From an optimization exercise on the open Yosys and OpenROAD flow, aimed at small area, a short achievable clock period and few clock cycles; shortcuts taken in it are not production practice.
Where RTL was checked, it was by simulation tests only, not by an equivalence proof against the original.
Not every run is shown, and edits may drop behaviour that the tests do not exercise.
Function not checked in runs 2 to 5: the RTL went through the layout flow alone.

### design.v
module sha256(
    input clk,
    input reset_n,
    input cs,
    input we,
    input [7:0] address,
    input [31:0] write_data,
    output [31:0] read_data
);
localparam ADDR_CTRL   = 8'h08;
localparam ADDR_STATUS = 8'h09;
localparam [31:0] IV0 = 32'h6a09e667;
localparam [31:0] IV1 = 32'hbb67ae85;
localparam [31:0] IV2 = 32'h3c6ef372;
localparam [31:0] IV3 = 32'ha54ff53a;
localparam [31:0] IV4 = 32'h510e527f;
localparam [31:0] IV5 = 32'h9b05688c;
localparam [31:0] IV6 = 32'h1f83d9ab;
localparam [31:0] IV7 = 32'h5be0cd19;
function [31:0] kfun(input [5:0] i);
    case (i)
        6'd00: kfun = 32'h428a2f98;
        6'd01: kfun = 32'h71374491;
        6'd02: kfun = 32'hb5c0fbcf;
        6'd03: kfun = 32'he9b5dba5;
        6'd04: kfun = 32'h3956c25b;
        6'd05: kfun = 32'h59f111f1;
        6'd06: kfun = 32'h923f82a4;
        6'd07: kfun = 32'hab1c5ed5;
        6'd08: kfun = 32'hd807aa98;
        6'd09: kfun = 32'h12835b01;
        6'd10: kfun = 32'h243185be;
        6'd11: kfun = 32'h550c7dc3;
        6'd12: kfun = 32'h72be5d74;
        6'd13: kfun = 32'h80deb1fe;
        6'd14: kfun = 32'h9bdc06a7;
        6'd15: kfun = 32'hc19bf174;
        6'd16: kfun = 32'he49b69c1;
        6'd17: kfun = 32'hefbe4786;
        6'd18: kfun = 32'h0fc19dc6;
        6'd19: kfun = 32'h240ca1cc;
        6'd20: kfun = 32'h2de92c6f;
        6'd21: kfun = 32'h4a7484aa;
        6'd22: kfun = 32'h5cb0a9dc;
        6'd23: kfun = 32'h76f988da;
        6'd24: kfun = 32'h983e5152;
        6'd25: kfun = 32'ha831c66d;
        6'd26: kfun = 32'hb00327c8;
        6'd27: kfun = 32'hbf597fc7;
        6'd28: kfun = 32'hc6e00bf3;
        6'd29: kfun = 32'hd5a79147;
        6'd30: kfun = 32'h06ca6351;
        6'd31: kfun = 32'h14292967;
        6'd32: kfun = 32'h27b70a85;
        6'd33: kfun = 32'h2e1b2138;
        6'd34: kfun = 32'h4d2c6dfc;
        6'd35: kfun = 32'h53380d13;
        6'd36: kfun = 32'h650a7354;
        6'd37: kfun = 32'h766a0abb;
        6'd38: kfun = 32'h81c2c92e;
        6'd39: kfun = 32'h92722c85;
        6'd40: kfun = 32'ha2bfe8a1;
        6'd41: kfun = 32'ha81a664b;
        6'd42: kfun = 32'hc24b8b70;
        6'd43: kfun = 32'hc76c51a3;
        6'd44: kfun = 32'hd192e819;
        6'd45: kfun = 32'hd6990624;
        6'd46: kfun = 32'hf40e3585;
        6'd47: kfun = 32'h106aa070;
        6'd48: kfun = 32'h19a4c116;
        6'd49: kfun = 32'h1e376c08;
        6'd50: kfun = 32'h2748774c;
        6'd51: kfun = 32'h34b0bcb5;
        6'd52: kfun = 32'h391c0cb3;
        6'd53: kfun = 32'h4ed8aa4a;
        6'd54: kfun = 32'h5b9cca4f;
        6'd55: kfun = 32'h682e6ff3;
        6'd56: kfun = 32'h748f82ee;
        6'd57: kfun = 32'h78a5636f;
        6'd58: kfun = 32'h84c87814;
        6'd59: kfun = 32'h8cc70208;
        6'd60: kfun = 32'h90befffa;
        6'd61: kfun = 32'ha4506ceb;
        6'd62: kfun = 32'hbef9a3f7;
        default: kfun = 32'hc67178f2;
    endcase
endfunction
function [31:0] ch(input [31:0] x, input [31:0] y, input [31:0] z);
    ch = (x & y) ^ ((~x) & z);
endfunction
function [31:0] maj(input [31:0] x, input [31:0] y, input [31:0] z);
    maj = (x & y) | (x & z) | (y & z);
endfunction
function [31:0] sum0(input [31:0] x);
    sum0 = {x[1:0], x[31:2]} ^ {x[12:0], x[31:13]} ^ {x[21:0], x[31:22]};
endfunction
function [31:0] sum1(input [31:0] x);
    sum1 = {x[5:0], x[31:6]} ^ {x[10:0], x[31:11]} ^ {x[24:0], x[31:25]};
endfunction
function [31:0] sig0(input [31:0] x);
    sig0 = {x[6:0], x[31:7]} ^ {x[17:0], x[31:18]} ^ {3'h0, x[31:3]};
endfunction
function [31:0] sig1(input [31:0] x);
    sig1 = {x[16:0], x[31:17]} ^ {x[18:0], x[31:19]} ^ {10'h0, x[31:10]};
endfunction
function [31:0] addbk(input [31:0] x, input [31:0] y);
    reg [31:0] gg, pp;
    integer i, l;
    begin
        gg = x & y;
        pp = x ^ y;
        for (l = 1; l < 32; l = l * 2)
            for (i = 2 * l - 1; i < 32; i = i + 2 * l) begin
                gg[i] = gg[i] | (pp[i] & gg[i - l]);
                pp[i] = pp[i] & pp[i - l];
            end
        for (l = 8; l >= 1; l = l / 2)
            for (i = 3 * l - 1; i < 32; i = i + 2 * l) begin
                gg[i] = gg[i] | (pp[i] & gg[i - l]);
                pp[i] = pp[i] & pp[i - l];
            end
        addbk = x ^ y ^ {gg[30:0], 1'b0};
    end
endfunction
function [31:0] addsk(input [31:0] x, input [31:0] y);
    reg [31:0] gg, pp, g2, p2;
    integer i, l;
    begin
        gg = x & y;
        pp = x ^ y;
        for (l = 1; l < 32; l = l * 2) begin
            g2 = gg;
            p2 = pp;
            for (i = 0; i < 32; i = i + 1)
                if (i % (2 * l) >= l) begin
                    g2[i] = gg[i] | (pp[i] & gg[(i / (2 * l)) * (2 * l) + l - 1]);
                    p2[i] = pp[i] & pp[(i / (2 * l)) * (2 * l) + l - 1];
                end
            gg = g2;
            pp = p2;
        end
        addsk = x ^ y ^ {gg[30:0], 1'b0};
    end
endfunction
reg        busy;        
reg        fin;         
reg [5:0]  u;           
reg [31:0] w [0:15];    
reg [31:0] H [0:7];     
reg [31:0] a, b, c, d, e, f, g, h;
reg [31:0] pkw;         
reg [31:0] kr;          
reg        load_iv;     
wire wr       = cs && we;
wire ctrl_wr  = wr && (address == ADDR_CTRL) && !busy;
wire start    = ctrl_wr && (write_data[0] || write_data[1]);
wire init     = write_data[0];
wire blk_wr   = wr && (address[7:4] == 4'h1);
wire last     = (u == 6'd0);
wire [31:0] hsel = H[address[2:0]];
assign read_data =
    (address == ADDR_STATUS)      ? {31'h0, !busy} :
    (address[7:3] == 5'b00100)    ? hsel :
    32'h0;
function [63:0] csa(input [31:0] x, input [31:0] y, input [31:0] z);
    csa = {((x & y) | (x & z) | (y & z)) << 1, x ^ y ^ z};
endfunction
wire [63:0] x1  = csa(pkw, sum1(e), ch(e, f, g));               
wire [63:0] xe  = csa(x1[31:0], x1[63:32], d);                  
wire [63:0] x2  = csa(sum0(a), maj(a, b, c), x1[31:0]);
wire [63:0] xa  = csa(x2[31:0], x2[63:32], x1[63:32]);          
wire [31:0] an  = xa[31:0] + xa[63:32];
wire [31:0] en  = xe[31:0] + xe[63:32];
wire [31:0] han = addbk(H[3], a);
wire [31:0] hen = addbk(H[7], e);
wire [63:0] m0  = csa(sig1(w[14]), w[9], sig0(w[1]));
wire [63:0] m1  = csa(m0[31:0], m0[63:32], w[0]);
wire [31:0] wn  = addsk(m1[31:0], m1[63:32]);
wire [31:0] s7  = init ? IV7 : H[7];
wire [63:0] q   = csa(busy ? g : s7, busy ? w[1] : w[0], kr);
wire [31:0] pn  = q[31:0] + q[63:32];
wire [31:0] wdg = {32{!busy}} & write_data;
integer i;
always @(posedge clk) begin
    fin <= reset_n && busy && last;
    if (!reset_n)
        busy <= 1'b0;
    else if (start)
        busy <= 1'b1;
    else if (last)
        busy <= 1'b0;
    if (!reset_n)
        u <= 6'd0;
    else if (start)
        u <= 6'd1;
    else if (busy && !last)
        u <= u + 6'd1;
    pkw <= pn;
    kr  <= (start || (busy && !last)) ? kfun(u + 6'd1) : kfun(6'd0);
    for (i = 0; i < 15; i = i + 1)
        if (busy || (blk_wr && address[3:0] == i))
            w[i] <= ({32{busy}} & w[i + 1]) | wdg;
    if (busy || (blk_wr && address[3:0] == 4'd15))
        w[15] <= ({32{busy}} & wn) | wdg;
    if (start) begin
        if (init) begin
            a <= IV0; b <= IV1; c <= IV2; d <= IV3;
            e <= IV4; f <= IV5; g <= IV6; h <= IV7;
        end else begin
            a <= H[0]; b <= H[1]; c <= H[2]; d <= H[3];
            e <= H[4]; f <= H[5]; g <= H[6]; h <= H[7];
        end
    end else begin
        a <= an; b <= a; c <= b; d <= c;
        e <= en; f <= e; g <= f; h <= g;
    end
    load_iv <= start && init;
    if (load_iv) begin
        H[0] <= IV0; H[1] <= IV1; H[2] <= IV2; H[3] <= IV3;
        H[4] <= IV4; H[5] <= IV5; H[6] <= IV6; H[7] <= IV7;
    end else if ((busy && (u[5:0] > 6'd61 || last)) || fin) begin
        H[0] <= han; H[1] <= H[0]; H[2] <= H[1]; H[3] <= H[2];
        H[4] <= hen; H[5] <= H[4]; H[6] <= H[5]; H[7] <= H[6];
    end
end
endmodule
### run.sh
#!/bin/bash
# synth_recipe.tcl (not shown) runs the flow's synth.tcl, then flattens the netlist and writes it again
# the make line also repeats each setting of config.mk as NAME=value (left out here)
make -C /OpenROAD-flow-scripts/flow DESIGN_CONFIG=/design/flow/config.mk WORK_HOME=/design/flow/orfs CLKGATE_MAP_FILE= SYNTH_SCRIPT=/design/flow/synth_recipe.tcl finish
### config.mk
export PLATFORM = sky130hd
export DESIGN_NAME = sha256
export DESIGN_NICKNAME = sha256
export VERILOG_FILES = /design/flow/design.v
export SDC_FILE = /design/flow/constraint.sdc
export NUM_CORES = 4
export LEC_CHECK = 0
export CAP_MARGIN = 20
export CORE_MARGIN = 2
export CORE_UTILIZATION = 40
export SETUP_SLACK_MARGIN = 5
export SLEW_MARGIN = 20
export TNS_END_PERCENT = 100
### constraint.sdc
create_clock -name core_clock -period 10.0 [get_ports {clk}]
set_input_delay 2.0000 -clock core_clock [delete_from_list [all_inputs] [get_ports {clk}]]
set_output_delay 2.0000 -clock core_clock [all_outputs]
set_load 0.01 [all_outputs]
run_1/power_grid.png
Scale bar: 100 um. Pins as bars on the die edge. Tap cells in grey.
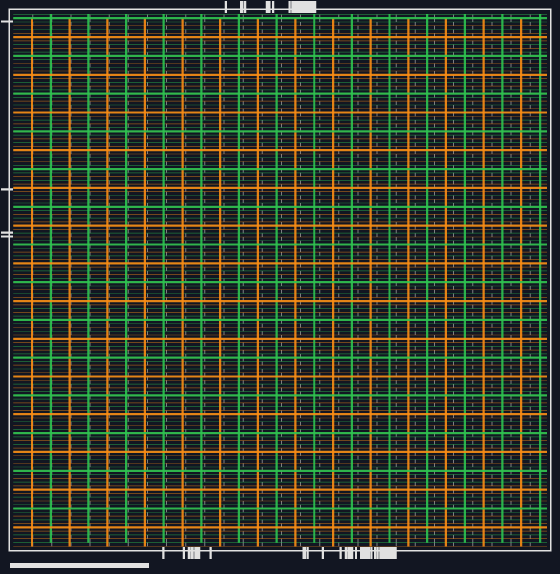
colour	net
orange	VSS
green	VDD
rows	141
met4 straps	28
met1 rails	142
met5 straps	28
tap cells	1,930
Die Y: 389 um
Chip Width: 389 um

run_1/placement_by_type.png
Scale bar: 100 um.
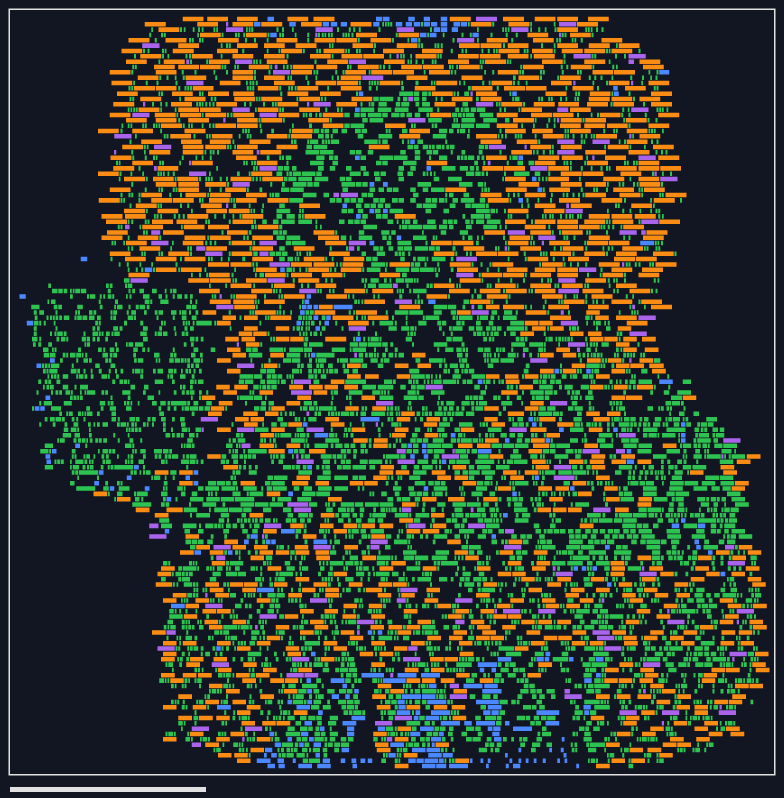
colour	class	cells
purple	clock drivers and dummy loads	211
blue	other buffers and delay cells	279
green	combinational and other logic	4,970
orange	flops	1,065
register share of the cell area: 0.388
final instance area: 0.0683 mm2

==> key figures, run 1 <==
Yosys
  – Mapped Area: 0.0594 mm2
  – Synth cell types: 93
  – Syn_area_per_cell: 9.18 um2
  – Synth Register Bits: 1,065
  – Synth warnings: 3
  – Synth async-reset ratio: 0

Clocking
  – Clock Path Buffers: 3
  – CTS HTree Levels: 3
  – Post-CTS Hold Buffers: 0
  – CTS tree: built
  – CTS Buf Count: 114
  – Clock transition at the registers of the reported paths: 0.06 ns

Hold path
  – Startpoint of the lowest-slack hold path: f[1]$_DFF_P_
  – Hold Path Cell Cnt: 2

STA
  – Max Fclk: 186 MHz
  – Endpoints failing hold: 0
  – Final worst slack: 4.64 ns
  – Fin Setup TNS: 0 ns
  – Actual slew at the worst max-slew pin: 1.36 ns
  – Slew margin rel.: 0.0957

Setup path
  – Worst reg2reg setup slack: 5.01 ns
  – Worst flop-to-flop path startpoint: e[30]$_DFF_P_
  – Worst Setup End Kind: output pin
  – Max incr delay on CP: 0.52 ns
  – Critical path required time: 8.00 ns
  – WP data arrival: 3.36 ns
  – Crit-path max FO: 10
  – Critical path, cell by cell: buf_12, buf_16, mux4_2, a21oi_1, nor2_2, buf_6

Global routing
  – Congestion Overflow GR: 0
  – First-pass GRT wire length: 318,000 um
  – Initial antenna violation count: 5

Finish
  – Share of layout cells above drive strength 1: 0.108
  – FF/Latch Area: 0.0265 mm2

Run status
  – Status: timing/DRC/antenna clean

Floorplanning
  – Starting density of the core: 0.402

Job
  – Max Cap Viol: 0

Routing
  – Antenna-violating nets left: 0
  – DR iter-0 viols: 6,092

Placement
  – Gpl congestion: 0.997
Testbench counts for the RTL of run 1, summed over its fixed seeds: cycles 80,808.
run_1/clk_routes.png
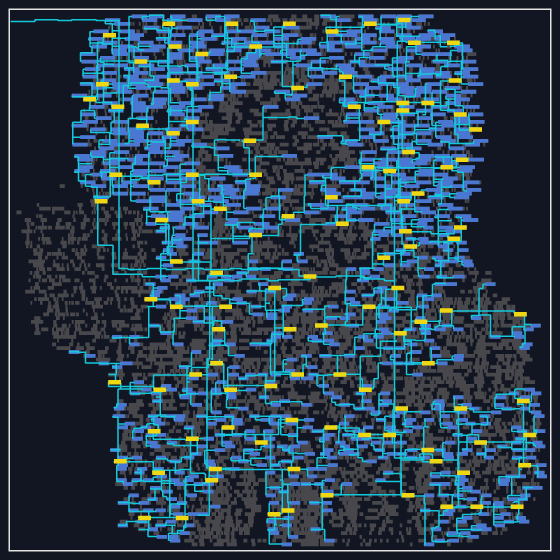
[yellow] clock drivers | count: 114
[blue] flip-flops | count: 1,065
[cyan] clock wires | length: 14,500 um
routed clock nets	115
Worst Skew: 0.0523 ns
clock latency (worst-skew pair): 0.77 ns

-- run 1: state kept, by name, summed over array words and instances (netlist names) --
register	flops
H	256
load_iv	1
w	512
b	32
pkw	32
g	32
busy	1
fin	1
d	32
f	32
u	6
kr	32
e	32
a	32
c	32
-- run 1: layout by cell type (no fill, tap or decap), drive strengths merged, types with 34 or more instances in the layout --
| cell type | netlist | final |
|---|---|---|
| a211oi | 74 | 74 |
| a21o | 96 | 96 |
| a21oi | 333 | 333 |
| a22oi | 52 | 52 |
| a31oi | 36 | 36 |
| buf | 52 | 237 |
| clkbuf | 388 | 161 |
| clkdlybuf4s50 | 0 | 34 |
| clkinv | 1 | 40 |
| dfxtp | 553 | 553 |
| edfxtp | 512 | 512 |
| fa | 253 | 253 |
| ha | 199 | 199 |
| inv | 185 | 191 |
| mux2i | 40 | 40 |
| nand2 | 1987 | 1987 |
| nand3 | 143 | 143 |
| nand3b | 127 | 127 |
| nor2 | 219 | 219 |
| nor3 | 65 | 65 |
| o21ai | 345 | 345 |
| xnor2 | 295 | 295 |
| xor2 | 101 | 101 |
-- run 1: repair_timing --
action / 4_1_cts / 5_1_grt
buffers inserted: 60 / 61
cloned: 18 / 2
pin swaps: 89 / 69
setup endpoints to repair: 67 / 64
gates resized for setup: 336 / 142
-- run 1: path summary, 6_finish.rpt --
kind | endpoint
hold reg to reg | g[1]$_DFF_P_
setup reg to reg | a[31]$_DFF_P_
setup / recovery | read_data[25]
hold / removal | g[1]$_DFF_P_
-- run 1: metal layers --
layer  track usage  share of wire  vias up
met5             0              0        -
li1              -              -    21900
met4         0.129          0.050        0
met2         0.426           0.43     2317
met3        0.0484          0.091      401
met1         0.404           0.42    23800
-- run 1: cells by family (layout without fill, tap and decap cells) --
group                      count (synthesis)  after routing  synth area share
AOI/OAI and AO/OA                       1183           1183             0.125
other                                      0              4                 0
xor gates and xnor gates                 396            396            0.0586
muxes                                     67             67            0.0145
DFF                                     1065           1065             0.445
and+or+nand+nor                         2653           2655             0.185
adders and majority gates                481            481             0.132
buffers and inverters                    626            678            0.0399
-- run 1: worst reg2reg max path, delay by kind of cell, from the launching register on --
kind,cells,cell delay [ns]
simple gates,1,0.23
fa+ha+maj,4,1.99
flops,1,0.56
xor+xnor,2,0.32
buf+inv,4,0.51
compound gates,8,1.27
-- run 1: layout make-up --
class	count	area share
diodes	4	0.000147
repair buffers	279	0.0447
clock buffers	159	0.0472
clock inverters	52	0.00729
repair inverters	2	0.000293
flip-flops and latches	1065	0.388
multi-input cells	4782	0.466
inverters	186	0.0109
well taps	1930	0.0354
-- run 1: through the flow --
| stage | std cells | utilization | hold slack (ns) | cell area (um2) |
|---|---|---|---|---|
| floorplan | 6471 | - | 0.410 | 59900 |
| global placement | 8102 | 0.419 | 0.422 | 61900 |
| detailed placement | 8102 | 0.419 | 0.427 | 61900 |
| CTS | 8391 | 0.455 | 0.436 | 67100 |
| global route | 8456 | 0.463 | 0.454 | 68300 |
| finish | 8459 | 0.463 | 0.435 | 68300 |
==> run 2: changes to the inputs <==
--- a/design.v
+++ b/design.v
@@ -103,53 +103,12 @@
 function [31:0] sig1(input [31:0] x);
     sig1 = {x[16:0], x[31:17]} ^ {x[18:0], x[31:19]} ^ {10'h0, x[31:10]};
 endfunction
-function [31:0] addbk(input [31:0] x, input [31:0] y);
-    reg [31:0] gg, pp;
-    integer i, l;
-    begin
-        gg = x & y;
-        pp = x ^ y;
-        for (l = 1; l < 32; l = l * 2)
-            for (i = 2 * l - 1; i < 32; i = i + 2 * l) begin
-                gg[i] = gg[i] | (pp[i] & gg[i - l]);
-                pp[i] = pp[i] & pp[i - l];
-            end
-        for (l = 8; l >= 1; l = l / 2)
-            for (i = 3 * l - 1; i < 32; i = i + 2 * l) begin
-                gg[i] = gg[i] | (pp[i] & gg[i - l]);
-                pp[i] = pp[i] & pp[i - l];
-            end
-        addbk = x ^ y ^ {gg[30:0], 1'b0};
-    end
-endfunction
-function [31:0] addsk(input [31:0] x, input [31:0] y);
-    reg [31:0] gg, pp, g2, p2;
-    integer i, l;
-    begin
-        gg = x & y;
-        pp = x ^ y;
-        for (l = 1; l < 32; l = l * 2) begin
-            g2 = gg;
-            p2 = pp;
-            for (i = 0; i < 32; i = i + 1)
-                if (i % (2 * l) >= l) begin
-                    g2[i] = gg[i] | (pp[i] & gg[(i / (2 * l)) * (2 * l) + l - 1]);
-                    p2[i] = pp[i] & pp[(i / (2 * l)) * (2 * l) + l - 1];
-                end
-            gg = g2;
-            pp = p2;
-        end
-        addsk = x ^ y ^ {gg[30:0], 1'b0};
-    end
-endfunction
 reg        busy;        
-reg        fin;         
 reg [5:0]  u;           
 reg [31:0] w [0:15];    
 reg [31:0] H [0:7];     
 reg [31:0] a, b, c, d, e, f, g, h;
 reg [31:0] pkw;         
-reg [31:0] kr;          
 reg        load_iv;     
 wire wr       = cs && we;
 wire ctrl_wr  = wr && (address == ADDR_CTRL) && !busy;
@@ -159,7 +118,7 @@
 wire last     = (u == 6'd0);
 wire [31:0] hsel = H[address[2:0]];
 assign read_data =
-    (address == ADDR_STATUS)      ? {31'h0, !busy} :
+    (address == ADDR_STATUS)      ? {31'h0, !busy || last} :
     (address[7:3] == 5'b00100)    ? hsel :
     32'h0;
 function [63:0] csa(input [31:0] x, input [31:0] y, input [31:0] z);
@@ -171,18 +130,19 @@
 wire [63:0] xa  = csa(x2[31:0], x2[63:32], x1[63:32]);          
 wire [31:0] an  = xa[31:0] + xa[63:32];
 wire [31:0] en  = xe[31:0] + xe[63:32];
-wire [31:0] han = addbk(H[3], a);
-wire [31:0] hen = addbk(H[7], e);
+wire [63:0] ya  = csa(xa[31:0], xa[63:32], H[3]);
+wire [63:0] ye  = csa(xe[31:0], xe[63:32], H[7]);
+wire [31:0] han = ya[31:0] + ya[63:32];
+wire [31:0] hen = ye[31:0] + ye[63:32];
 wire [63:0] m0  = csa(sig1(w[14]), w[9], sig0(w[1]));
 wire [63:0] m1  = csa(m0[31:0], m0[63:32], w[0]);
-wire [31:0] wn  = addsk(m1[31:0], m1[63:32]);
+wire [31:0] wn  = m1[31:0] + m1[63:32];
 wire [31:0] s7  = init ? IV7 : H[7];
-wire [63:0] q   = csa(busy ? g : s7, busy ? w[1] : w[0], kr);
+wire [63:0] q   = csa(busy ? g : s7, busy ? w[1] : w[0], kfun(u));
 wire [31:0] pn  = q[31:0] + q[63:32];
 wire [31:0] wdg = {32{!busy}} & write_data;
 integer i;
 always @(posedge clk) begin
-    fin <= reset_n && busy && last;
     if (!reset_n)
         busy <= 1'b0;
     else if (start)
@@ -196,7 +156,6 @@
     else if (busy && !last)
         u <= u + 6'd1;
     pkw <= pn;
-    kr  <= (start || (busy && !last)) ? kfun(u + 6'd1) : kfun(6'd0);
     for (i = 0; i < 15; i = i + 1)
         if (busy || (blk_wr && address[3:0] == i))
             w[i] <= ({32{busy}} & w[i + 1]) | wdg;
@@ -218,7 +177,7 @@
     if (load_iv) begin
         H[0] <= IV0; H[1] <= IV1; H[2] <= IV2; H[3] <= IV3;
         H[4] <= IV4; H[5] <= IV5; H[6] <= IV6; H[7] <= IV7;
-    end else if ((busy && (u[5:0] > 6'd61 || last)) || fin) begin
+    end else if (busy && (u[5:0] > 6'd60 || last)) begin
         H[0] <= han; H[1] <= H[0]; H[2] <= H[1]; H[3] <= H[2];
         H[4] <= hen; H[5] <= H[4]; H[6] <= H[5]; H[7] <= H[6];
     end
--- a/config.mk
+++ b/config.mk
@@ -8,6 +8,6 @@
 export CAP_MARGIN = 20
 export CORE_MARGIN = 2
 export CORE_UTILIZATION = 40
-export SETUP_SLACK_MARGIN = 5
+export SETUP_SLACK_MARGIN = 4.5
 export SLEW_MARGIN = 20
 export TNS_END_PERCENT = 100
run_2/clk_routes.png
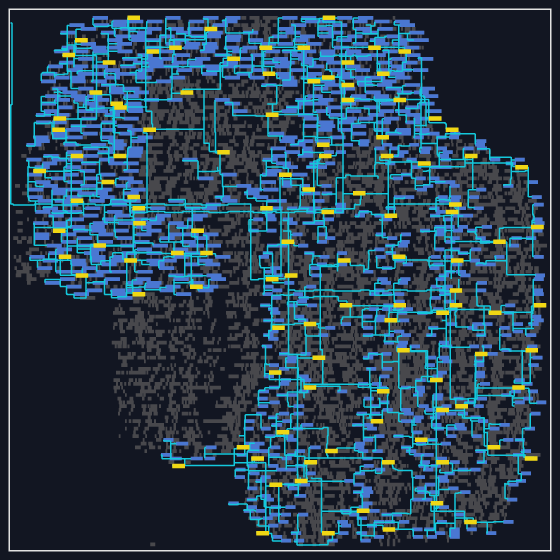
[blue] flip-flops | count: 1,032
[cyan] clock wires | length: 14,500 um
[yellow] clock drivers | count: 114
routed clock nets	115
flops lie	spread over the die
Worst Skew: 0.0885 ns

run_2/congestion.png
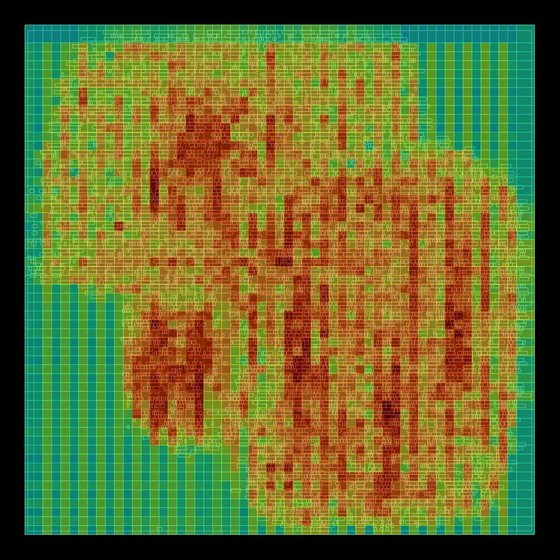
met3 Resource Use GR: 0.0479
Core Util, Final: 0.456

run_2/power_grid.png
Scale bar: 100 um. Pins as bars on the die edge. Tap cells in grey.
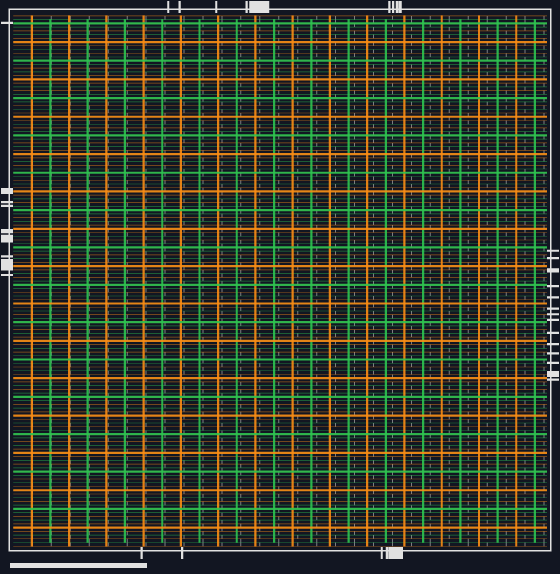
colour	net
green	VDD
orange	VSS
met1 rails	143
tap cells	2,016
met4 straps	28
met5 straps	28
rows	142
Die Y: 393 um
CORE AREA: 0.150 mm2

==> run 2 against run 1 <==
Effect of this change:
- utilization shrank 0.65 points
- still clean on timing, DRC and antenna
- maximum frequency decreased by 2.9%
- largest cell class unchanged
- critical endpoint is now read_data[0]
- clock skew increased by 0.036 ns
==> key figures, run 2 <==
Run status
  – Status: timing/DRC/antenna clean

Clocking
  – CTS Buf Count: 114 (unchanged)
  – Clock transition at the registers of the reported paths: 0.06 ns (about the same)
  – CTS HTree Levels: 3 (unchanged)
  – CTS tree: built
  – Clock Path Buffers: 3 (unchanged)

Setup path
  – WP data arrival: 3.52 ns (+0.16 ns)
  – Critical path, cell by cell: clkdlybuf4s15_1, or4_4, o31ai_4, buf_2
  – Max incr delay on CP: 0.55 ns (+0.03 ns)
  – Crit-path max FO: 3 (-7)

Finish
  – Final instance area: 0.0685 mm2 (+0.23%)
  – Max reg flops: 512 (unchanged)
  – Reg with most FFs: w
  – Share of layout cells above drive strength 1: 0.0883 (-0.0197)
  – Most common cell after layout, fill and taps aside: nand2_1
  – Most frequent cells in the layout: nand2_1, edfxtp_1, dfxtp_1

Yosys
  – Post-Synth Simple-Gate Area: 0.185 (-0.000283)
  – Fraction of synthesized area in multiplexers: 0.0134 (-0.00109)
  – Adder-cell share of the synthesized area: 0.140 (+0.00812)
  – Syn_area_per_cell: 9.02 um2 (-1.7%)
  – Synth Register Bits: 1,032 (-3.1%)
  – Post-synthesis compound-gate area fraction: 0.135 (+0.00968)
  – Synth cell types: 92 (-1.1%)
  – Synth warnings: 3 (unchanged)
  – Xor/xnor cell area share of the yosys netlist: 0.0584 (-0.000234)

Global routing
  – First-pass GRT wire length: 313,000 um (-1.8%)

STA
  – Endpoints failing hold: 0 (unchanged)
  – Max Fclk: 181 MHz (-2.9%)
  – Actual slew at the worst max-slew pin: 1.11 ns (-0.243 ns)
  – Slew margin rel.: 0.257 (+0.162)
  – Final hold slack: 0.380 ns (-0.0549 ns)

Routing
  – DR iter-0 viols: 5,762 (-5.4%)

Job
  – Max Cap Viol: 0 (unchanged)
run 2: cell types whose count changed in the layout (fill, tap and decap cells not counted), moves of 41 or more:
| cell | delta |
|---|---|
| o21ai_0 | +45 |
| nand3_1 | +41 |
| inv_1 | +50 |
| nand2_1 | -191 |
| a21oi_1 | +75 |
| nor3_1 | +95 |
| nand3b_1 | -125 |
| nor2_1 | +179 |
run 2: repair_timing:
| action | CTS | global route |
|---|---|---|
| gates resized for setup | 313 | 106 |
| pin swaps | 27 | 35 |
| gates cloned | 9 | 3 |
| setup endpoints to repair | 85 | 61 |
| hold buffers | 0 | 0 |
| setup buffers | 27 | 15 |
run 2: final cells by class:
cell class	instances	area share
clock buffers	159	0.0471
inverters	236	0.0133
repair buffers	212	0.0320
well taps	2016	0.0368
clock inverters	50	0.0101
diodes	1	0.0000365
flip-flops and latches	1032	0.377
multi-input cells	5001	0.483
run 2: kinds of logic (layout without fill, tap and decap cells):
logic type / Yosys count / count (layout)
compound gates: 1296 / 1296
xor+xnor: 404 / 404
fa+ha+maj: 517 / 517
buf+inv: 684 / 657
flops: 1032 / 1032
mux: 65 / 65
other cells: 0 / 1
simple gates: 2719 / 2719
run 2: metal layers:
metal | up-vias | wire length (um) | GRT usage
met1 | 24500 | 94200 | 0.394
met2 | 2380 | 91100 | 0.399
met5 | - | 0 | 0
met4 | 0 | 8960 | 0.108
li1 | 22600 | - | -
met3 | 399 | 18900 | 0.0479
run 2: tightest hold or removal path: stages, from the launching register on:
cell	delay, ns
dfxtp_1	0.32
nand2_1	0.04
o21ai_0	0.06
run 2: worst paths after layout:
path / slack [ns] / startpoint / depth (start not counted) / end
max: 4.48 / address[6] / 4 / read_data[0]
min: 0.38 / f[19]$_DFF_P_ / 2 / g[19]$_DFF_P_
max reg2reg: 4.60 / e[1]$_DFF_P_ / 19 / H[4][27]$_SDFFE_PP0P_
min reg2reg: 0.38 / f[19]$_DFF_P_ / 2 / g[19]$_DFF_P_
run_2/wires.png
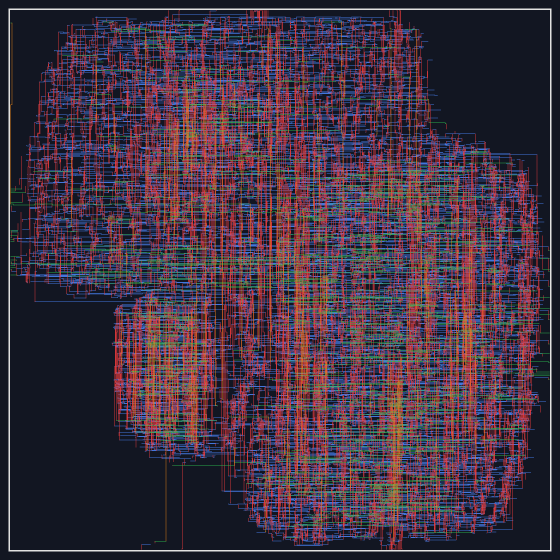

==> run 3: changes to the inputs <==
--- a/design.v
+++ b/design.v
@@ -103,12 +103,32 @@
 function [31:0] sig1(input [31:0] x);
     sig1 = {x[16:0], x[31:17]} ^ {x[18:0], x[31:19]} ^ {10'h0, x[31:10]};
 endfunction
+function [31:0] addbk(input [31:0] x, input [31:0] y);
+    reg [31:0] gg, pp;
+    integer i, l;
+    begin
+        gg = x & y;
+        pp = x ^ y;
+        for (l = 1; l < 32; l = l * 2)
+            for (i = 2 * l - 1; i < 32; i = i + 2 * l) begin
+                gg[i] = gg[i] | (pp[i] & gg[i - l]);
+                pp[i] = pp[i] & pp[i - l];
+            end
+        for (l = 8; l >= 1; l = l / 2)
+            for (i = 3 * l - 1; i < 32; i = i + 2 * l) begin
+                gg[i] = gg[i] | (pp[i] & gg[i - l]);
+                pp[i] = pp[i] & pp[i - l];
+            end
+        addbk = x ^ y ^ {gg[30:0], 1'b0};
+    end
+endfunction
 reg        busy;        
+reg        fin;         
 reg [5:0]  u;           
 reg [31:0] w [0:15];    
 reg [31:0] H [0:7];     
 reg [31:0] a, b, c, d, e, f, g, h;
-reg [31:0] pkw;         
+reg [31:0] kr;           
 reg        load_iv;     
 wire wr       = cs && we;
 wire ctrl_wr  = wr && (address == ADDR_CTRL) && !busy;
@@ -118,31 +138,32 @@
 wire last     = (u == 6'd0);
 wire [31:0] hsel = H[address[2:0]];
 assign read_data =
-    (address == ADDR_STATUS)      ? {31'h0, !busy || last} :
+    (address == ADDR_STATUS)      ? {31'h0, !busy} :
     (address[7:3] == 5'b00100)    ? hsel :
     32'h0;
 function [63:0] csa(input [31:0] x, input [31:0] y, input [31:0] z);
     csa = {((x & y) | (x & z) | (y & z)) << 1, x ^ y ^ z};
 endfunction
-wire [63:0] x1  = csa(pkw, sum1(e), ch(e, f, g));               
-wire [63:0] xe  = csa(x1[31:0], x1[63:32], d);                  
-wire [63:0] x2  = csa(sum0(a), maj(a, b, c), x1[31:0]);
-wire [63:0] xa  = csa(x2[31:0], x2[63:32], x1[63:32]);          
+wire [31:0] s1e = sum1(e);
+wire [31:0] che = ch(e, f, g);
+wire [63:0] x0  = csa(h, w[0], kr);                             
+wire [63:0] x1  = csa(s1e, che, x0[31:0]);                      
+wire [63:0] xe  = csa(x1[31:0], x1[63:32], x0[63:32]);
+wire [63:0] ye  = csa(xe[31:0], xe[63:32], d);                  
+wire [63:0] x2  = csa(sum0(a), maj(a, b, c), x0[63:32]);
+wire [63:0] x3  = csa(x1[31:0], x1[63:32], x2[31:0]);
+wire [63:0] xa  = csa(x3[31:0], x3[63:32], x2[63:32]);          
 wire [31:0] an  = xa[31:0] + xa[63:32];
-wire [31:0] en  = xe[31:0] + xe[63:32];
-wire [63:0] ya  = csa(xa[31:0], xa[63:32], H[3]);
-wire [63:0] ye  = csa(xe[31:0], xe[63:32], H[7]);
-wire [31:0] han = ya[31:0] + ya[63:32];
-wire [31:0] hen = ye[31:0] + ye[63:32];
+wire [31:0] en  = ye[31:0] + ye[63:32];
+wire [31:0] han = addbk(H[3], a);
+wire [31:0] hen = addbk(H[7], e);
 wire [63:0] m0  = csa(sig1(w[14]), w[9], sig0(w[1]));
 wire [63:0] m1  = csa(m0[31:0], m0[63:32], w[0]);
-wire [31:0] wn  = m1[31:0] + m1[63:32];
-wire [31:0] s7  = init ? IV7 : H[7];
-wire [63:0] q   = csa(busy ? g : s7, busy ? w[1] : w[0], kfun(u));
-wire [31:0] pn  = q[31:0] + q[63:32];
+wire [31:0] wn  = addbk(m1[31:0], m1[63:32]);
 wire [31:0] wdg = {32{!busy}} & write_data;
 integer i;
 always @(posedge clk) begin
+    fin <= reset_n && busy && last;
     if (!reset_n)
         busy <= 1'b0;
     else if (start)
@@ -155,7 +176,7 @@
         u <= 6'd1;
     else if (busy && !last)
         u <= u + 6'd1;
-    pkw <= pn;
+    kr  <= busy && !last ? kfun(u) : kfun(6'd0);
     for (i = 0; i < 15; i = i + 1)
         if (busy || (blk_wr && address[3:0] == i))
             w[i] <= ({32{busy}} & w[i + 1]) | wdg;
@@ -177,7 +198,7 @@
     if (load_iv) begin
         H[0] <= IV0; H[1] <= IV1; H[2] <= IV2; H[3] <= IV3;
         H[4] <= IV4; H[5] <= IV5; H[6] <= IV6; H[7] <= IV7;
-    end else if (busy && (u[5:0] > 6'd60 || last)) begin
+    end else if ((busy && (u[5:0] > 6'd61 || last)) || fin) begin
         H[0] <= han; H[1] <= H[0]; H[2] <= H[1]; H[3] <= H[2];
         H[4] <= hen; H[5] <= H[4]; H[6] <= H[5]; H[7] <= H[6];
     end
--- a/config.mk
+++ b/config.mk
@@ -8,6 +8,6 @@
 export CAP_MARGIN = 20
 export CORE_MARGIN = 2
 export CORE_UTILIZATION = 40
-export SETUP_SLACK_MARGIN = 4.5
+export SETUP_SLACK_MARGIN = 5
 export SLEW_MARGIN = 20
 export TNS_END_PERCENT = 100
run_3/wires.png
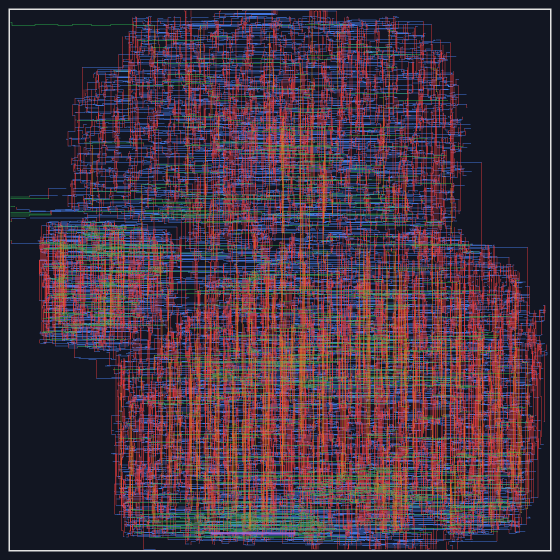
colour	layer	wire length
purple	metal 5	58.9 um
blue	metal 1	89.4 mm
orange	metal 4	12,900 um
green	metal 3	18,900 um
red	metal 2	94.9 mm
WL/cell: 25.9 um
all-layer global routing usage: 0.281

run_3/power_grid.png
Scale bar: 100 um. Pins as bars on the die edge. Tap cells in grey.
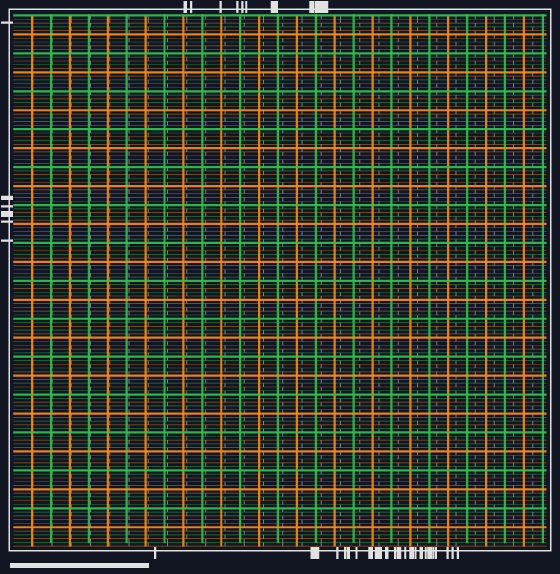
colour	net
green	VDD
orange	VSS
tap cells	1,917
met1 rails	141
met4 straps	28
Chip Width: 387 um
CORE AREA: 0.146 mm2

run_3/placement_by_type.png
Scale bar: 100 um.
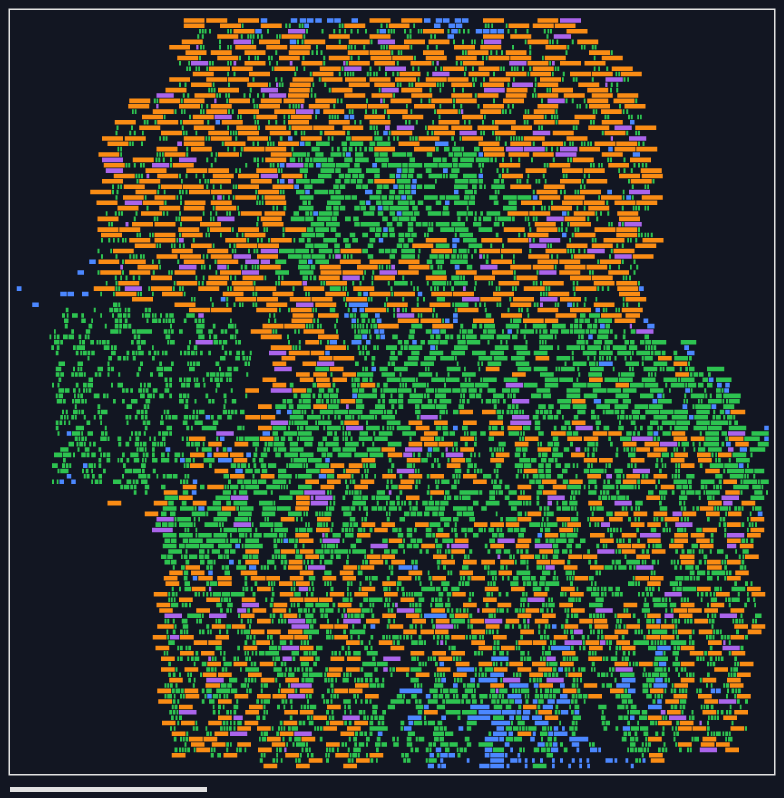
colour	class	cells
orange	flops	1,065
green	combinational and other logic	4,863
purple	clock drivers and dummy loads	207
blue	other buffers and delay cells	288

==> run 3 against run 2 <==
Effect of this change:
- maximum frequency shrank 2.4%
- critical path depth is 9 higher
- sequential cell count up 33
- still clean
- utilization grew 1.0 points
- sequential share of layout area rose by 1.3 points
- global-route usage up 0.99 points
==> key figures, run 3 <==
Finish
  – Share of layout cells above drive strength 1: 0.121 (+0.0322)
  – Final #Nets: 6,862
  – Most frequent cells in the layout: nand2_1, edfxtp_1, dfxtp_1
  – Most common cell after layout, fill and taps aside: nand2_1
  – Syn-to-layout area delta: 15.5%
  – Reg with most FFs: w
  – Max reg flops: 512 (unchanged)

STA
  – Slew margin rel.: 0.111 (-0.146)
  – Fin Setup TNS: 0 ns
  – Max Fclk: 177 MHz (-2.4%)
  – Final hold slack: 0.407 ns (+0.0263 ns)
  – Min Tclk post-route: 5.66 ns
  – Actual slew at the worst max-slew pin: 1.33 ns (+0.219 ns)
  – RSZ-0062 raised after global routing: true
  – Endpoints failing hold: 0 (unchanged)
  – Worst Skew: 0.0546 ns (-0.0339 ns)

Global routing
  – Initial antenna violation count: 3
  – Busiest grt layer: met2
  – First-pass GRT wire length: 312,000 um (-0.10%)
  – Met2 Track Usage GR: 0.425 (+0.0264)
  – Global routing usage on met1: 0.380 (-0.0141)
  – Met3 Resource Use GR: 0.0566 (+0.00869)

Setup path
  – Crit-path max FO: 5 (+2)
  – WS Path Type: input pin to output pin
  – WP data arrival: 3.66 ns (+0.14 ns)

Floorplanning
  – DIE AREA: 0.150 mm2

Clocking
  – Clock latency (worst-skew pair): 0.76 ns
  – CTS tree: built
  – Clock Path Buffers: 3 (unchanged)
  – CTS HTree Levels: 3 (unchanged)
  – Post-CTS Hold Buffers: 0 (unchanged)
  – Clock transition at the registers of the reported paths: 0.06 ns (about the same)
  – CTS Buf Count: 111 (-2.6%)

Yosys
  – Fraction of synthesized area in multiplexers: 0.0137 (+0.000303)
  – Post-Synth Simple-Gate Area: 0.175 (-0.00987)
  – Share of the synthesized area in the top cell type: 0.261
  – Largest family of logic cells by synthesized area: simple AND/OR/NAND/NOR gates
  – Synth Register Bits: 1,065 (+3.2%)
  – Xor/xnor cell area share of the yosys netlist: 0.0538 (-0.00462)
  – Synth cell types: 83 (-9.8%)
  – Syn_area_per_cell: 9.25 um2 (+2.5%)
  – Largest cells by area after synthesis: edfxtp_1, dfxtp_1, nand2_1
  – EDFF count, synth: 512
  – Post-synthesis compound-gate area fraction: 0.114 (-0.0211)
  – Post-Syn Nets: 6,891
  – Adder-cell share of the synthesized area: 0.150 (+0.00998)
  – Synth warnings: 3 (unchanged)
  – Top-count cell post-synth: nand2_1

Routing
  – Pre-antenna DRT Iters: 7
  – DR iter-0 viols: 5,698 (-1.1%)

Placement
  – Inst Count DP: 7,968
  – I/O Buffers: 75

Run status
  – Status: timing/DRC/antenna clean

Job
  – Max Cap Viol: 0 (unchanged)

Hold path
  – Hold Crit Class: flop to flop
## run 3: critical path: stages
cell and delay (ns):
buf_8 0.08, buf_12 0.12, clkinvlp_4 0.11, buf_4 0.15
buf_6 0.11, buf_6 0.11, buf_12 0.14, buf_16 0.15
a21oi_1 0.15, o22ai_1 0.11, a21oi_1 0.18, nor2_2 0.10
buf_2 0.15
## run 3: cell families (layout without fill, tap and decap cells)
group | after synthesis | in the layout
other cells | 0 | 2
flops | 1065 | 1065
xor+xnor | 361 | 361
fa+ha+maj | 519 | 519
compound gates | 1104 | 1104
mux | 69 | 69
simple gates | 2560 | 2564
buf+inv | 680 | 741
## run 3: layout make-up
| cell class | instances | share of cell area |
|---|---|---|
| sequential | 1065 | 0.390 |
| clock buffer | 147 | 0.0466 |
| clock inverter | 60 | 0.0110 |
| tap | 1917 | 0.0353 |
| antenna | 2 | 0.0000737 |
| multi-input combinational | 4617 | 0.461 |
| inverter | 246 | 0.0139 |
| timing repair buffer | 288 | 0.0423 |
## run 3: stage by stage
stage | instance area (um2) | utilization | setup WS (ns)
final | 67900 | 0.466 | 4.34
after global routing | 67900 | 0.466 | 4.31
after CTS | 67000 | 0.460 | 4.45
after detailed placement | 60900 | 0.418 | 2.73
after global placement | 60900 | 0.418 | 2.79
after floorplan | 59000 | - | 4.91
## run 3: worst paths after layout
kind	from	to	slack [ns]	cells after the start
max reg2reg	w[14][18]$_DFFE_PP_	w[15][31]$_DFFE_PP_	4.60	21
max	address[0]	read_data[28]	4.34	13
min reg2reg	g[29]$_DFF_P_	h[29]$_DFF_P_	0.41	2
min	g[29]$_DFF_P_	h[29]$_DFF_P_	0.41	2
## run 3: what timing repair did
action | CTS | global route
setup buffers | 110 | 39
endpoints found under the setup margin | 100 | 149
pin swaps | 155 | 98
gates resized for setup | 432 | 121
gates cloned | 13 | 2
## run 3: layer usage
| metal | share of wire | up-vias |
|---|---|---|
| met1 | 0.41 | 23600 |
| met5 | 0.00027 | - |
| met3 | 0.087 | 491 |
| li1 | - | 21300 |
| met2 | 0.44 | 2111 |
| met4 | 0.060 | 2 |
==> run 4: changes to the inputs <==
--- a/design.v
+++ b/design.v
@@ -122,80 +122,103 @@
         addbk = x ^ y ^ {gg[30:0], 1'b0};
     end
 endfunction
+function [31:0] addsk(input [31:0] x, input [31:0] y);
+    reg [31:0] gg, pp, g2, p2;
+    integer i, l;
+    begin
+        gg = x & y;
+        pp = x ^ y;
+        for (l = 1; l < 32; l = l * 2) begin
+            g2 = gg;
+            p2 = pp;
+            for (i = 0; i < 32; i = i + 1)
+                if (i % (2 * l) >= l) begin
+                    g2[i] = gg[i] | (pp[i] & gg[(i / (2 * l)) * (2 * l) + l - 1]);
+                    p2[i] = pp[i] & pp[(i / (2 * l)) * (2 * l) + l - 1];
+                end
+            gg = g2;
+            pp = p2;
+        end
+        addsk = x ^ y ^ {gg[30:0], 1'b0};
+    end
+endfunction
 reg        busy;        
 reg        fin;         
 reg [5:0]  u;           
 reg [31:0] w [0:15];    
 reg [31:0] H [0:7];     
 reg [31:0] a, b, c, d, e, f, g, h;
-reg [31:0] kr;           
-reg        load_iv;     
+reg [31:0] pkw;         
+reg [31:0] kr;          
+reg        pre;         
 wire wr       = cs && we;
-wire ctrl_wr  = wr && (address == ADDR_CTRL) && !busy;
+wire ctrl_wr  = wr && (address == ADDR_CTRL) && !busy && !pre;
 wire start    = ctrl_wr && (write_data[0] || write_data[1]);
 wire init     = write_data[0];
+wire go       = (start && !init) || pre;    
 wire blk_wr   = wr && (address[7:4] == 4'h1);
 wire last     = (u == 6'd0);
-wire [31:0] hsel = H[address[2:0]];
-assign read_data =
-    (address == ADDR_STATUS)      ? {31'h0, !busy} :
-    (address[7:3] == 5'b00100)    ? hsel :
-    32'h0;
+wire        hit_h = (address[7:3] == 5'b00100);
+wire [7:0]  sel_h;
+genvar gi;
+generate
+    for (gi = 0; gi < 8; gi = gi + 1) begin : g_sel
+        assign sel_h[gi] = hit_h && (address[2:0] == gi);
+    end
+endgenerate
+wire [31:0] hsel = ({32{sel_h[0]}} & H[0]) | ({32{sel_h[1]}} & H[1]) |
+                   ({32{sel_h[2]}} & H[2]) | ({32{sel_h[3]}} & H[3]) |
+                   ({32{sel_h[4]}} & H[4]) | ({32{sel_h[5]}} & H[5]) |
+                   ({32{sel_h[6]}} & H[6]) | ({32{sel_h[7]}} & H[7]);
+assign read_data = hsel | {31'h0, (address == ADDR_STATUS) && !busy && !pre};
 function [63:0] csa(input [31:0] x, input [31:0] y, input [31:0] z);
     csa = {((x & y) | (x & z) | (y & z)) << 1, x ^ y ^ z};
 endfunction
-wire [31:0] s1e = sum1(e);
-wire [31:0] che = ch(e, f, g);
-wire [63:0] x0  = csa(h, w[0], kr);                             
-wire [63:0] x1  = csa(s1e, che, x0[31:0]);                      
-wire [63:0] xe  = csa(x1[31:0], x1[63:32], x0[63:32]);
-wire [63:0] ye  = csa(xe[31:0], xe[63:32], d);                  
-wire [63:0] x2  = csa(sum0(a), maj(a, b, c), x0[63:32]);
-wire [63:0] x3  = csa(x1[31:0], x1[63:32], x2[31:0]);
-wire [63:0] xa  = csa(x3[31:0], x3[63:32], x2[63:32]);          
+wire [63:0] x1  = csa(pkw, sum1(e), ch(e, f, g));               
+wire [63:0] xe  = csa(x1[31:0], x1[63:32], d);                  
+wire [63:0] x2  = csa(sum0(a), maj(a, b, c), x1[31:0]);
+wire [63:0] xa  = csa(x2[31:0], x2[63:32], x1[63:32]);          
 wire [31:0] an  = xa[31:0] + xa[63:32];
-wire [31:0] en  = ye[31:0] + ye[63:32];
+wire [31:0] en  = xe[31:0] + xe[63:32];
 wire [31:0] han = addbk(H[3], a);
 wire [31:0] hen = addbk(H[7], e);
 wire [63:0] m0  = csa(sig1(w[14]), w[9], sig0(w[1]));
 wire [63:0] m1  = csa(m0[31:0], m0[63:32], w[0]);
-wire [31:0] wn  = addbk(m1[31:0], m1[63:32]);
+wire [31:0] wn  = addsk(m1[31:0], m1[63:32]);
+wire [63:0] q   = csa(busy ? g : H[7], busy ? w[1] : w[0], kr);
+wire [31:0] pn  = q[31:0] + q[63:32];
 wire [31:0] wdg = {32{!busy}} & write_data;
 integer i;
 always @(posedge clk) begin
     fin <= reset_n && busy && last;
+    pre <= reset_n && start && init;
     if (!reset_n)
         busy <= 1'b0;
-    else if (start)
+    else if (go)
         busy <= 1'b1;
     else if (last)
         busy <= 1'b0;
     if (!reset_n)
         u <= 6'd0;
-    else if (start)
+    else if (go)
         u <= 6'd1;
     else if (busy && !last)
         u <= u + 6'd1;
-    kr  <= busy && !last ? kfun(u) : kfun(6'd0);
+    pkw <= pn;
+    kr  <= (go || (busy && !last)) ? kfun(u + 6'd1) : kfun(6'd0);
     for (i = 0; i < 15; i = i + 1)
         if (busy || (blk_wr && address[3:0] == i))
             w[i] <= ({32{busy}} & w[i + 1]) | wdg;
     if (busy || (blk_wr && address[3:0] == 4'd15))
         w[15] <= ({32{busy}} & wn) | wdg;
-    if (start) begin
-        if (init) begin
-            a <= IV0; b <= IV1; c <= IV2; d <= IV3;
-            e <= IV4; f <= IV5; g <= IV6; h <= IV7;
-        end else begin
-            a <= H[0]; b <= H[1]; c <= H[2]; d <= H[3];
-            e <= H[4]; f <= H[5]; g <= H[6]; h <= H[7];
-        end
-    end else begin
+    if (busy) begin
         a <= an; b <= a; c <= b; d <= c;
         e <= en; f <= e; g <= f; h <= g;
-    end
-    load_iv <= start && init;
-    if (load_iv) begin
+    end else begin
+        a <= H[0]; b <= H[1]; c <= H[2]; d <= H[3];
+        e <= H[4]; f <= H[5]; g <= H[6]; h <= H[7];
+    end
+    if (start && init) begin
         H[0] <= IV0; H[1] <= IV1; H[2] <= IV2; H[3] <= IV3;
         H[4] <= IV4; H[5] <= IV5; H[6] <= IV6; H[7] <= IV7;
     end else if ((busy && (u[5:0] > 6'd61 || last)) || fin) begin
==> run 4 against run 3 <==
Effect of this change:
- still clean
- critical path depth down 3
- area after synthesis shrank 1.4%
- register-to-register slack improved by 0.46 ns
- worst hold slack improved by 0.052 ns
- count of clock-buffer cells in the layout down 7
- via count is 5.6% lower
- sequential share of layout area is 1.1 points higher
- final cell count down 5.2%
- die area down 1.4%
- setup slack worse by 0.0013 ns
- largest cell class unchanged
==> key figures, run 4 <==
Placement
  – I/O Buffers: 75 (unchanged)

Setup path
  – Crit-path max FO: 8 (+3)
  – Cell mode on critical path: nor2_4
  – Slowest CP cell: clkbuf_16
  – Critical path, cell by cell: buf_8, nor2_4, nand4b_1, buf_6, buf_12, nor2_4, clkbuf_16, a222oi_1, nand3_1, buf_2
  – WP data arrival: 3.66 ns (about the same)

STA
  – Fin Setup TNS: 0 ns (unchanged)
  – Endpoints failing hold: 0 (unchanged)
  – Actual slew at the worst max-slew pin: 1.21 ns (-0.125 ns)
  – Max Fclk: 177 MHz (about the same)

Yosys
  – Synth warnings: 3 (unchanged)
  – Syn_area_per_cell: 9.77 um2 (+5.6%)
  – EDFF count, synth: 512 (unchanged)
  – Post-Syn Nets: 6,431 (-6.7%)
  – Largest cells by area after synthesis: edfxtp_1, dfxtp_1, nand2_1
  – Top-count cell post-synth: nand2_1

Global routing
  – All-layer global routing usage: 0.258 (-0.0239)
  – First-pass GRT wire length: 285,000 um (-8.8%)
  – Initial antenna violation count: 6 (+3)

Clocking
  – Clock transition at the registers of the reported paths: 0.06 ns (about the same)
  – CTS HTree Levels: 3 (unchanged)
  – CTS tree: built
  – CTS Buf Count: 115 (+3.6%)

Routing
  – WL/cell: 24.6 um (-5.2%)
  – Pre-antenna DRT Iters: 6 (-1)

Run status
  – Status: timing/DRC/antenna clean

Finish
  – Syn-to-layout area delta: 14.0%
  – Max reg flops: 512 (unchanged)
  – Most frequent cells in the layout: nand2_1, dfxtp_1, edfxtp_1
  – Most common cell after layout, fill and taps aside: nand2_1
  – Reg with most FFs: w
==> run 4: changes by cell type after synthesis, moves of 38 or more <==
cell / delta
nand2_1: -337
mux2_2: +204
o21ai_0: -134
inv_1: -77
fa_1: -68
a22oi_1: +64
nand3_1: -62
a21oi_1: -38
a31oi_1: -38
==> run 4: path summary, 6_finish.rpt <==
kind | from | endpoint | slack (ns) | depth (start not counted)
setup reg to reg | w[1][21]$_DFFE_PP_ | w[15][31]$_DFFE_PP_ | 5.06 | 15
setup / recovery | address[6] | read_data[0] | 4.34 | 10
hold reg to reg | H[5][0]$_SDFFE_PP0P_ | H[5][0]$_SDFFE_PP0P_ | 0.46 | 2
hold / removal | H[5][0]$_SDFFE_PP0P_ | H[5][0]$_SDFFE_PP0P_ | 0.46 | 2
==> run 4: repair_timing <==
item,4_1_cts,5_1_grt
gates resized for setup,266,85
hold endpoints to repair,0,0
pin swaps,47,51
cloned,10,2
setup endpoints to repair,162,62
hold buffers,0,0
setup buffers,57,30
==> run 4: kinds of logic (layout without fill, tap and decap cells) <==
logic type / count (synthesis) / after routing / synth area share
and+or+nand+nor: 2196 / 2204 / 0.153
DFF: 1065 / 1065 / 0.456
AOI/OAI and AO/OA: 995 / 995 / 0.110
buffers and inverters: 545 / 607 / 0.0354
adders and majority gates: 481 / 481 / 0.135
xor gates and xnor gates: 389 / 389 / 0.0589
muxes: 264 / 264 / 0.0511
other: 0 / 2 / 0
==> run 4: cell type report <==
cell class	count	area, um2	share of cell area
antenna	2	5.00	0.0000757
clock buffer	140	3040	0.0460
clock inverter	77	892	0.0135
multi-input combinational	4333	30400	0.460
inverter	162	611	0.00924
sequential	1065	26500	0.401
tap	1903	2380	0.0360
timing repair buffer	228	2270	0.0344
==> run 4: worst max-delay path: cells and delay by family <==
family / cells / cell delay (ns)
AO/OA/AOI/OAI: 1 / 0.10
buffers and inverters: 5 / 0.79
AND/OR/NAND/NOR: 4 / 0.75
==> run 4: through the flow <==
stage / setup WS (ns) / utilization / cells / hold slack [ns] / cell area (um2)
global placement: 2.61 / 0.421 / 7592 / 0.443 / 60500
finish: 4.34 / 0.459 / 7910 / 0.458 / 66100
CTS: 4.42 / 0.455 / 7876 / 0.454 / 65500
floorplan: 4.49 / - / 5935 / 0.432 / 58000
global route: 4.33 / 0.459 / 7909 / 0.494 / 66100
detailed placement: 2.51 / 0.421 / 7592 / 0.454 / 60500
==> run 4: metal layers <==
layer	share of wire	track usage	vias up
met4	0.040	0.0943	4
met3	0.077	0.0455	376
met2	0.45	0.402	1954
met5	0.00011	0	-
li1	-	-	20300
met1	0.43	0.358	22200
run_4/placement_by_type.png
Scale bar: 100 um.
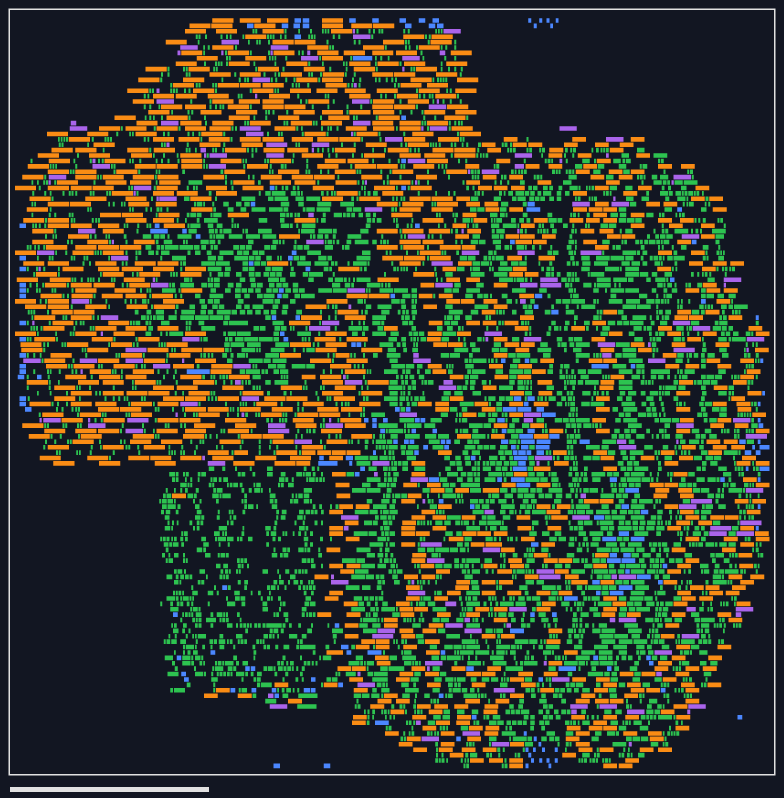
colour	class	cells
blue	other buffers and delay cells	228
purple	clock drivers and dummy loads	217
orange	flops	1,065
green	combinational and other logic	4,495
Core Util, Final: 0.459
final instance area: 0.0661 mm2
CORE AREA: 0.144 mm2
# rows: 139

run_4/wires.png
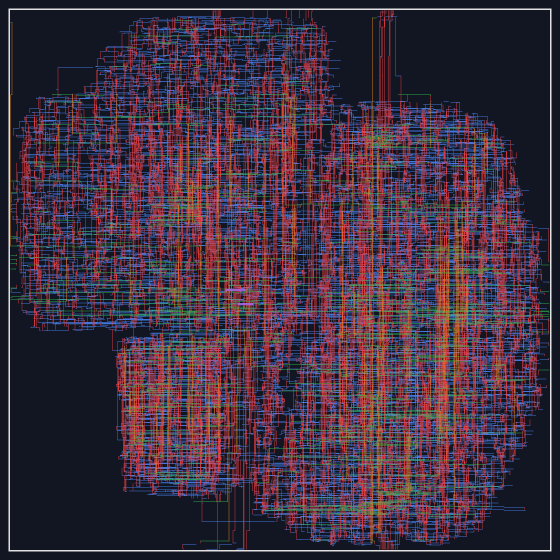
colour	layer	wire length
green	metal 3	15,000 um
blue	metal 1	84.0 mm
purple	metal 5	22.1 um
red	metal 2	87.7 mm
orange	metal 4	7,760 um

run_4/power_grid.png
Scale bar: 100 um. Pins as bars on the die edge. Tap cells in grey.
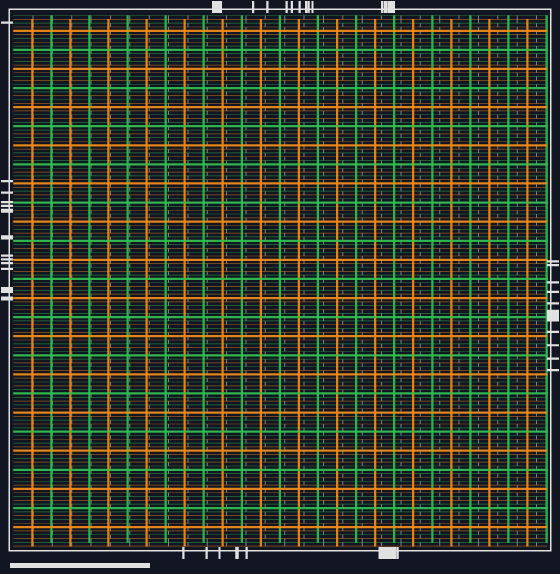
colour	net
green	VDD
orange	VSS
signal pins	76
met1 rails	140
met5 straps	27
met4 straps	28
tap cells	1,903
Chip Width: 385 um

run_4/clk_routes.png
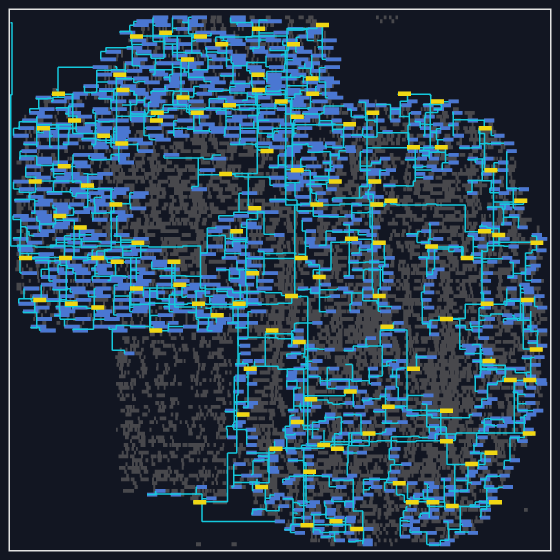

==> run 5: changes to the inputs <==
--- a/config.mk
+++ b/config.mk
@@ -8,6 +8,7 @@
 export CAP_MARGIN = 20
 export CORE_MARGIN = 2
 export CORE_UTILIZATION = 40
-export SETUP_SLACK_MARGIN = 5
+export CTS_BUF_LIST = sky130_fd_sc_hd__clkbuf_4 sky130_fd_sc_hd__clkbuf_8
+export SETUP_SLACK_MARGIN = 4.6
 export SLEW_MARGIN = 20
 export TNS_END_PERCENT = 100
run_5/clk_routes.png
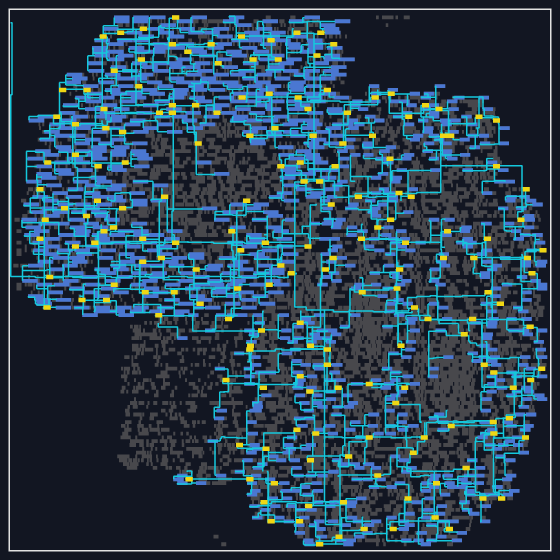
[cyan] clock wires | length: 15,700 um
[blue] flip-flops | count: 1,065
[yellow] clock drivers | count: 183
routed clock nets	184

run_5/congestion.png
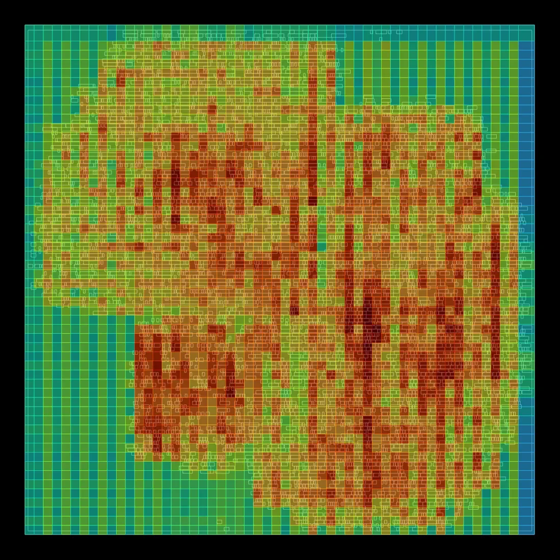
met2 Track Usage GR: 0.399
all-layer global routing usage: 0.260

==> run 5 against run 4 <==
Effect of this change:
- still clean on timing, DRC and antenna
- count of clock-buffer cells in the layout increased by 134
- clock skew rose by 0.029 ns
- area after synthesis stayed put
- critical path type unchanged
- largest cell class unchanged
==> key figures, run 5 <==
Yosys
  – Post-Synthesis Cells: 5,935
  – Synth Register Bits: 1,065
  – Synth top cells by count: nand2_1, dfxtp_1, edfxtp_1
  – Share of the synthesized area in the top cell type: 0.265
  – Yosys top cell by area: edfxtp_1
  – Post-Syn Nets: 6,431 (unchanged)
  – Syn_area_per_cell: 9.77 um2 (unchanged)
  – Largest cells by area after synthesis: edfxtp_1, dfxtp_1, nand2_1
  – EDFF count, synth: 512 (unchanged)
  – Top-count cell post-synth: nand2_1
  – Synth warnings: 3 (unchanged)
  – Dominant synthesized flop cell: dfxtp_1

Finish
  – Max reg flops: 512 (unchanged)
  – Reg with most FFs: w
  – Most common cell after layout, fill and taps aside: nand2_1
  – Most frequent cells in the layout: nand2_1, dfxtp_1, edfxtp_1
  – Final instance area: 0.0656 mm2 (-0.65%)
  – Syn-to-layout area delta: 13.2%

Global routing
  – Congestion Overflow GR: 0
  – Number of global-route vias before repair: 43,300
  – Initial antenna violation count: 7 (+1)
  – First-pass GRT wire length: 287,000 um (+0.71%)
  – Largest net degree at the start of global routing: 174

Floorplanning
  – CORE AREA: 0.144 mm2 (unchanged)
  – Chip Width: 385 um (unchanged)
  – # rows: 139 (unchanged)
  – Starting density of the core: 0.403

STA
  – Endpoints failing setup: 0
  – Endpoints failing hold: 0 (unchanged)
  – Max Fclk: 174 MHz (-1.7%)
  – Fin Setup TNS: 0 ns (unchanged)
  – Final worst slack: 4.24 ns (-0.0957 ns)
  – Actual slew at the worst max-slew pin: 1.07 ns (-0.135 ns)
  – Pins Over Slew Limit: 0

Hold path
  – Startpoint of the lowest-slack hold path: b[1]$_DFF_P_
  – Hold Crit Class: flop to flop

Clocking
  – CTS tree: built
  – Clock latency (worst-skew pair): 0.97 ns
  – CTS Buf Count: 183 (+59%)
  – Clock Path Buffers: 3
  – CTS HTree Levels: 4 (+1)
  – Post-CTS Hold Buffers: 0 (unchanged)
  – Clock transition at the registers of the reported paths: 0.06 ns (about the same)

Routing
  – WL/cell: 24.3 um (-1.3%)
  – Vias/cell: 5.60
  – Final WL: 194,000 um
  – Pre-antenna DRT Iters: 8 (+2)
  – # DRC: 0

Setup path
  – Crit-path max FO: 5 (-3)
  – WP data arrival: 3.76 ns (+0.10 ns)
  – Worst flop-to-flop path startpoint: e[5]$_DFF_P_
  – Crit path from: address[7]

Run status
  – Status: timing/DRC/antenna clean

Placement
  – Post-DP Area: 0.0605 mm2 (about the same)
  – Worst slack, placed: 2.35 ns (-0.159 ns)
  – I/O Buffers: 75 (unchanged)

Job
  – Max Cap Viol: 0
run_5/placement_by_type.png
Scale bar: 100 um.
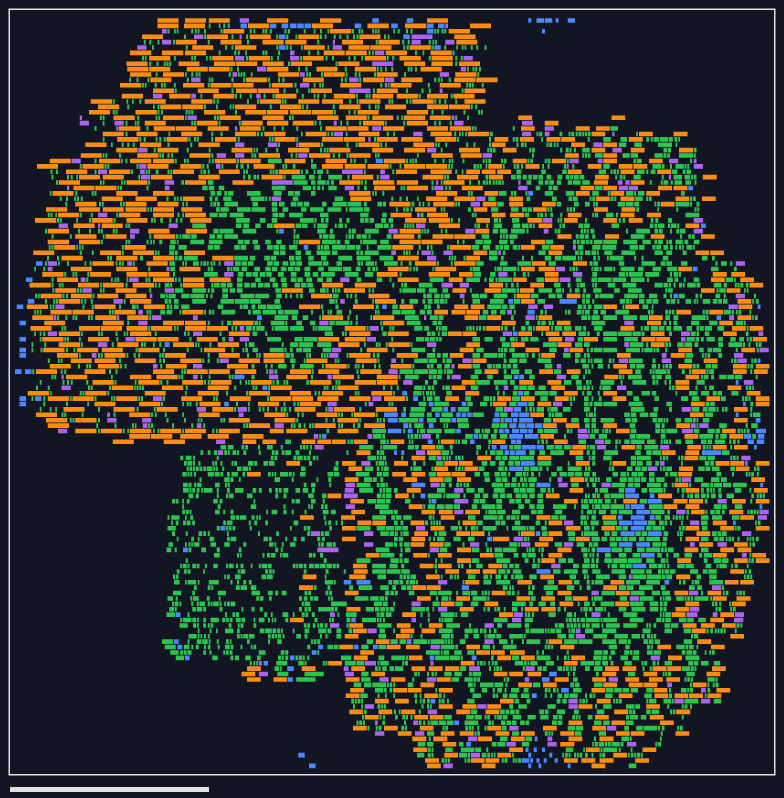
colour	class	cells
purple	clock drivers and dummy loads	330
green	combinational and other logic	4,496
blue	other buffers and delay cells	204
orange	flops	1,065

-- run 5: changes by cell type in the layout (fill, tap and decap cells not counted), moves of 8 or more --
cell / before / now
clkbuf_4: 0 / 63
buf_4: 100 / 80
bufinv_16: 14 / 6
xnor2_1: 289 / 300
a22oi_2: 19 / 27
dfxtp_2: 18 / 8
clkinv_2: 23 / 15
clkbuf_8: 7 / 211
inv_6: 10 / 1
xnor2_2: 16 / 5
clkbuf_16: 118 / 1
dfxtp_1: 527 / 541
clkbuf_1: 18 / 0
a22oi_1: 99 / 91
-- run 5: path summary, 6_finish.rpt --
path / end / slack [ns] / depth (start not counted)
min reg2reg: c[1]$_DFF_P_ / 0.45 / 1
max reg2reg: a[31]$_DFF_P_ / 4.73 / 15
min: c[1]$_DFF_P_ / 0.45 / 1
max: read_data[12] / 4.24 / 11
-- run 5: layout make-up --
cell class                      instances  area [um2]
Clock inverter                         56         548
Clock buffer                          274        3380
Multi-Input combinational cell       4334       30200
Tap cell                             1903        2380
Antenna cell                            2        5.00
Fill cell                           13500       78200
Sequential cell                      1065       26500
Inverter                              162         611
Timing Repair Buffer                  204        2070
-- run 5: kinds of logic (layout without fill, tap and decap cells) --
logic type | Yosys count | count (layout) | share of synthesized area
compound gates | 995 | 996 | 0.110
simple gates | 2196 | 2204 | 0.153
flops | 1065 | 1065 | 0.456
mux | 264 | 264 | 0.0511
fa+ha+maj | 481 | 481 | 0.135
xor+xnor | 389 | 389 | 0.0589
buf+inv | 545 | 696 | 0.0354
other cells | 0 | 2 | 0
-- run 5: timing repair --
action                                  4_1_cts  5_1_grt
cloned                                        9        2
buffers inserted                             60        4
gates resized for setup                     237       53
pin swaps                                    56       21
endpoints found under the setup margin       48      113
-- run 5: critical path: stages --
cell and delay (ns):
buf_8 0.10, nor2_4 0.21, nand4_1 0.19, buf_6 0.17, buf_6 0.13, nor2_4 0.20
buf_6 0.14, buf_8 0.13, a22oi_1 0.09, nand4_1 0.21, buf_2 0.18
-- run 5: metal layers --
metal | GRT usage | wire, um | vias up
met3 | 0.0512 | 15600 | 390
li1 | - | - | 20400
met5 | 0 | 40 | -
met2 | 0.399 | 87100 | 1986
met4 | 0.107 | 8190 | 6
met1 | 0.358 | 83200 | 22000
-- run 5: stage by stage --
| stage | hold WS, ns | cells | util |
|---|---|---|---|
| after floorplan | 0.432 | 5935 | - |
| after global placement | 0.440 | 7591 | 0.420 |
| after detailed placement | 0.449 | 7592 | 0.421 |
| after CTS | 0.456 | 7991 | 0.454 |
| after global routing | 0.492 | 7999 | 0.456 |
| final | 0.449 | 8000 | 0.456 |
==> run 6: changes to the inputs <==
--- a/design.v
+++ b/design.v
@@ -158,19 +158,11 @@
 wire go       = (start && !init) || pre;    
 wire blk_wr   = wr && (address[7:4] == 4'h1);
 wire last     = (u == 6'd0);
-wire        hit_h = (address[7:3] == 5'b00100);
-wire [7:0]  sel_h;
-genvar gi;
-generate
-    for (gi = 0; gi < 8; gi = gi + 1) begin : g_sel
-        assign sel_h[gi] = hit_h && (address[2:0] == gi);
-    end
-endgenerate
-wire [31:0] hsel = ({32{sel_h[0]}} & H[0]) | ({32{sel_h[1]}} & H[1]) |
-                   ({32{sel_h[2]}} & H[2]) | ({32{sel_h[3]}} & H[3]) |
-                   ({32{sel_h[4]}} & H[4]) | ({32{sel_h[5]}} & H[5]) |
-                   ({32{sel_h[6]}} & H[6]) | ({32{sel_h[7]}} & H[7]);
-assign read_data = hsel | {31'h0, (address == ADDR_STATUS) && !busy && !pre};
+wire [31:0] hsel = H[address[2:0]];
+assign read_data =
+    (address == ADDR_STATUS)      ? {31'h0, !busy && !pre} :
+    (address[7:3] == 5'b00100)    ? hsel :
+    32'h0;
 function [63:0] csa(input [31:0] x, input [31:0] y, input [31:0] z);
     csa = {((x & y) | (x & z) | (y & z)) << 1, x ^ y ^ z};
 endfunction
@@ -178,15 +170,15 @@
 wire [63:0] xe  = csa(x1[31:0], x1[63:32], d);                  
 wire [63:0] x2  = csa(sum0(a), maj(a, b, c), x1[31:0]);
 wire [63:0] xa  = csa(x2[31:0], x2[63:32], x1[63:32]);          
-wire [31:0] an  = xa[31:0] + xa[63:32];
-wire [31:0] en  = xe[31:0] + xe[63:32];
+wire [31:0] an  = addsk(xa[31:0], xa[63:32]);
+wire [31:0] en  = addsk(xe[31:0], xe[63:32]);
 wire [31:0] han = addbk(H[3], a);
 wire [31:0] hen = addbk(H[7], e);
 wire [63:0] m0  = csa(sig1(w[14]), w[9], sig0(w[1]));
 wire [63:0] m1  = csa(m0[31:0], m0[63:32], w[0]);
 wire [31:0] wn  = addsk(m1[31:0], m1[63:32]);
 wire [63:0] q   = csa(busy ? g : H[7], busy ? w[1] : w[0], kr);
-wire [31:0] pn  = q[31:0] + q[63:32];
+wire [31:0] pn  = addsk(q[31:0], q[63:32]);
 wire [31:0] wdg = {32{!busy}} & write_data;
 integer i;
 always @(posedge clk) begin
--- a/config.mk
+++ b/config.mk
@@ -8,7 +8,8 @@
 export CAP_MARGIN = 20
 export CORE_MARGIN = 2
 export CORE_UTILIZATION = 40
-export CTS_BUF_LIST = sky130_fd_sc_hd__clkbuf_4 sky130_fd_sc_hd__clkbuf_8
+export CTS_CLUSTER_DIAMETER = 100
+export CTS_CLUSTER_SIZE = 24
 export SETUP_SLACK_MARGIN = 4.6
 export SLEW_MARGIN = 20
 export TNS_END_PERCENT = 100
run_6/wires.png
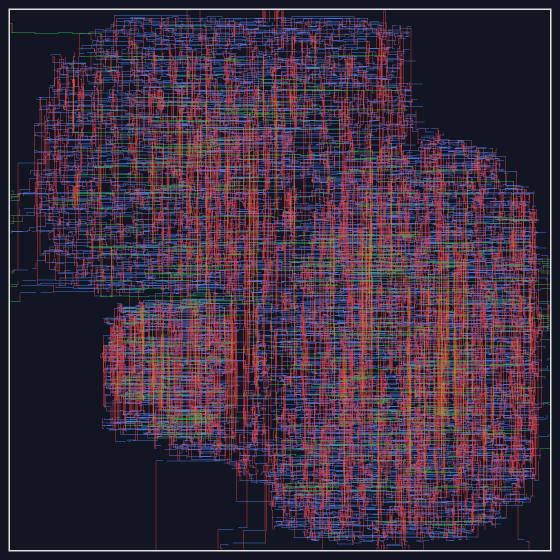
colour	layer	wire length
orange	metal 4	6,370 um
red	metal 2	83.7 mm
green	metal 3	13,600 um
blue	metal 1	82.6 mm
final WL: 186,000 um
via count: 43,500
WL/cell: 24.0 um

run_6/power_grid.png
Scale bar: 100 um. Pins as bars on the die edge. Tap cells in grey.
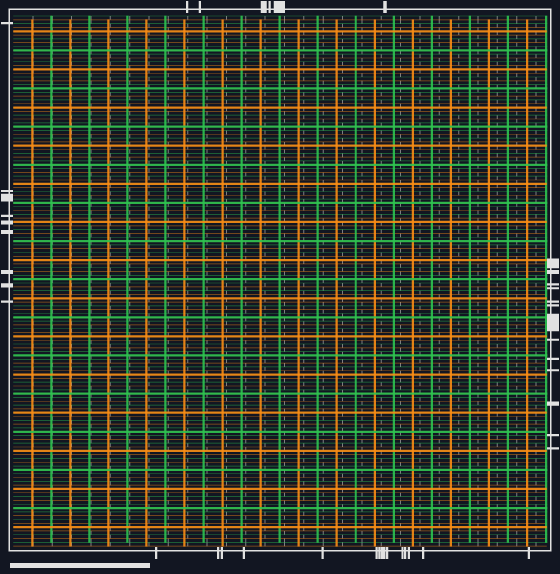
colour	net
green	VDD
orange	VSS
met5 straps	27
rows	139
met4 straps	28
met1 rails	140
Die Y: 385 um
Chip Width: 385 um

run_6/placement_by_type.png
Scale bar: 100 um.
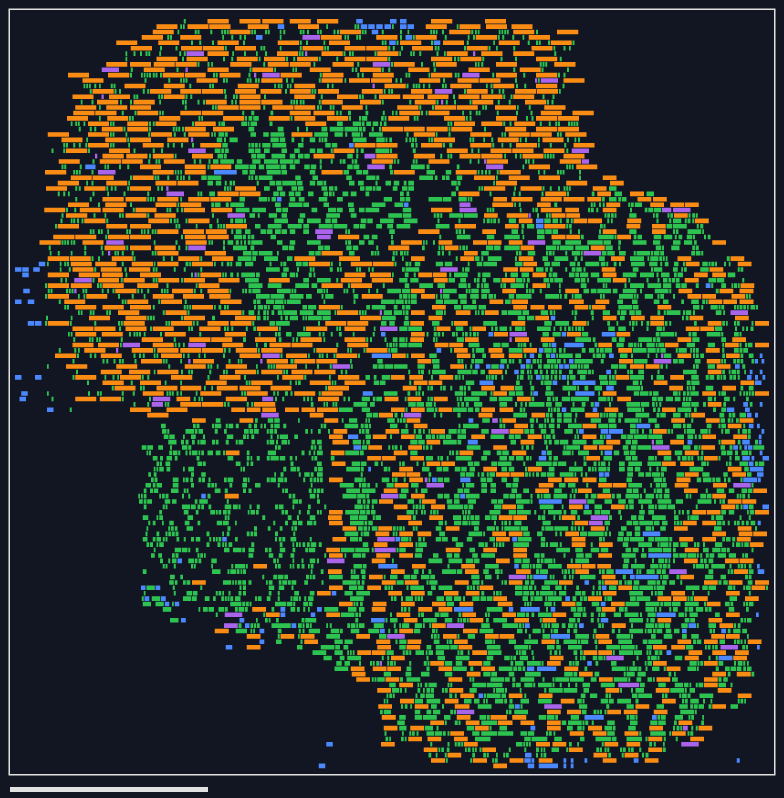
colour	class	cells
green	combinational and other logic	4,505
orange	flops	1,065
blue	other buffers and delay cells	208
purple	clock drivers and dummy loads	93

==> run 6 against run 5 <==
Effect of this change:
- maximum frequency is 4.8% higher
- first-iteration DRC count is 5.1% lower
- cell area shrank 3.4%
- die area is 0.19% higher
- critical path depth fell by 4
- critical path type unchanged
==> key figures, run 6 <==
Run status
  – Status: timing/DRC/antenna clean

Setup path
  – Worst reg2reg setup slack: 4.66 ns (-0.07 ns)
  – Buffers & Inverters on Critical Path: 4 (-2)
  – WP data arrival: 3.49 ns (-0.27 ns)
  – Worst flop-to-flop path startpoint: e[19]$_DFF_P_
  – Worst r2r dst: a[29]$_DFF_P_
  – Critical path, cell by cell: buf_16, buf_16, buf_4, mux4_2, mux2i_2, o22ai_2, buf_2
  – Cell mode on critical path: buf_16
  – Setup crit end: read_data[0]

Yosys
  – Post-Synthesis Cells: 5,938 (+0.051%)
  – Post-Syn Nets: 6,440 (+0.14%)
  – Synth top cells by count: nand2_1, dfxtp_1, edfxtp_1
  – Top-count cell post-synth: nand2_1
  – Synth warnings: 3 (unchanged)
  – EDFF count, synth: 512 (unchanged)
  – Synth Register Bits: 1,065 (unchanged)

Finish
  – Syn-to-layout area delta: 9.12%
  – # diodes: 0 (-2)
  – Reg with most FFs: w

STA
  – Fin Setup TNS: 0 ns (unchanged)
  – Pins Over Slew Limit: 0 (unchanged)
  – Final hold slack: 0.458 ns (+0.00871 ns)
  – Endpoints failing setup: 0 (unchanged)
  – Final worst slack: 4.51 ns (+0.263 ns)

Routing
  – Vias/cell: 5.60 (-0.13%)
  – Pre-antenna DRT Iters: 5 (-3)

Placement
  – I/O Buffers: 75 (unchanged)

Floorplanning
  – CORE AREA: 0.144 mm2 (unchanged)

Clocking
  – Post-CTS Hold Buffers: 0 (unchanged)
  – Clock Path Buffers: 3 (unchanged)
  – Clock transition at the registers of the reported paths: 0.10 ns (+0.04 ns)
  – CTS HTree Levels: 2 (-2)

Global routing
  – All-layer global routing usage: 0.245 (-0.0147)

Job
  – Max Cap Viol: 0 (unchanged)
Testbench counts for the RTL of run 6, summed over its fixed seeds: cycles 81,192.
-- run 6: cell count changes after synthesis, moves of 26 or more --
cell	previous run	this run
clkbuf_1	353	317
nand4_1	42	8
a21oi_1	292	323
a22oi_1	118	17
o21ai_0	204	245
nand3_1	185	142
o211ai_1	28	58
maj3_1	29	3
inv_1	160	252
mux4_2	2	30
xnor2_1	305	271
xor2_1	83	123
-- run 6: logic make-up (layout without fill, tap and decap cells) --
| kind of cell | after synthesis | in the layout | share of synthesized area |
|---|---|---|---|
| DFF | 1065 | 1065 | 0.455 |
| buffers and inverters | 629 | 557 | 0.0411 |
| and+or+nand+nor | 2125 | 2130 | 0.146 |
| AOI/OAI and AO/OA | 964 | 964 | 0.102 |
| xor gates and xnor gates | 394 | 394 | 0.0594 |
| adders and majority gates | 461 | 461 | 0.133 |
| muxes | 300 | 300 | 0.0630 |
-- run 6: through the flow --
step | std cells | utilization | area (um2)
floorplan | 5938 | - | 58100
global placement | 7604 | 0.420 | 60400
detailed placement | 7607 | 0.420 | 60500
CTS | 7756 | 0.438 | 63000
global route | 7774 | 0.441 | 63400
finish | 7774 | 0.441 | 63400
-- run 6: cell type report --
class | count | area [um2]
Clock buffer | 80 | 1460
Sequential cell | 1065 | 26500
Clock inverter | 13 | 218
Timing Repair Buffer | 208 | 2170
Fill cell | 13700 | 80400
Multi-Input combinational cell | 4249 | 29700
Inverter | 256 | 980
Tap cell | 1903 | 2380
-- run 6: what timing repair did --
item / 4_1_cts / 5_1_grt
cloned: 12 / 5
pin swaps: 15 / 23
setup buffers: 44 / 13
gates resized for setup: 196 / 89
setup endpoints to repair: 49 / 45
-- run 6: how the worst min path moves through the flow --
| stage | slack, ns | cells past startpoint | startpoint | endpoint |
|---|---|---|---|---|
| final | 0.46 | 2 | H[1][12]$_SDFFE_PP0P_ | H[1][12]$_SDFFE_PP0P_ |
| after global routing | 0.46 | 1 | f[12]$_DFF_P_ | g[12]$_DFF_P_ |
| after CTS | 0.43 | 1 | f[12]$_DFF_P_ | g[12]$_DFF_P_ |
| after detailed placement | 0.44 | 2 | H[1][12]$_SDFFE_PP0P_ | H[1][12]$_SDFFE_PP0P_ |
| after global placement | 0.44 | 2 | H[1][1]$_SDFFE_PP0P_ | H[1][1]$_SDFFE_PP0P_ |
| after floorplan | 0.43 | 2 | b[10]$_DFF_P_ | c[10]$_DFF_P_ |
-- run 6: layer usage --
metal	part of all wire	vias up	global-route usage
li1	-	19900	-
met1	0.44	21700	0.358
met2	0.45	1712	0.381
met3	0.073	248	0.0251
met4	0.034	0	0.0776
met5	0	-	0
-- run 6: worst register-to-register path, cell delays in order, from the launching register on --
cell and delay (ns):
dfxtp_1 0.59, mux2i_1 0.42, fa_1 0.58, fa_1 0.53, fa_1 0.49, inv_1 0.04, ha_1 0.33, and4_1 0.26
nor2b_1 0.16, a221oi_1 0.59, a21oi_1 0.25, o21ai_2 0.31, o21ai_1 0.16, o22ai_1 0.19, xnor2_1 0.08, mux2_2 0.26
==> run 7: changes to the inputs <==
--- a/config.mk
+++ b/config.mk
@@ -9,7 +9,7 @@
 export CORE_MARGIN = 2
 export CORE_UTILIZATION = 40
 export CTS_CLUSTER_DIAMETER = 100
-export CTS_CLUSTER_SIZE = 24
-export SETUP_SLACK_MARGIN = 4.6
+export CTS_CLUSTER_SIZE = 20
+export SETUP_SLACK_MARGIN = 4.8
 export SLEW_MARGIN = 20
 export TNS_END_PERCENT = 100
run_7/clk_routes.png
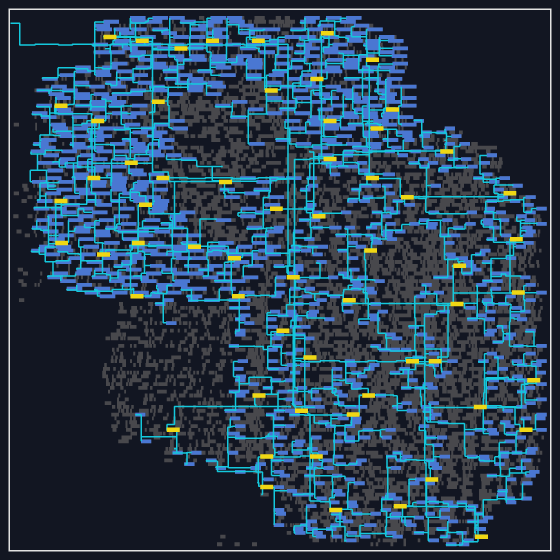
[blue] flip-flops | count: 1,065
[cyan] clock wires | length: 13,000 um
[yellow] clock drivers | count: 61
flops lie	spread over the die
Worst Skew: 0.0882 ns

run_7/placement_by_type.png
Scale bar: 100 um.
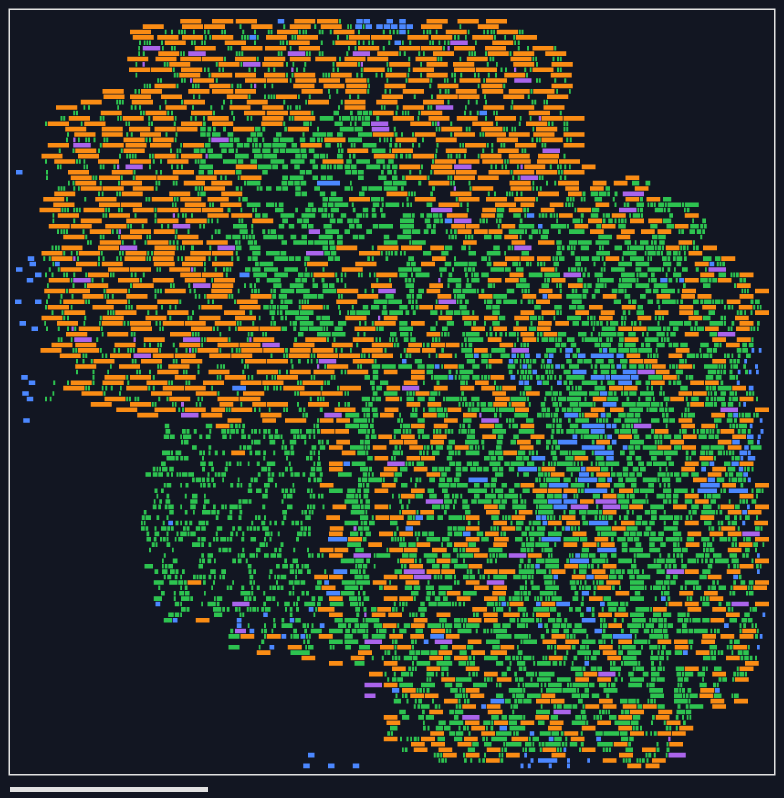
colour	class	cells
orange	flops	1,065
purple	clock drivers and dummy loads	99
green	combinational and other logic	4,503
blue	other buffers and delay cells	216
Core Util, Final: 0.446
register share of the cell area: 0.413
final instance area: 0.0641 mm2

run_7/wires.png
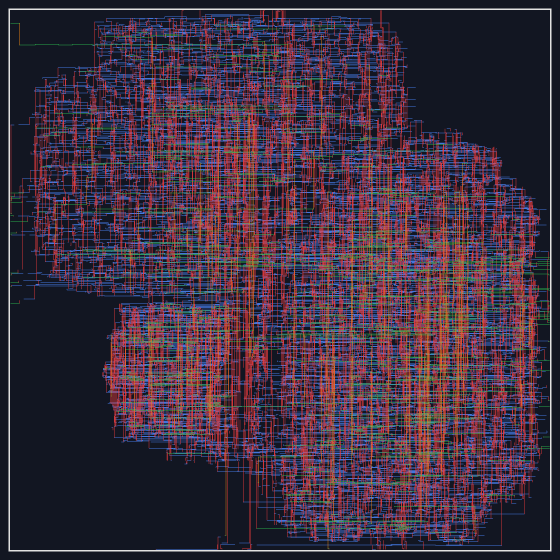
colour	layer	wire length
green	metal 3	13,500 um
orange	metal 4	7,450 um
red	metal 2	82.5 mm
blue	metal 1	83.1 mm
via count: 43,300
final WL: 186,000 um

==> run 7 against run 6 <==
Effect of this change:
- register-to-register slack improved by 0.29 ns
- sequential share of layout area fell by 0.44 points
- sequential cell count unchanged
- critical endpoint is now read_data[22]
- count of clock-buffer cells in the layout rose by 10
- first-iteration DRC count down 5.4%
- maximum frequency up 1.5%
==> key figures, run 7 <==
Yosys
  – EDFF count, synth: 512 (unchanged)
  – Top-count cell post-synth: nand2_1
  – Post-Synthesis Cells: 5,938 (unchanged)
  – Synth warnings: 3 (unchanged)
  – Post-Syn Nets: 6,440 (unchanged)
  – Synth top cells by count: nand2_1, dfxtp_1, edfxtp_1
  – Synth Register Bits: 1,065 (unchanged)
  – Syn_area_per_cell: 9.78 um2
  – Register area share after synthesis: 0.455
  – Synth async-reset ratio: 0

Floorplanning
  – CORE AREA: 0.144 mm2 (unchanged)
  – DIE AREA: 0.148 mm2
  – Chip Width: 385 um (unchanged)
  – Die Y: 385 um (unchanged)

Finish
  – # fillers: 13,500 (-1.4%)
  – FF/Latch Area: 0.0265 mm2 (about the same)
  – Footprint of the multi-input gates: 0.0300 mm2 (+0.99%)
  – Syn-to-layout area delta: 10.3%
  – Most common cell after layout, fill and taps aside: nand2_1
  – Reg with most FFs: w
  – # diodes: 0 (unchanged)

Global routing
  – Number of global-route vias before repair: 41,000
  – All-layer global routing usage: 0.248 (+0.00346)
  – Largest net degree at the start of global routing: 200
  – Congestion Overflow GR: 0

STA
  – Pins Over Slew Limit: 0 (unchanged)
  – Endpoints failing hold: 0
  – Final worst path period share: 0.541
  – Min Tclk post-route: 5.41 ns
  – Endpoints failing setup: 0 (unchanged)
  – Fin Setup TNS: 0 ns (unchanged)

Clocking
  – Clk sinks: 1,065
  – Post-CTS Hold Buffers: 0 (unchanged)
  – Clock latency (worst-skew pair): 0.74 ns
  – CTS HTree Levels: 2 (unchanged)
  – Clock Path Buffers: 3 (unchanged)
  – Clock transition at the registers of the reported paths: 0.09 ns (about the same)

Setup path
  – Cell mode on critical path: buf_16
  – Delay-heaviest family, CP: buffers and inverters
  – Crit-path max FO: 7
  – WS Path Type: input pin to output pin
  – CP Launch Type: input pin
  – Buffers & Inverters on Critical Path: 4 (unchanged)
  – WP data arrival: 3.41 ns (-0.08 ns)
  – Worst Setup End Kind: output pin
  – Critical path, cell by cell: buf_16, buf_16, buf_12, mux4_2, a21oi_2, a21oi_1, buf_2

Run status
  – Status: timing/DRC/antenna clean

Routing
  – DR iter-0 viols: 4,593
  – Pre-antenna DRT Iters: 6 (+1)
  – Vias/cell: 5.56 (-0.59%)
  – WL/cell: 23.9 um (about the same)

Placement
  – I/O Buffers: 75 (unchanged)

Job
  – Max Cap Viol: 0 (unchanged)
## run 7: cell counts after synthesis
Identical to the previous run, type by type.
## run 7: cells by family after synthesis
group                    share of synthesized area
AND/OR/NAND/NOR                              0.146
flip-flops                                   0.455
AO/OA/AOI/OAI                                0.102
buffers and inverters                       0.0411
adder cells (fa/ha/maj)                      0.133
XOR/XNOR                                    0.0594
multiplexers                                0.0630
## run 7: layout make-up
| cell class | count | area share |
|---|---|---|
| inverter | 256 | 0.0152 |
| clock inverter | 9 | 0.00279 |
| sequential | 1065 | 0.413 |
| tap | 1903 | 0.0371 |
| clock buffer | 90 | 0.0258 |
| timing repair buffer | 216 | 0.0378 |
| multi-input combinational | 4247 | 0.468 |
## run 7: per-stage QoR
step	std cells	area [um2]	utilization	worst slack (ns)	hold WS, ns
2_1_floorplan	5938	58100	-	4.77	0.430
3_3_place_gp	7602	60400	0.420	3.08	0.438
3_5_place_dp	7602	60400	0.420	3.04	0.445
4_1_cts	7783	63800	0.444	4.56	0.444
5_1_grt	7786	64100	0.446	4.57	0.476
6_report	7786	64100	0.446	4.59	0.434
## run 7: worst min-delay path: stages (launching register included)
cell,delay (ns)
dfxtp_1,0.35
nor2_1,0.09
a21oi_1,0.04
## run 7: worst paths after layout
path,start,to,slack [ns],depth (start not counted)
hold / removal,H[4][2]$_SDFFE_PP1P_,e[2]$_DFF_P_,0.43,2
hold reg to reg,H[4][2]$_SDFFE_PP1P_,e[2]$_DFF_P_,0.43,2
setup / recovery,address[0],read_data[22],4.59,7
setup reg to reg,e[28]$_DFF_P_,a[29]$_DFF_P_,4.95,17
## run 7: per-layer routing
metal	track usage	up-vias	wire length (um)
met5	0	-	0
met4	0.0880	0	7450
met3	0.0295	263	13500
met2	0.380	1700	82500
met1	0.362	21500	83100
li1	-	19900	-
## run 7: repair_timing
action | CTS | global route
gates resized for setup | 322 | 68
pin swaps | 39 | 24
setup endpoints to repair | 199 | 204
buffers inserted | 63 | 3
gates cloned | 19 | 0
hold endpoints to repair | 0 | 0
==> run 8: changes to the inputs <==
--- a/config.mk
+++ b/config.mk
@@ -7,9 +7,10 @@
 export LEC_CHECK = 0
 export CAP_MARGIN = 20
 export CORE_MARGIN = 2
-export CORE_UTILIZATION = 40
+export CORE_UTILIZATION = 70
 export CTS_CLUSTER_DIAMETER = 100
 export CTS_CLUSTER_SIZE = 20
+export PLACE_DENSITY = 0.8
 export SETUP_SLACK_MARGIN = 4.8
 export SLEW_MARGIN = 20
 export TNS_END_PERCENT = 100
==> run 8 against run 7 <==
Effect of this change:
- critical path depth is the same
- area after synthesis is the same
- cell area shrank 1.7%
- die area shrank 42%
- via count grew 4.6%
- synthesized cell count is the same
- maximum frequency shrank 1.5%
- critical endpoint is now read_data[3]
==> key figures, run 8 <==
Setup path
  – WS Path Type: input pin to output pin
  – R2R depth: 17 (unchanged)
  – CP Launch Type: input pin
  – Crit-path max FO: 7 (unchanged)
  – WP data arrival: 3.50 ns (+0.09 ns)
  – Crit path from: address[0]
  – Critical path, cell by cell: buf_16, buf_16, buf_4, mux4_2, a21oi_4, a21oi_2, buf_2
  – Worst Setup End Kind: output pin

STA
  – Pins Over Slew Limit: 0 (unchanged)
  – Final worst path period share: 0.550 (+0.00829)
  – Endpoints failing hold: 0 (unchanged)
  – Min Tclk post-route: 5.50 ns (+0.0829 ns)
  – Worst Skew: 0.0250 ns (-0.0632 ns)
  – Fin Setup TNS: 0 ns (unchanged)
  – Endpoints failing setup: 0 (unchanged)

Placement
  – I/O Buffers: 75 (unchanged)

Yosys
  – Post-synthesis compound-gate area fraction: 0.102 (unchanged)
  – Top-count cell post-synth: nand2_1
  – Post-Syn Nets: 6,440 (unchanged)
  – Synth top cells by count: nand2_1, dfxtp_1, edfxtp_1
  – Post-Synthesis Cells: 5,938 (unchanged)
  – Post-Synth Simple-Gate Area: 0.146 (unchanged)
  – Largest family of logic cells by synthesized area: simple AND/OR/NAND/NOR gates
  – EDFF count, synth: 512 (unchanged)
  – Register area share after synthesis: 0.455 (unchanged)
  – Synth warnings: 3 (unchanged)
  – Synth async-reset ratio: 0 (unchanged)
  – Xor/xnor cell area share of the yosys netlist: 0.0594 (unchanged)
  – Fraction of synthesized area in multiplexers: 0.0630 (unchanged)
  – Syn_area_per_cell: 9.78 um2 (unchanged)

Finish
  – Syn-to-layout area delta: 8.50%
  – Most common cell after layout, fill and taps aside: nand2_1
  – # fillers: 5,443 (-60%)
  – Final #Nets: 6,364

Clocking
  – CTS HTree Levels: 2 (unchanged)
  – Clk sinks: 1,065 (unchanged)

Global routing
  – All-layer global routing usage: 0.432 (+0.184)
  – Global routing usage on met1: 0.531 (+0.169)
  – Largest net degree at the start of global routing: 198 (-1.0%)
  – Congestion Overflow GR: 0 (unchanged)

Routing
  – DR iter-0 viols: 5,427 (+18%)
  – Pre-antenna DRT Iters: 10 (+4)
  – Final WL: 187,000 um (+0.30%)
  – Vias/cell: 6.50 (+17%)
  – Via count: 45,300 (+4.6%)

Hold path
  – Hold Path Cell Cnt: 2 (unchanged)
  – Startpoint of the lowest-slack hold path: b[13]$_DFF_P_

Floorplanning
  – CORE AREA: 0.0821 mm2 (-43%)
  – Chip Width: 292 um (-24%)
  – DIE AREA: 0.0853 mm2 (-42%)

Run status
  – Status: timing/DRC/antenna clean
-- run 8: cell types whose count changed in the layout (fill, tap and decap cells not counted), sizes merged --
cell,change
clkinv,-2
clkdlybuf4s15,+1
clkbuf,-3
a21oi,-1
clkdlybuf4s18,-1
diode,+2
buf,+16
or3,+1
inv,-1
-- run 8: final timing paths --
path | slack [ns] | to
max reg2reg | 4.76 | H[0][31]$_SDFFE_PP0P_
min reg2reg | 0.46 | c[13]$_DFF_P_
min | 0.46 | c[13]$_DFF_P_
max | 4.50 | read_data[3]
-- run 8: kinds of logic after synthesis --
group | after synthesis
simple gates | 2125
flops | 1065
compound gates | 964
buf+inv | 629
fa+ha+maj | 461
xor+xnor | 394
mux | 300
-- run 8: metrics by stage --
step	setup slack (ns)	area (um2)	instances	hold slack, ns
2_1_floorplan	4.77	58100	5938	0.430
3_3_place_gp	2.56	59400	6773	0.437
3_5_place_dp	2.55	59400	6773	0.449
4_1_cts	4.55	62500	6942	0.463
5_1_grt	4.50	63000	6963	0.480
6_report	4.50	63000	6965	0.462
-- run 8: critical path: cells and delay by family --
family          cells  cell delay [ns]
mux                 1             0.56
buf+inv             4             0.55
compound gates      2             0.36
-- run 8: area by class of cell --
class	count	area, um2	area share
flip-flops and latches	1065	26500	0.420
repair buffers	233	2500	0.0397
well taps	1070	1340	0.0212
clock inverters	6	86.3	0.00137
inverters	256	982	0.0156
multi-input cells	4247	30000	0.476
clock buffers	86	1600	0.0254
diodes	2	5.00	0.0000794
-- run 8: what timing repair did --
item	4_1_cts	5_1_grt
hold buffers	0	0
endpoints found under the setup margin	77	58
pin swaps	39	30
gates resized for setup	326	67
cloned	11	2
setup buffers	66	19
-- run 8: layer usage --
metal,part of all wire,vias to the layer above
li1,-,19900
met1,0.35,21800
met2,0.45,2834
met3,0.11,776
met4,0.087,4
met5,0.00017,-
run_8/clk_routes.png
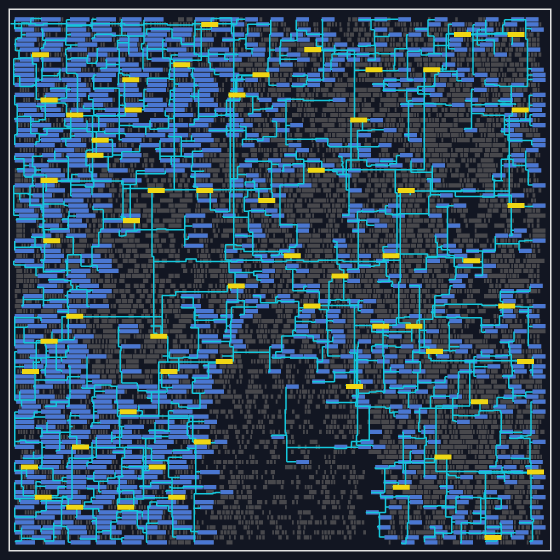
[yellow] clock drivers | count: 59
[blue] flip-flops | count: 1,065
[cyan] clock wires | length: 11,500 um
flops lie	spread over the die
clock latency (worst-skew pair): 0.70 ns

run_8/power_grid.png
Scale bar: 100 um. Pins as bars on the die edge. Tap cells in grey.
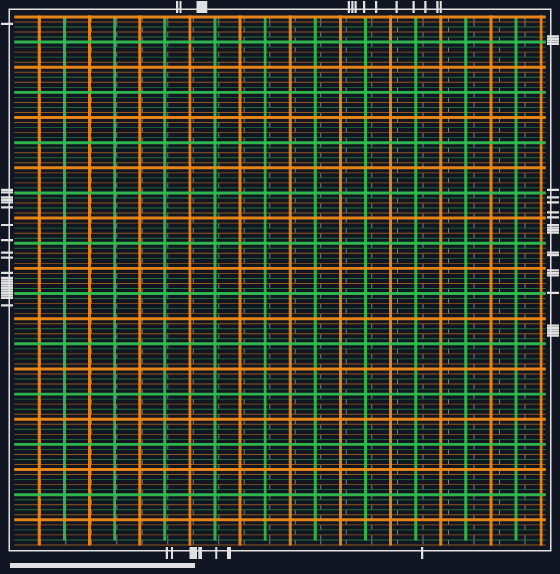
colour	net
green	VDD
orange	VSS
met1 rails	106
signal pins	76

run_8/congestion.png
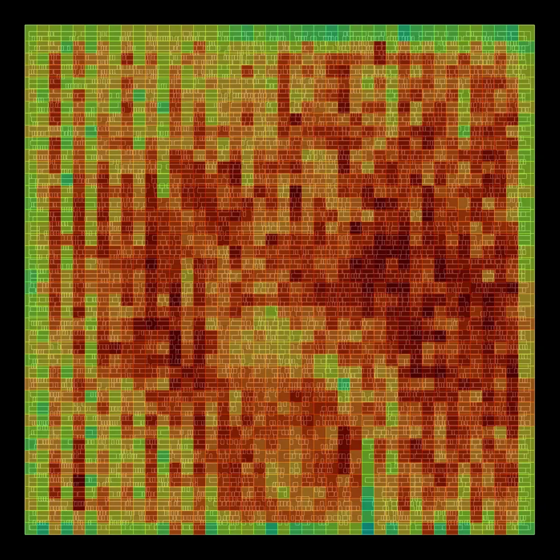
met3 Resource Use GR: 0.104
busiest grt layer: met2
met2 Track Usage GR: 0.679
WL/cell: 26.9 um

==> run 9: changes to the inputs <==
--- a/config.mk
+++ b/config.mk
@@ -7,10 +7,10 @@
 export LEC_CHECK = 0
 export CAP_MARGIN = 20
 export CORE_MARGIN = 2
-export CORE_UTILIZATION = 70
+export CORE_UTILIZATION = 60
 export CTS_CLUSTER_DIAMETER = 100
 export CTS_CLUSTER_SIZE = 20
-export PLACE_DENSITY = 0.8
+export PLACE_DENSITY = 0.7
 export SETUP_SLACK_MARGIN = 4.8
 export SLEW_MARGIN = 20
 export TNS_END_PERCENT = 100
run_9/placement_by_type.png
Scale bar: 100 um.
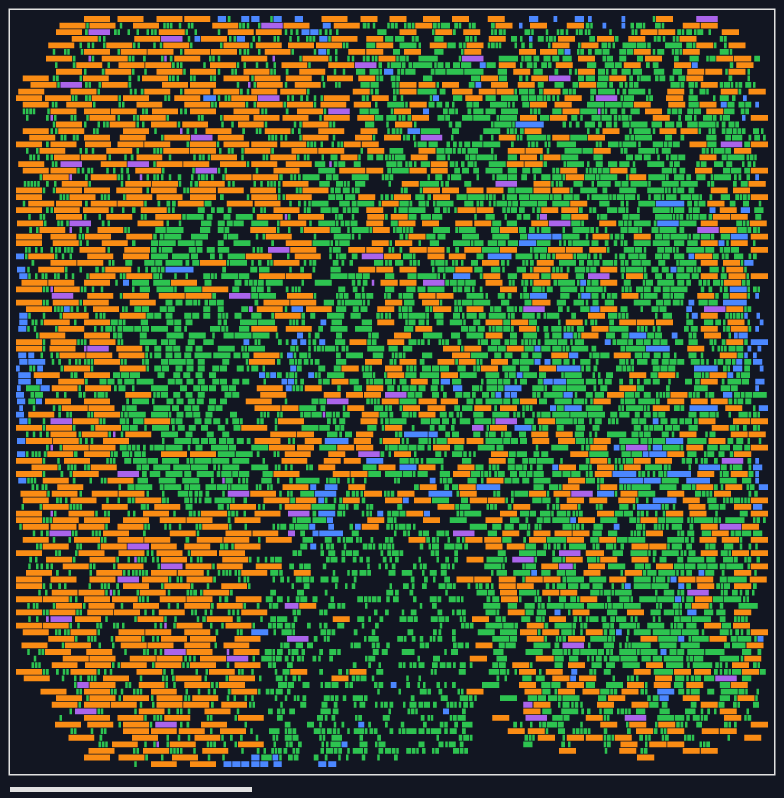
colour	class	cells
purple	clock drivers and dummy loads	94
blue	other buffers and delay cells	227
orange	flops	1,065
green	combinational and other logic	4,503

run_9/clk_routes.png
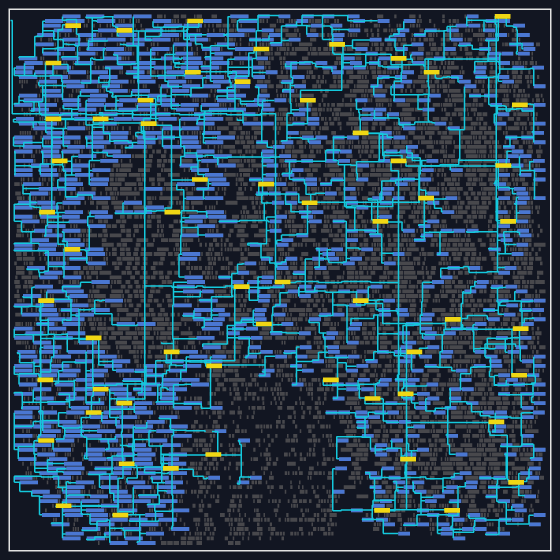
[cyan] clock wires | length: 12,500 um
[blue] flip-flops | count: 1,065
[yellow] clock drivers | count: 60
flops lie	spread over the die
clock latency (worst-skew pair): 0.73 ns

==> run 9 against run 8 <==
Effect of this change:
- setup slack improved by 0.14 ns
- via count fell by 2.3%
- cell area is 0.51% higher
- maximum frequency up 2.7%
- count of clock-buffer cells in the layout grew 2
- sequential share of layout area fell by 0.24 points
- global-route usage shrank 6.0 points
- wire length is 0.37% lower
- die area grew 16%
- clock skew is 0.013 ns higher
- largest cell class unchanged
==> key figures, run 9 <==
Run status
  – Status: timing/DRC/antenna clean

Setup path
  – R2R depth: 16 (-1)
  – Critical path, cell by cell: buf_16, buf_16, buf_4, mux2_4, a22o_1, a21oi_2, nor2_1, buf_2
  – Crit-path max FO: 7 (unchanged)
  – Worst reg2reg setup slack: 4.89 ns (+0.13 ns)
  – Crit path from: address[1]
  – CP Launch Type: input pin
  – Worst Setup End Kind: output pin
  – Setup crit end: read_data[28]
  – WS Path Type: input pin to output pin
  – Worst r2r dst: a[29]$_DFF_P_
  – Slowest CP cell: mux2_4
  – WP data arrival: 3.35 ns (-0.15 ns)

Yosys
  – Syn_area_per_cell: 9.78 um2 (unchanged)
  – Synth warnings: 3 (unchanged)
  – Yosys top cell by area: edfxtp_1
  – Post-Syn Nets: 6,440 (unchanged)
  – Register area share after synthesis: 0.455 (unchanged)
  – Top-count cell post-synth: nand2_1
  – Synth top cells by count: nand2_1, dfxtp_1, edfxtp_1
  – EDFF count, synth: 512 (unchanged)
  – Synth async-reset ratio: 0 (unchanged)
  – Post-Synthesis Cells: 5,938 (unchanged)

STA
  – Endpoints failing hold: 0 (unchanged)
  – Min Tclk post-route: 5.35 ns (-0.145 ns)
  – RSZ-0062 raised after global routing: true
  – Worst Skew: 0.0378 ns (+0.0128 ns)
  – Slew margin rel.: 0.183
  – Endpoints failing setup: 0 (unchanged)
  – Final worst path period share: 0.535 (-0.0145)
  – Pins Over Slew Limit: 0 (unchanged)
  – Fin Setup TNS: 0 ns (unchanged)

Global routing
  – Congestion Overflow GR: 0 (unchanged)
  – Number of global-route vias before repair: 42,100
  – Largest net degree at the start of global routing: 246 (+24%)
  – First-pass GRT wire length: 274,000 um
  – All-layer global routing usage: 0.373 (-0.0597)

Clocking
  – CTS HTree Levels: 2 (unchanged)
  – Clk sinks: 1,065 (unchanged)

Routing
  – # DRC: 0
  – DR iter-0 viols: 4,865 (-10%)
  – Vias/cell: 6.18 (-5.0%)
  – Via count: 44,300 (-2.3%)
  – Final WL: 186,000 um (-0.37%)
  – Antenna-violating nets left: 0
  – Pre-antenna DRT Iters: 6 (-4)
  – WL/cell: 26.0 um (-3.1%)

Floorplanning
  – DIE AREA: 0.0993 mm2 (+16%)
  – Starting density of the core: 0.603
  – # rows: 114

Placement
  – I/O Buffers: 75 (unchanged)
  – Gpl congestion: 0.994

Finish
  – # diodes: 0 (-2)
  – Syn-to-layout area delta: 9.06%
  – Final #Nets: 6,359 (-0.079%)
  – Most common cell after layout, fill and taps aside: nand2_1
run_9/power_grid.png
Scale bar: 100 um. Pins as bars on the die edge. Tap cells in grey.
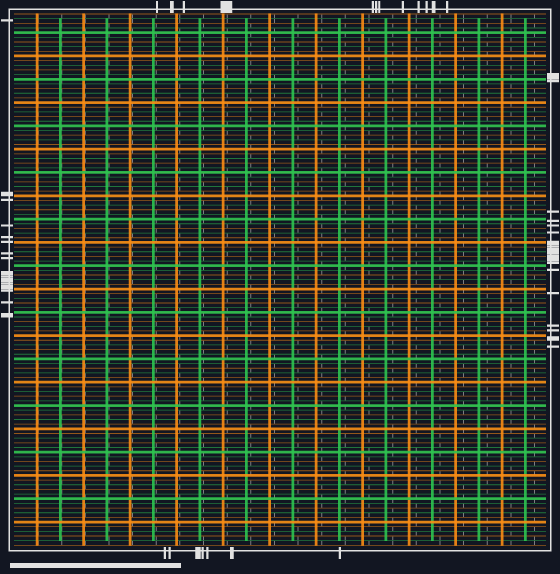
colour	net
orange	VSS
green	VDD
signal pins	76
tap cells	1,276
met4 straps	22
Chip Width: 315 um
CORE AREA: 0.0963 mm2
Die Y: 315 um

run 9: cell counts after synthesis:
No cell type changed its count.
run 9: worst max-delay path, delay by kind of cell:
| family | cells | cell delay (ns) |
|---|---|---|
| compound gates | 2 | 0.38 |
| mux | 1 | 0.29 |
| buf+inv | 4 | 0.59 |
| simple gates | 1 | 0.07 |
run 9: metal layers:
metal,up-vias,GRT usage,share of wire
met5,-,0,0
met4,0,0.221,0.070
met3,489,0.0510,0.082
met2,2164,0.589,0.46
met1,21700,0.493,0.39
li1,19900,-,-
run 9: how the worst min path moves through the flow:
stage | endpoint | from | cells past startpoint | slack, ns
2_1_floorplan | c[10]$_DFF_P_ | b[10]$_DFF_P_ | 2 | 0.43
3_3_place_gp | H[1][1]$_SDFFE_PP0P_ | H[1][1]$_SDFFE_PP0P_ | 2 | 0.44
3_5_place_dp | H[2][24]$_SDFFE_PP0P_ | H[2][24]$_SDFFE_PP0P_ | 2 | 0.44
4_1_cts | H[2][24]$_SDFFE_PP0P_ | H[2][24]$_SDFFE_PP0P_ | 2 | 0.45
5_1_grt | H[2][24]$_SDFFE_PP0P_ | H[2][24]$_SDFFE_PP0P_ | 2 | 0.47
6_report | H[2][10]$_SDFFE_PP0P_ | H[2][10]$_SDFFE_PP0P_ | 2 | 0.46
run 9: layout make-up:
type                       instances  area (um2)
sequential                      1065       26500
clock inverter                     6        66.3
multi-input combinational       4247       30000
tap                             1276        1600
clock buffer                      88        1630
inverter                         256         968
fill                            7700       32900
timing repair buffer             227        2620
run 9: kinds of logic after synthesis:
family,share of synthesized area
compound gates,0.102
xor+xnor,0.0594
mux,0.0630
flops,0.455
fa+ha+maj,0.133
simple gates,0.146
buf+inv,0.0411
run 9: what timing repair did:
item / CTS / global route
resized for setup: 325 / 79
cloned: 17 / 2
setup buffers: 59 / 8
endpoints found under the setup margin: 81 / 137
pin swaps: 31 / 21
hold buffers: 0 / 0
run 9: stage by stage:
step	instances	hold slack [ns]	utilization	cell area (um2)	worst slack (ns)
6_report	7165	0.456	0.658	63400	4.65
5_1_grt	7165	0.466	0.658	63400	4.62
4_1_cts	7154	0.455	0.653	62900	4.65
3_5_place_dp	6984	0.445	0.620	59700	2.95
3_3_place_gp	6984	0.438	0.620	59700	2.94
2_1_floorplan	5938	0.430	-	58100	4.77
==> run 10: changes to the inputs <==
--- a/config.mk
+++ b/config.mk
@@ -9,7 +9,7 @@
 export CORE_MARGIN = 2
 export CORE_UTILIZATION = 60
 export CTS_CLUSTER_DIAMETER = 100
-export CTS_CLUSTER_SIZE = 20
+export CTS_CLUSTER_SIZE = 24
 export PLACE_DENSITY = 0.7
 export SETUP_SLACK_MARGIN = 4.8
 export SLEW_MARGIN = 20
==> run 10 against run 9 <==
Effect of this change:
- still clean
- cell area is 0.53% lower
- utilization is 0.35 points lower
- count of clock-buffer cells in the layout is 15 lower
==> key figures, run 10 <==
Yosys
  – Syn_area_per_cell: 9.78 um2 (unchanged)
  – Synth async-reset ratio: 0 (unchanged)
  – EDFF count, synth: 512 (unchanged)
  – Synth warnings: 3 (unchanged)
  – Post-synthesis compound-gate area fraction: 0.102 (unchanged)
  – Top-count cell post-synth: nand2_1
  – Xor/xnor cell area share of the yosys netlist: 0.0594 (unchanged)
  – Register area share after synthesis: 0.455 (unchanged)
  – Post-Synthesis Cells: 5,938 (unchanged)
  – Fraction of synthesized area in multiplexers: 0.0630 (unchanged)
  – Synth top cells by count: nand2_1, dfxtp_1, edfxtp_1
  – Adder-cell share of the synthesized area: 0.133 (unchanged)

Run status
  – Status: timing/DRC/antenna clean

Routing
  – DR iter-0 viols: 4,496 (-7.6%)
  – Antenna-violating nets left: 0 (unchanged)
  – # DRC: 0 (unchanged)
  – Highest metal used: met4
  – Pre-antenna DRT Iters: 7 (+1)
  – Vias/cell: 6.16 (-0.28%)
  – Met1 Wirelength: 73,200 um (+0.57%)

Placement
  – Gpl congestion: 0.994 (unchanged)
  – Post-DP Area: 0.0597 mm2 (unchanged)
  – I/O Buffers: 75 (unchanged)

Floorplanning
  – CORE AREA: 0.0963 mm2 (unchanged)
  – Die Y: 315 um (unchanged)
  – DIE AREA: 0.0993 mm2 (unchanged)
  – Chip Width: 315 um (unchanged)

STA
  – Slew margin rel.: 0.166 (-0.0162)
  – Endpoints failing hold: 0 (unchanged)
  – Fin Setup TNS: 0 ns (unchanged)
  – Endpoints failing setup: 0 (unchanged)
  – Final worst path period share: 0.543 (+0.00750)
  – Pins Over Slew Limit: 0 (unchanged)
  – Min Tclk post-route: 5.43 ns (+0.0750 ns)
  – Final worst slack: 4.57 ns (-0.0750 ns)

Finish
  – Final #Nets: 6,336 (-0.36%)
  – Finished Layout Cells: 7,135 (-0.42%)
  – # diodes: 0 (unchanged)

Setup path
  – Critical path, cell by cell: buf_16, bufbuf_16, mux4_2, nand2_1, o21a_1, a21oi_4, buf_2
  – Crit-path max FO: 22 (+15)
  – Worst reg2reg setup slack: 4.90 ns (about the same)
  – CP Launch Type: input pin
  – Worst Setup End Kind: output pin
  – WP data arrival: 3.43 ns (+0.08 ns)

Clocking
  – CTS HTree Levels: 2 (unchanged)
  – Post-CTS Hold Buffers: 0 (unchanged)

Global routing
  – Largest net degree at the start of global routing: 246 (unchanged)
  – First-pass GRT wire length: 274,000 um (about the same)
  – Number of global-route vias before repair: 42,000 (-0.20%)
-- run 10: routing by layer --
layer  track usage  vias to the layer above
li1              -                    19800
met1         0.488                    21600
met2         0.593                     2034
met3        0.0600                      484
met4         0.211                        0
met5             0                        -
-- run 10: per-stage QoR --
step / utilization / hold slack [ns]
3_5_place_dp: 0.620 / 0.445
4_1_cts: 0.650 / 0.457
2_1_floorplan: - / 0.430
6_report: 0.655 / 0.459
3_3_place_gp: 0.620 / 0.438
5_1_grt: 0.655 / 0.468
-- run 10: kinds of logic after synthesis --
logic type / count (synthesis)
simple gates: 2125
flops: 1065
compound gates: 964
buf+inv: 629
fa+ha+maj: 461
xor+xnor: 394
mux: 300
-- run 10: what timing repair did --
action,4_1_cts,5_1_grt
setup buffers,50,3
endpoints found under the setup margin,83,143
cloned,19,0
gates resized for setup,318,91
endpoints found under the hold margin,0,0
pin swaps,28,25
-- run 10: area by class of cell --
class	instances	area [um2]
tap	1276	1600
clock buffer	73	1360
multi-input combinational	4248	30100
timing repair buffer	212	2430
fill	7709	33300
clock inverter	5	76.3
sequential	1065	26500
inverter	256	972
-- run 10: final timing paths --
| check | from | endpoint | cells past startpoint |
|---|---|---|---|
| max | address[1] | read_data[25] | 7 |
| min | H[2][24]$_SDFFE_PP0P_ | H[2][24]$_SDFFE_PP0P_ | 2 |
| max reg2reg | e[18]$_DFF_P_ | a[29]$_DFF_P_ | 16 |
| min reg2reg | H[2][24]$_SDFFE_PP0P_ | H[2][24]$_SDFFE_PP0P_ | 2 |
-- run 10: worst min-delay path, cell delays in order (launching register included) --
cell and delay, ns:
dfxtp_1 0.32, nand2_1 0.05, a21oi_1 0.05
run_10/wires.png
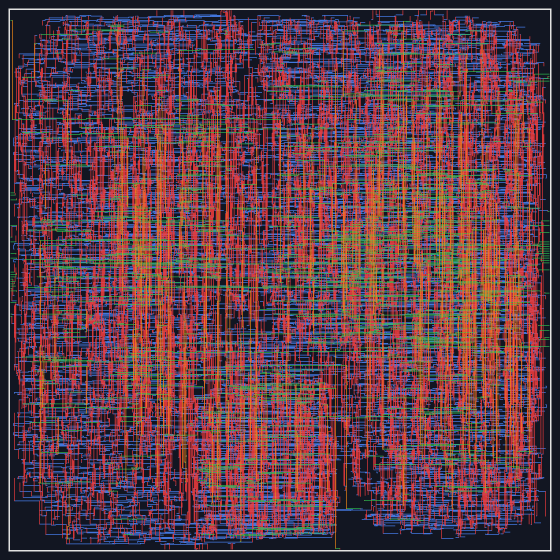
colour	layer	wire length
blue	metal 1	73.2 mm
red	metal 2	85.4 mm
orange	metal 4	12,800 um
green	metal 3	14,500 um
via count: 44,000
all-layer global routing usage: 0.373
WL/cell: 26.1 um
final WL: 186,000 um

run_10/clk_routes.png
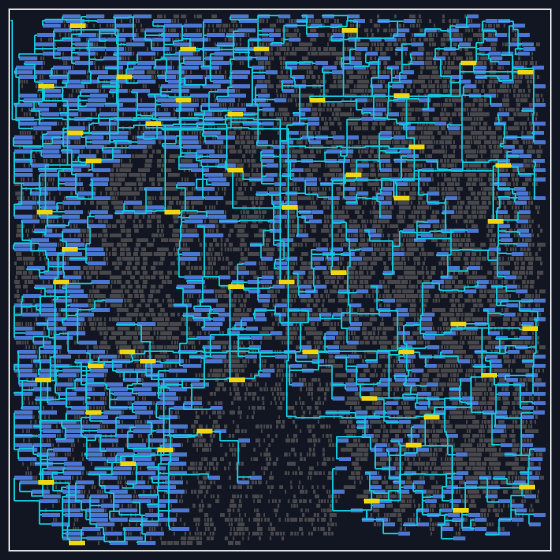
[yellow] clock drivers | count: 51
[cyan] clock wires | length: 12,300 um
[blue] flip-flops | count: 1,065
flops lie	spread over the die
Worst Skew: 0.0413 ns
clock latency (worst-skew pair): 0.71 ns

run_10/placement_by_type.png
Scale bar: 100 um.
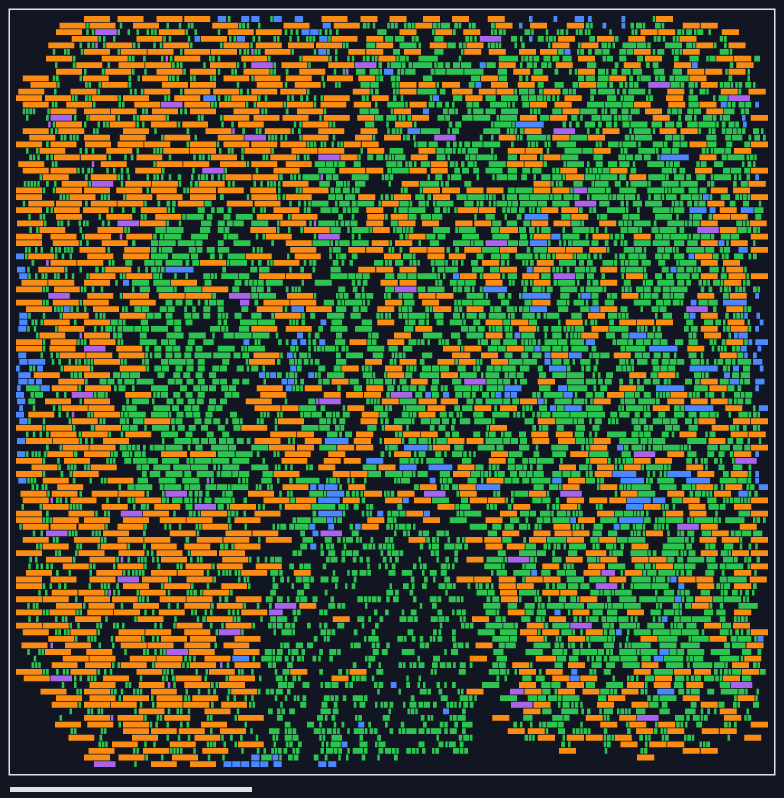
colour	class	cells
orange	flops	1,065
blue	other buffers and delay cells	212
green	combinational and other logic	4,504
purple	clock drivers and dummy loads	78
Core Util, Final: 0.655
# rows: 114
register share of the cell area: 0.420
final instance area: 0.0630 mm2

==> run 11: changes to the inputs <==
--- a/config.mk
+++ b/config.mk
@@ -9,8 +9,8 @@
 export CORE_MARGIN = 2
 export CORE_UTILIZATION = 60
 export CTS_CLUSTER_DIAMETER = 100
-export CTS_CLUSTER_SIZE = 24
+export CTS_CLUSTER_SIZE = 20
 export PLACE_DENSITY = 0.7
-export SETUP_SLACK_MARGIN = 4.8
+export SETUP_SLACK_MARGIN = 5
 export SLEW_MARGIN = 20
 export TNS_END_PERCENT = 100
run_11/wires.png
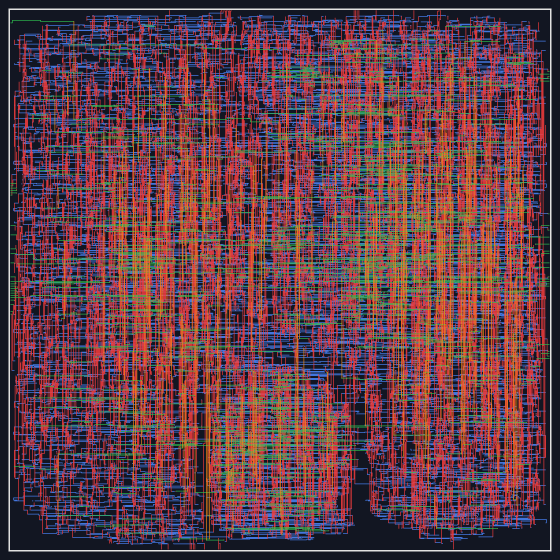
colour	layer	wire length
orange	metal 4	13,600 um
green	metal 3	15,400 um
blue	metal 1	72.5 mm
red	metal 2	86.8 mm

run_11/congestion.png
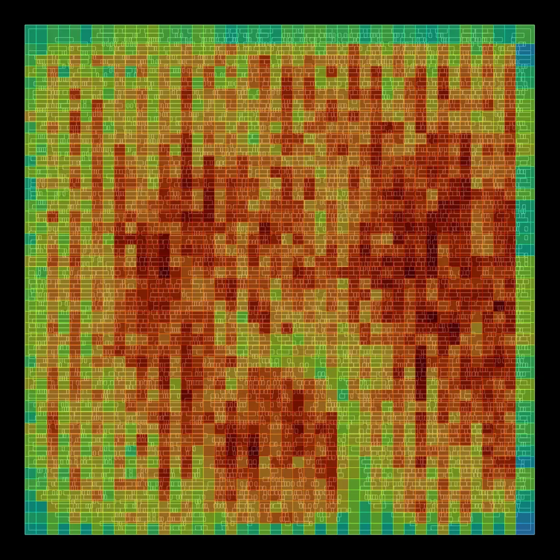
all-layer global routing usage: 0.378
met2 Track Usage GR: 0.603
WL/cell: 26.2 um
met3 Resource Use GR: 0.0579
global routing usage on met1: 0.488

==> run 11 against run 10 <==
Effect of this change:
- count of clock-buffer cells in the layout increased by 17
- clock skew decreased by 0.017 ns
- die area unchanged
- maximum frequency decreased by 1.8%
- via count increased by 0.84%
- sequential cell count unchanged
- global-route usage increased by 0.53 points
- largest cell class unchanged
- wire length increased by 1.3%
- register-to-register slack improved by 0.13 ns
==> key figures, run 11 <==
Run status
  – Status: timing/DRC/antenna clean

STA
  – Final hold slack: 0.453 ns (-0.00509 ns)
  – Worst Skew: 0.0241 ns (-0.0172 ns)
  – Endpoints failing hold: 0 (unchanged)

Clocking
  – Clock latency (worst-skew pair): 0.74 ns (+0.03 ns)
  – CTS HTree Levels: 2 (unchanged)

Finish
  – Final #Nets: 6,367 (+0.49%)

Routing
  – Via count: 44,300 (+0.84%)
  – DR iter-0 viols: 5,069 (+13%)
  – Final WL: 188,000 um (+1.3%)
  – Antenna-violating nets left: 0 (unchanged)

Setup path
  – Worst reg2reg setup slack: 5.03 ns (+0.13 ns)
  – WP data arrival: 3.53 ns (+0.10 ns)
  – Worst r2r dst: a[19]$_DFF_P_

Floorplanning
  – # rows: 114 (unchanged)
  – DIE AREA: 0.0993 mm2 (unchanged)
  – Chip Width: 315 um (unchanged)

Hold path
  – Hold Path End: H[2][24]$_SDFFE_PP0P_
  – Hold Path Cell Cnt: 2 (unchanged)
  – Startpoint of the lowest-slack hold path: H[2][24]$_SDFFE_PP0P_

Placement
  – I/O Buffers: 75 (unchanged)

Yosys
  – Xor/xnor cell area share of the yosys netlist: 0.0594 (unchanged)
  – Adder-cell share of the synthesized area: 0.133 (unchanged)
  – Post-Synthesis Cells: 5,938 (unchanged)
run_11/placement_by_type.png
Scale bar: 100 um.
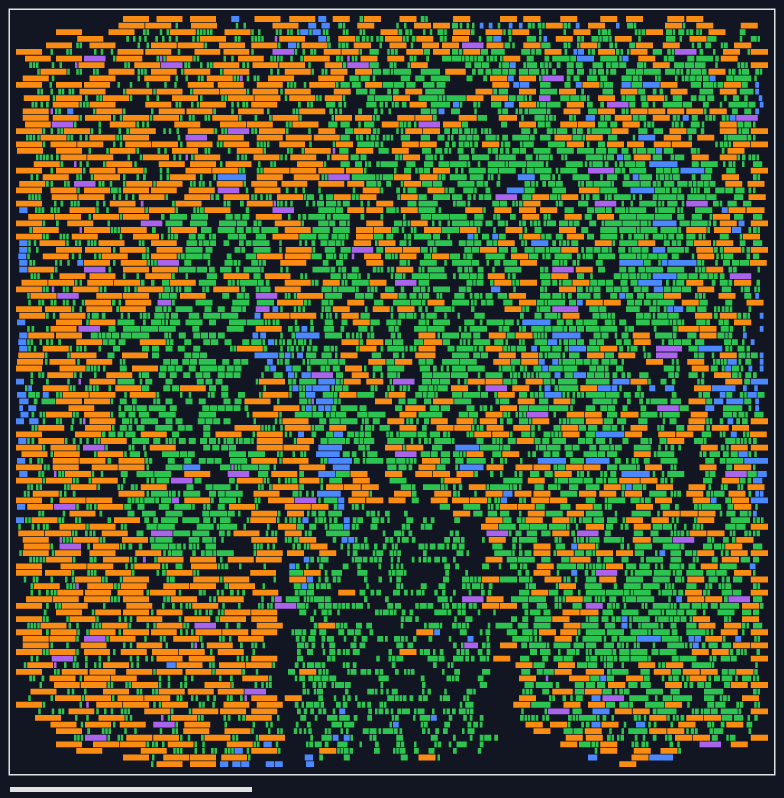
colour	class	cells
blue	other buffers and delay cells	235
green	combinational and other logic	4,502
purple	clock drivers and dummy loads	99
orange	flops	1,065

[run 11: cell types whose count changed in the layout (fill, tap and decap cells not counted), moves of 6 or more]
cell and delta:
dfxtp_1 -8, buf_16 +6, nor2_1 +6, clkbuf_1 +6
buf_4 +9, buf_8 -6, o21ai_2 +12, clkbuf_16 +9
dfxtp_4 +8, buf_6 +7
[run 11: routing by layer]
layer	vias to the layer above	global-route usage	wire, um
met5	-	0	0
li1	19900	-	-
met3	538	0.0579	15400
met2	2165	0.603	86800
met1	21700	0.488	72500
met4	0	0.233	13600
[run 11: stage by stage]
stage                     area [um2]  setup slack, ns  utilization  instances
after global placement         59800             2.93        0.621       6977
after global routing           63800             4.47        0.663       7177
after CTS                      63300             4.51        0.658       7161
final                          63800             4.47        0.663       7178
after floorplan                58400             5.00            -       5938
after detailed placement       59800             2.85        0.621       6979
[run 11: critical path: stages]
cell,delay [ns]
buf_6,0.10
nor3_4,0.31
and3b_2,0.33
buf_6,0.13
buf_12,0.13
buf_16,0.16
o21ai_2,0.07
a21oi_2,0.12
buf_2,0.15
[run 11: cell families (layout without fill, tap and decap cells)]
family | Yosys count | count (layout)
AOI/OAI and AO/OA | 964 | 964
xor gates and xnor gates | 394 | 394
adders and majority gates | 461 | 461
buffers and inverters | 629 | 590
DFF | 1065 | 1065
muxes | 300 | 300
other | 0 | 1
and+or+nand+nor | 2125 | 2127
[run 11: layout make-up]
class                           count  area share
Inverter                          256      0.0154
Tap cell                         1276      0.0250
Clock inverter                      9     0.00277
Timing Repair Buffer              235      0.0431
Multi-Input combinational cell   4246       0.472
Antenna cell                        1   0.0000392
Clock buffer                       90      0.0258
Sequential cell                  1065       0.416
[run 11: timing repair]
| action | CTS | global route |
|---|---|---|
| buffers inserted | 66 | 15 |
| gates cloned | 17 | 0 |
| pin swaps | 31 | 35 |
| gates resized for setup | 317 | 77 |
| endpoints found under the setup margin | 189 | 103 |
| hold buffers | 0 | 0 |

static timing again, ports no longer ideal:
How much do the figures lean on ideal ports? The routed layouts below were timed once more, with nothing changed but the port constraints.
Step 1 (the two cells are an assumption about what drives the block):
set clk [get_ports {clk}]
set_driving_cell -lib_cell sky130_fd_sc_hd__clkbuf_16 $clk
set_driving_cell -lib_cell sky130_fd_sc_hd__buf_2 [delete_from_list [all_inputs] $clk]
Step 2 moves the port delays by t, midway between the first and last clock arrival at a register: inputs arrive t later, outputs are due t later. That takes back most of the time a late clock gives input paths.
Three values: ideal ports, drivers, drivers and shift; two values: the first two.
run | shift t [ns] | setup slack, ns | hold WS [ns] | pins driven straight from the clock port
run 1 | 0.831 | 4.636 / 4.569 / 4.414 | 0.435 / 0.435 / 0.435 | 1
run 2 | 0.810 | 4.477 / 4.310 / 3.939 | 0.380 / 0.380 / 0.380 | 1
run 3 | 0.823 | 4.341 / 4.291 / 4.291 | 0.407 / 0.407 / 0.407 | 1
run 4 | 0.831 | 4.340 / 4.225 / 4.225 | 0.458 / 0.458 / 0.458 | 1
run 5 | 1.001 | 4.244 / 4.116 / 4.116 | 0.449 / 0.449 / 0.449 | 1
run 6 | 0.763 | 4.507 / 4.191 / 4.191 | 0.458 / 0.458 / 0.458 | 1
run 7 | 0.786 | 4.587 / 4.306 / 4.306 | 0.434 / 0.434 / 0.434 | 1
run 8 | 0.758 | 4.504 / 4.174 / 4.174 | 0.462 / 0.462 / 0.462 | 1
run 9 | 0.782 | 4.649 / 4.228 / 4.228 | 0.456 / 0.456 / 0.456 | 1
run 10 | 0.762 | 4.574 / 4.268 / 4.268 | 0.459 / 0.459 / 0.459 | 1
run 11 | 0.798 | 4.473 / 4.202 / 4.202 | 0.453 / 0.453 / 0.453 | 1
After both steps every run listed still meets setup and hold. The setup slack of run 2, which loses most, moves by -0.167 ns with the drivers and by -0.538 ns with both steps.
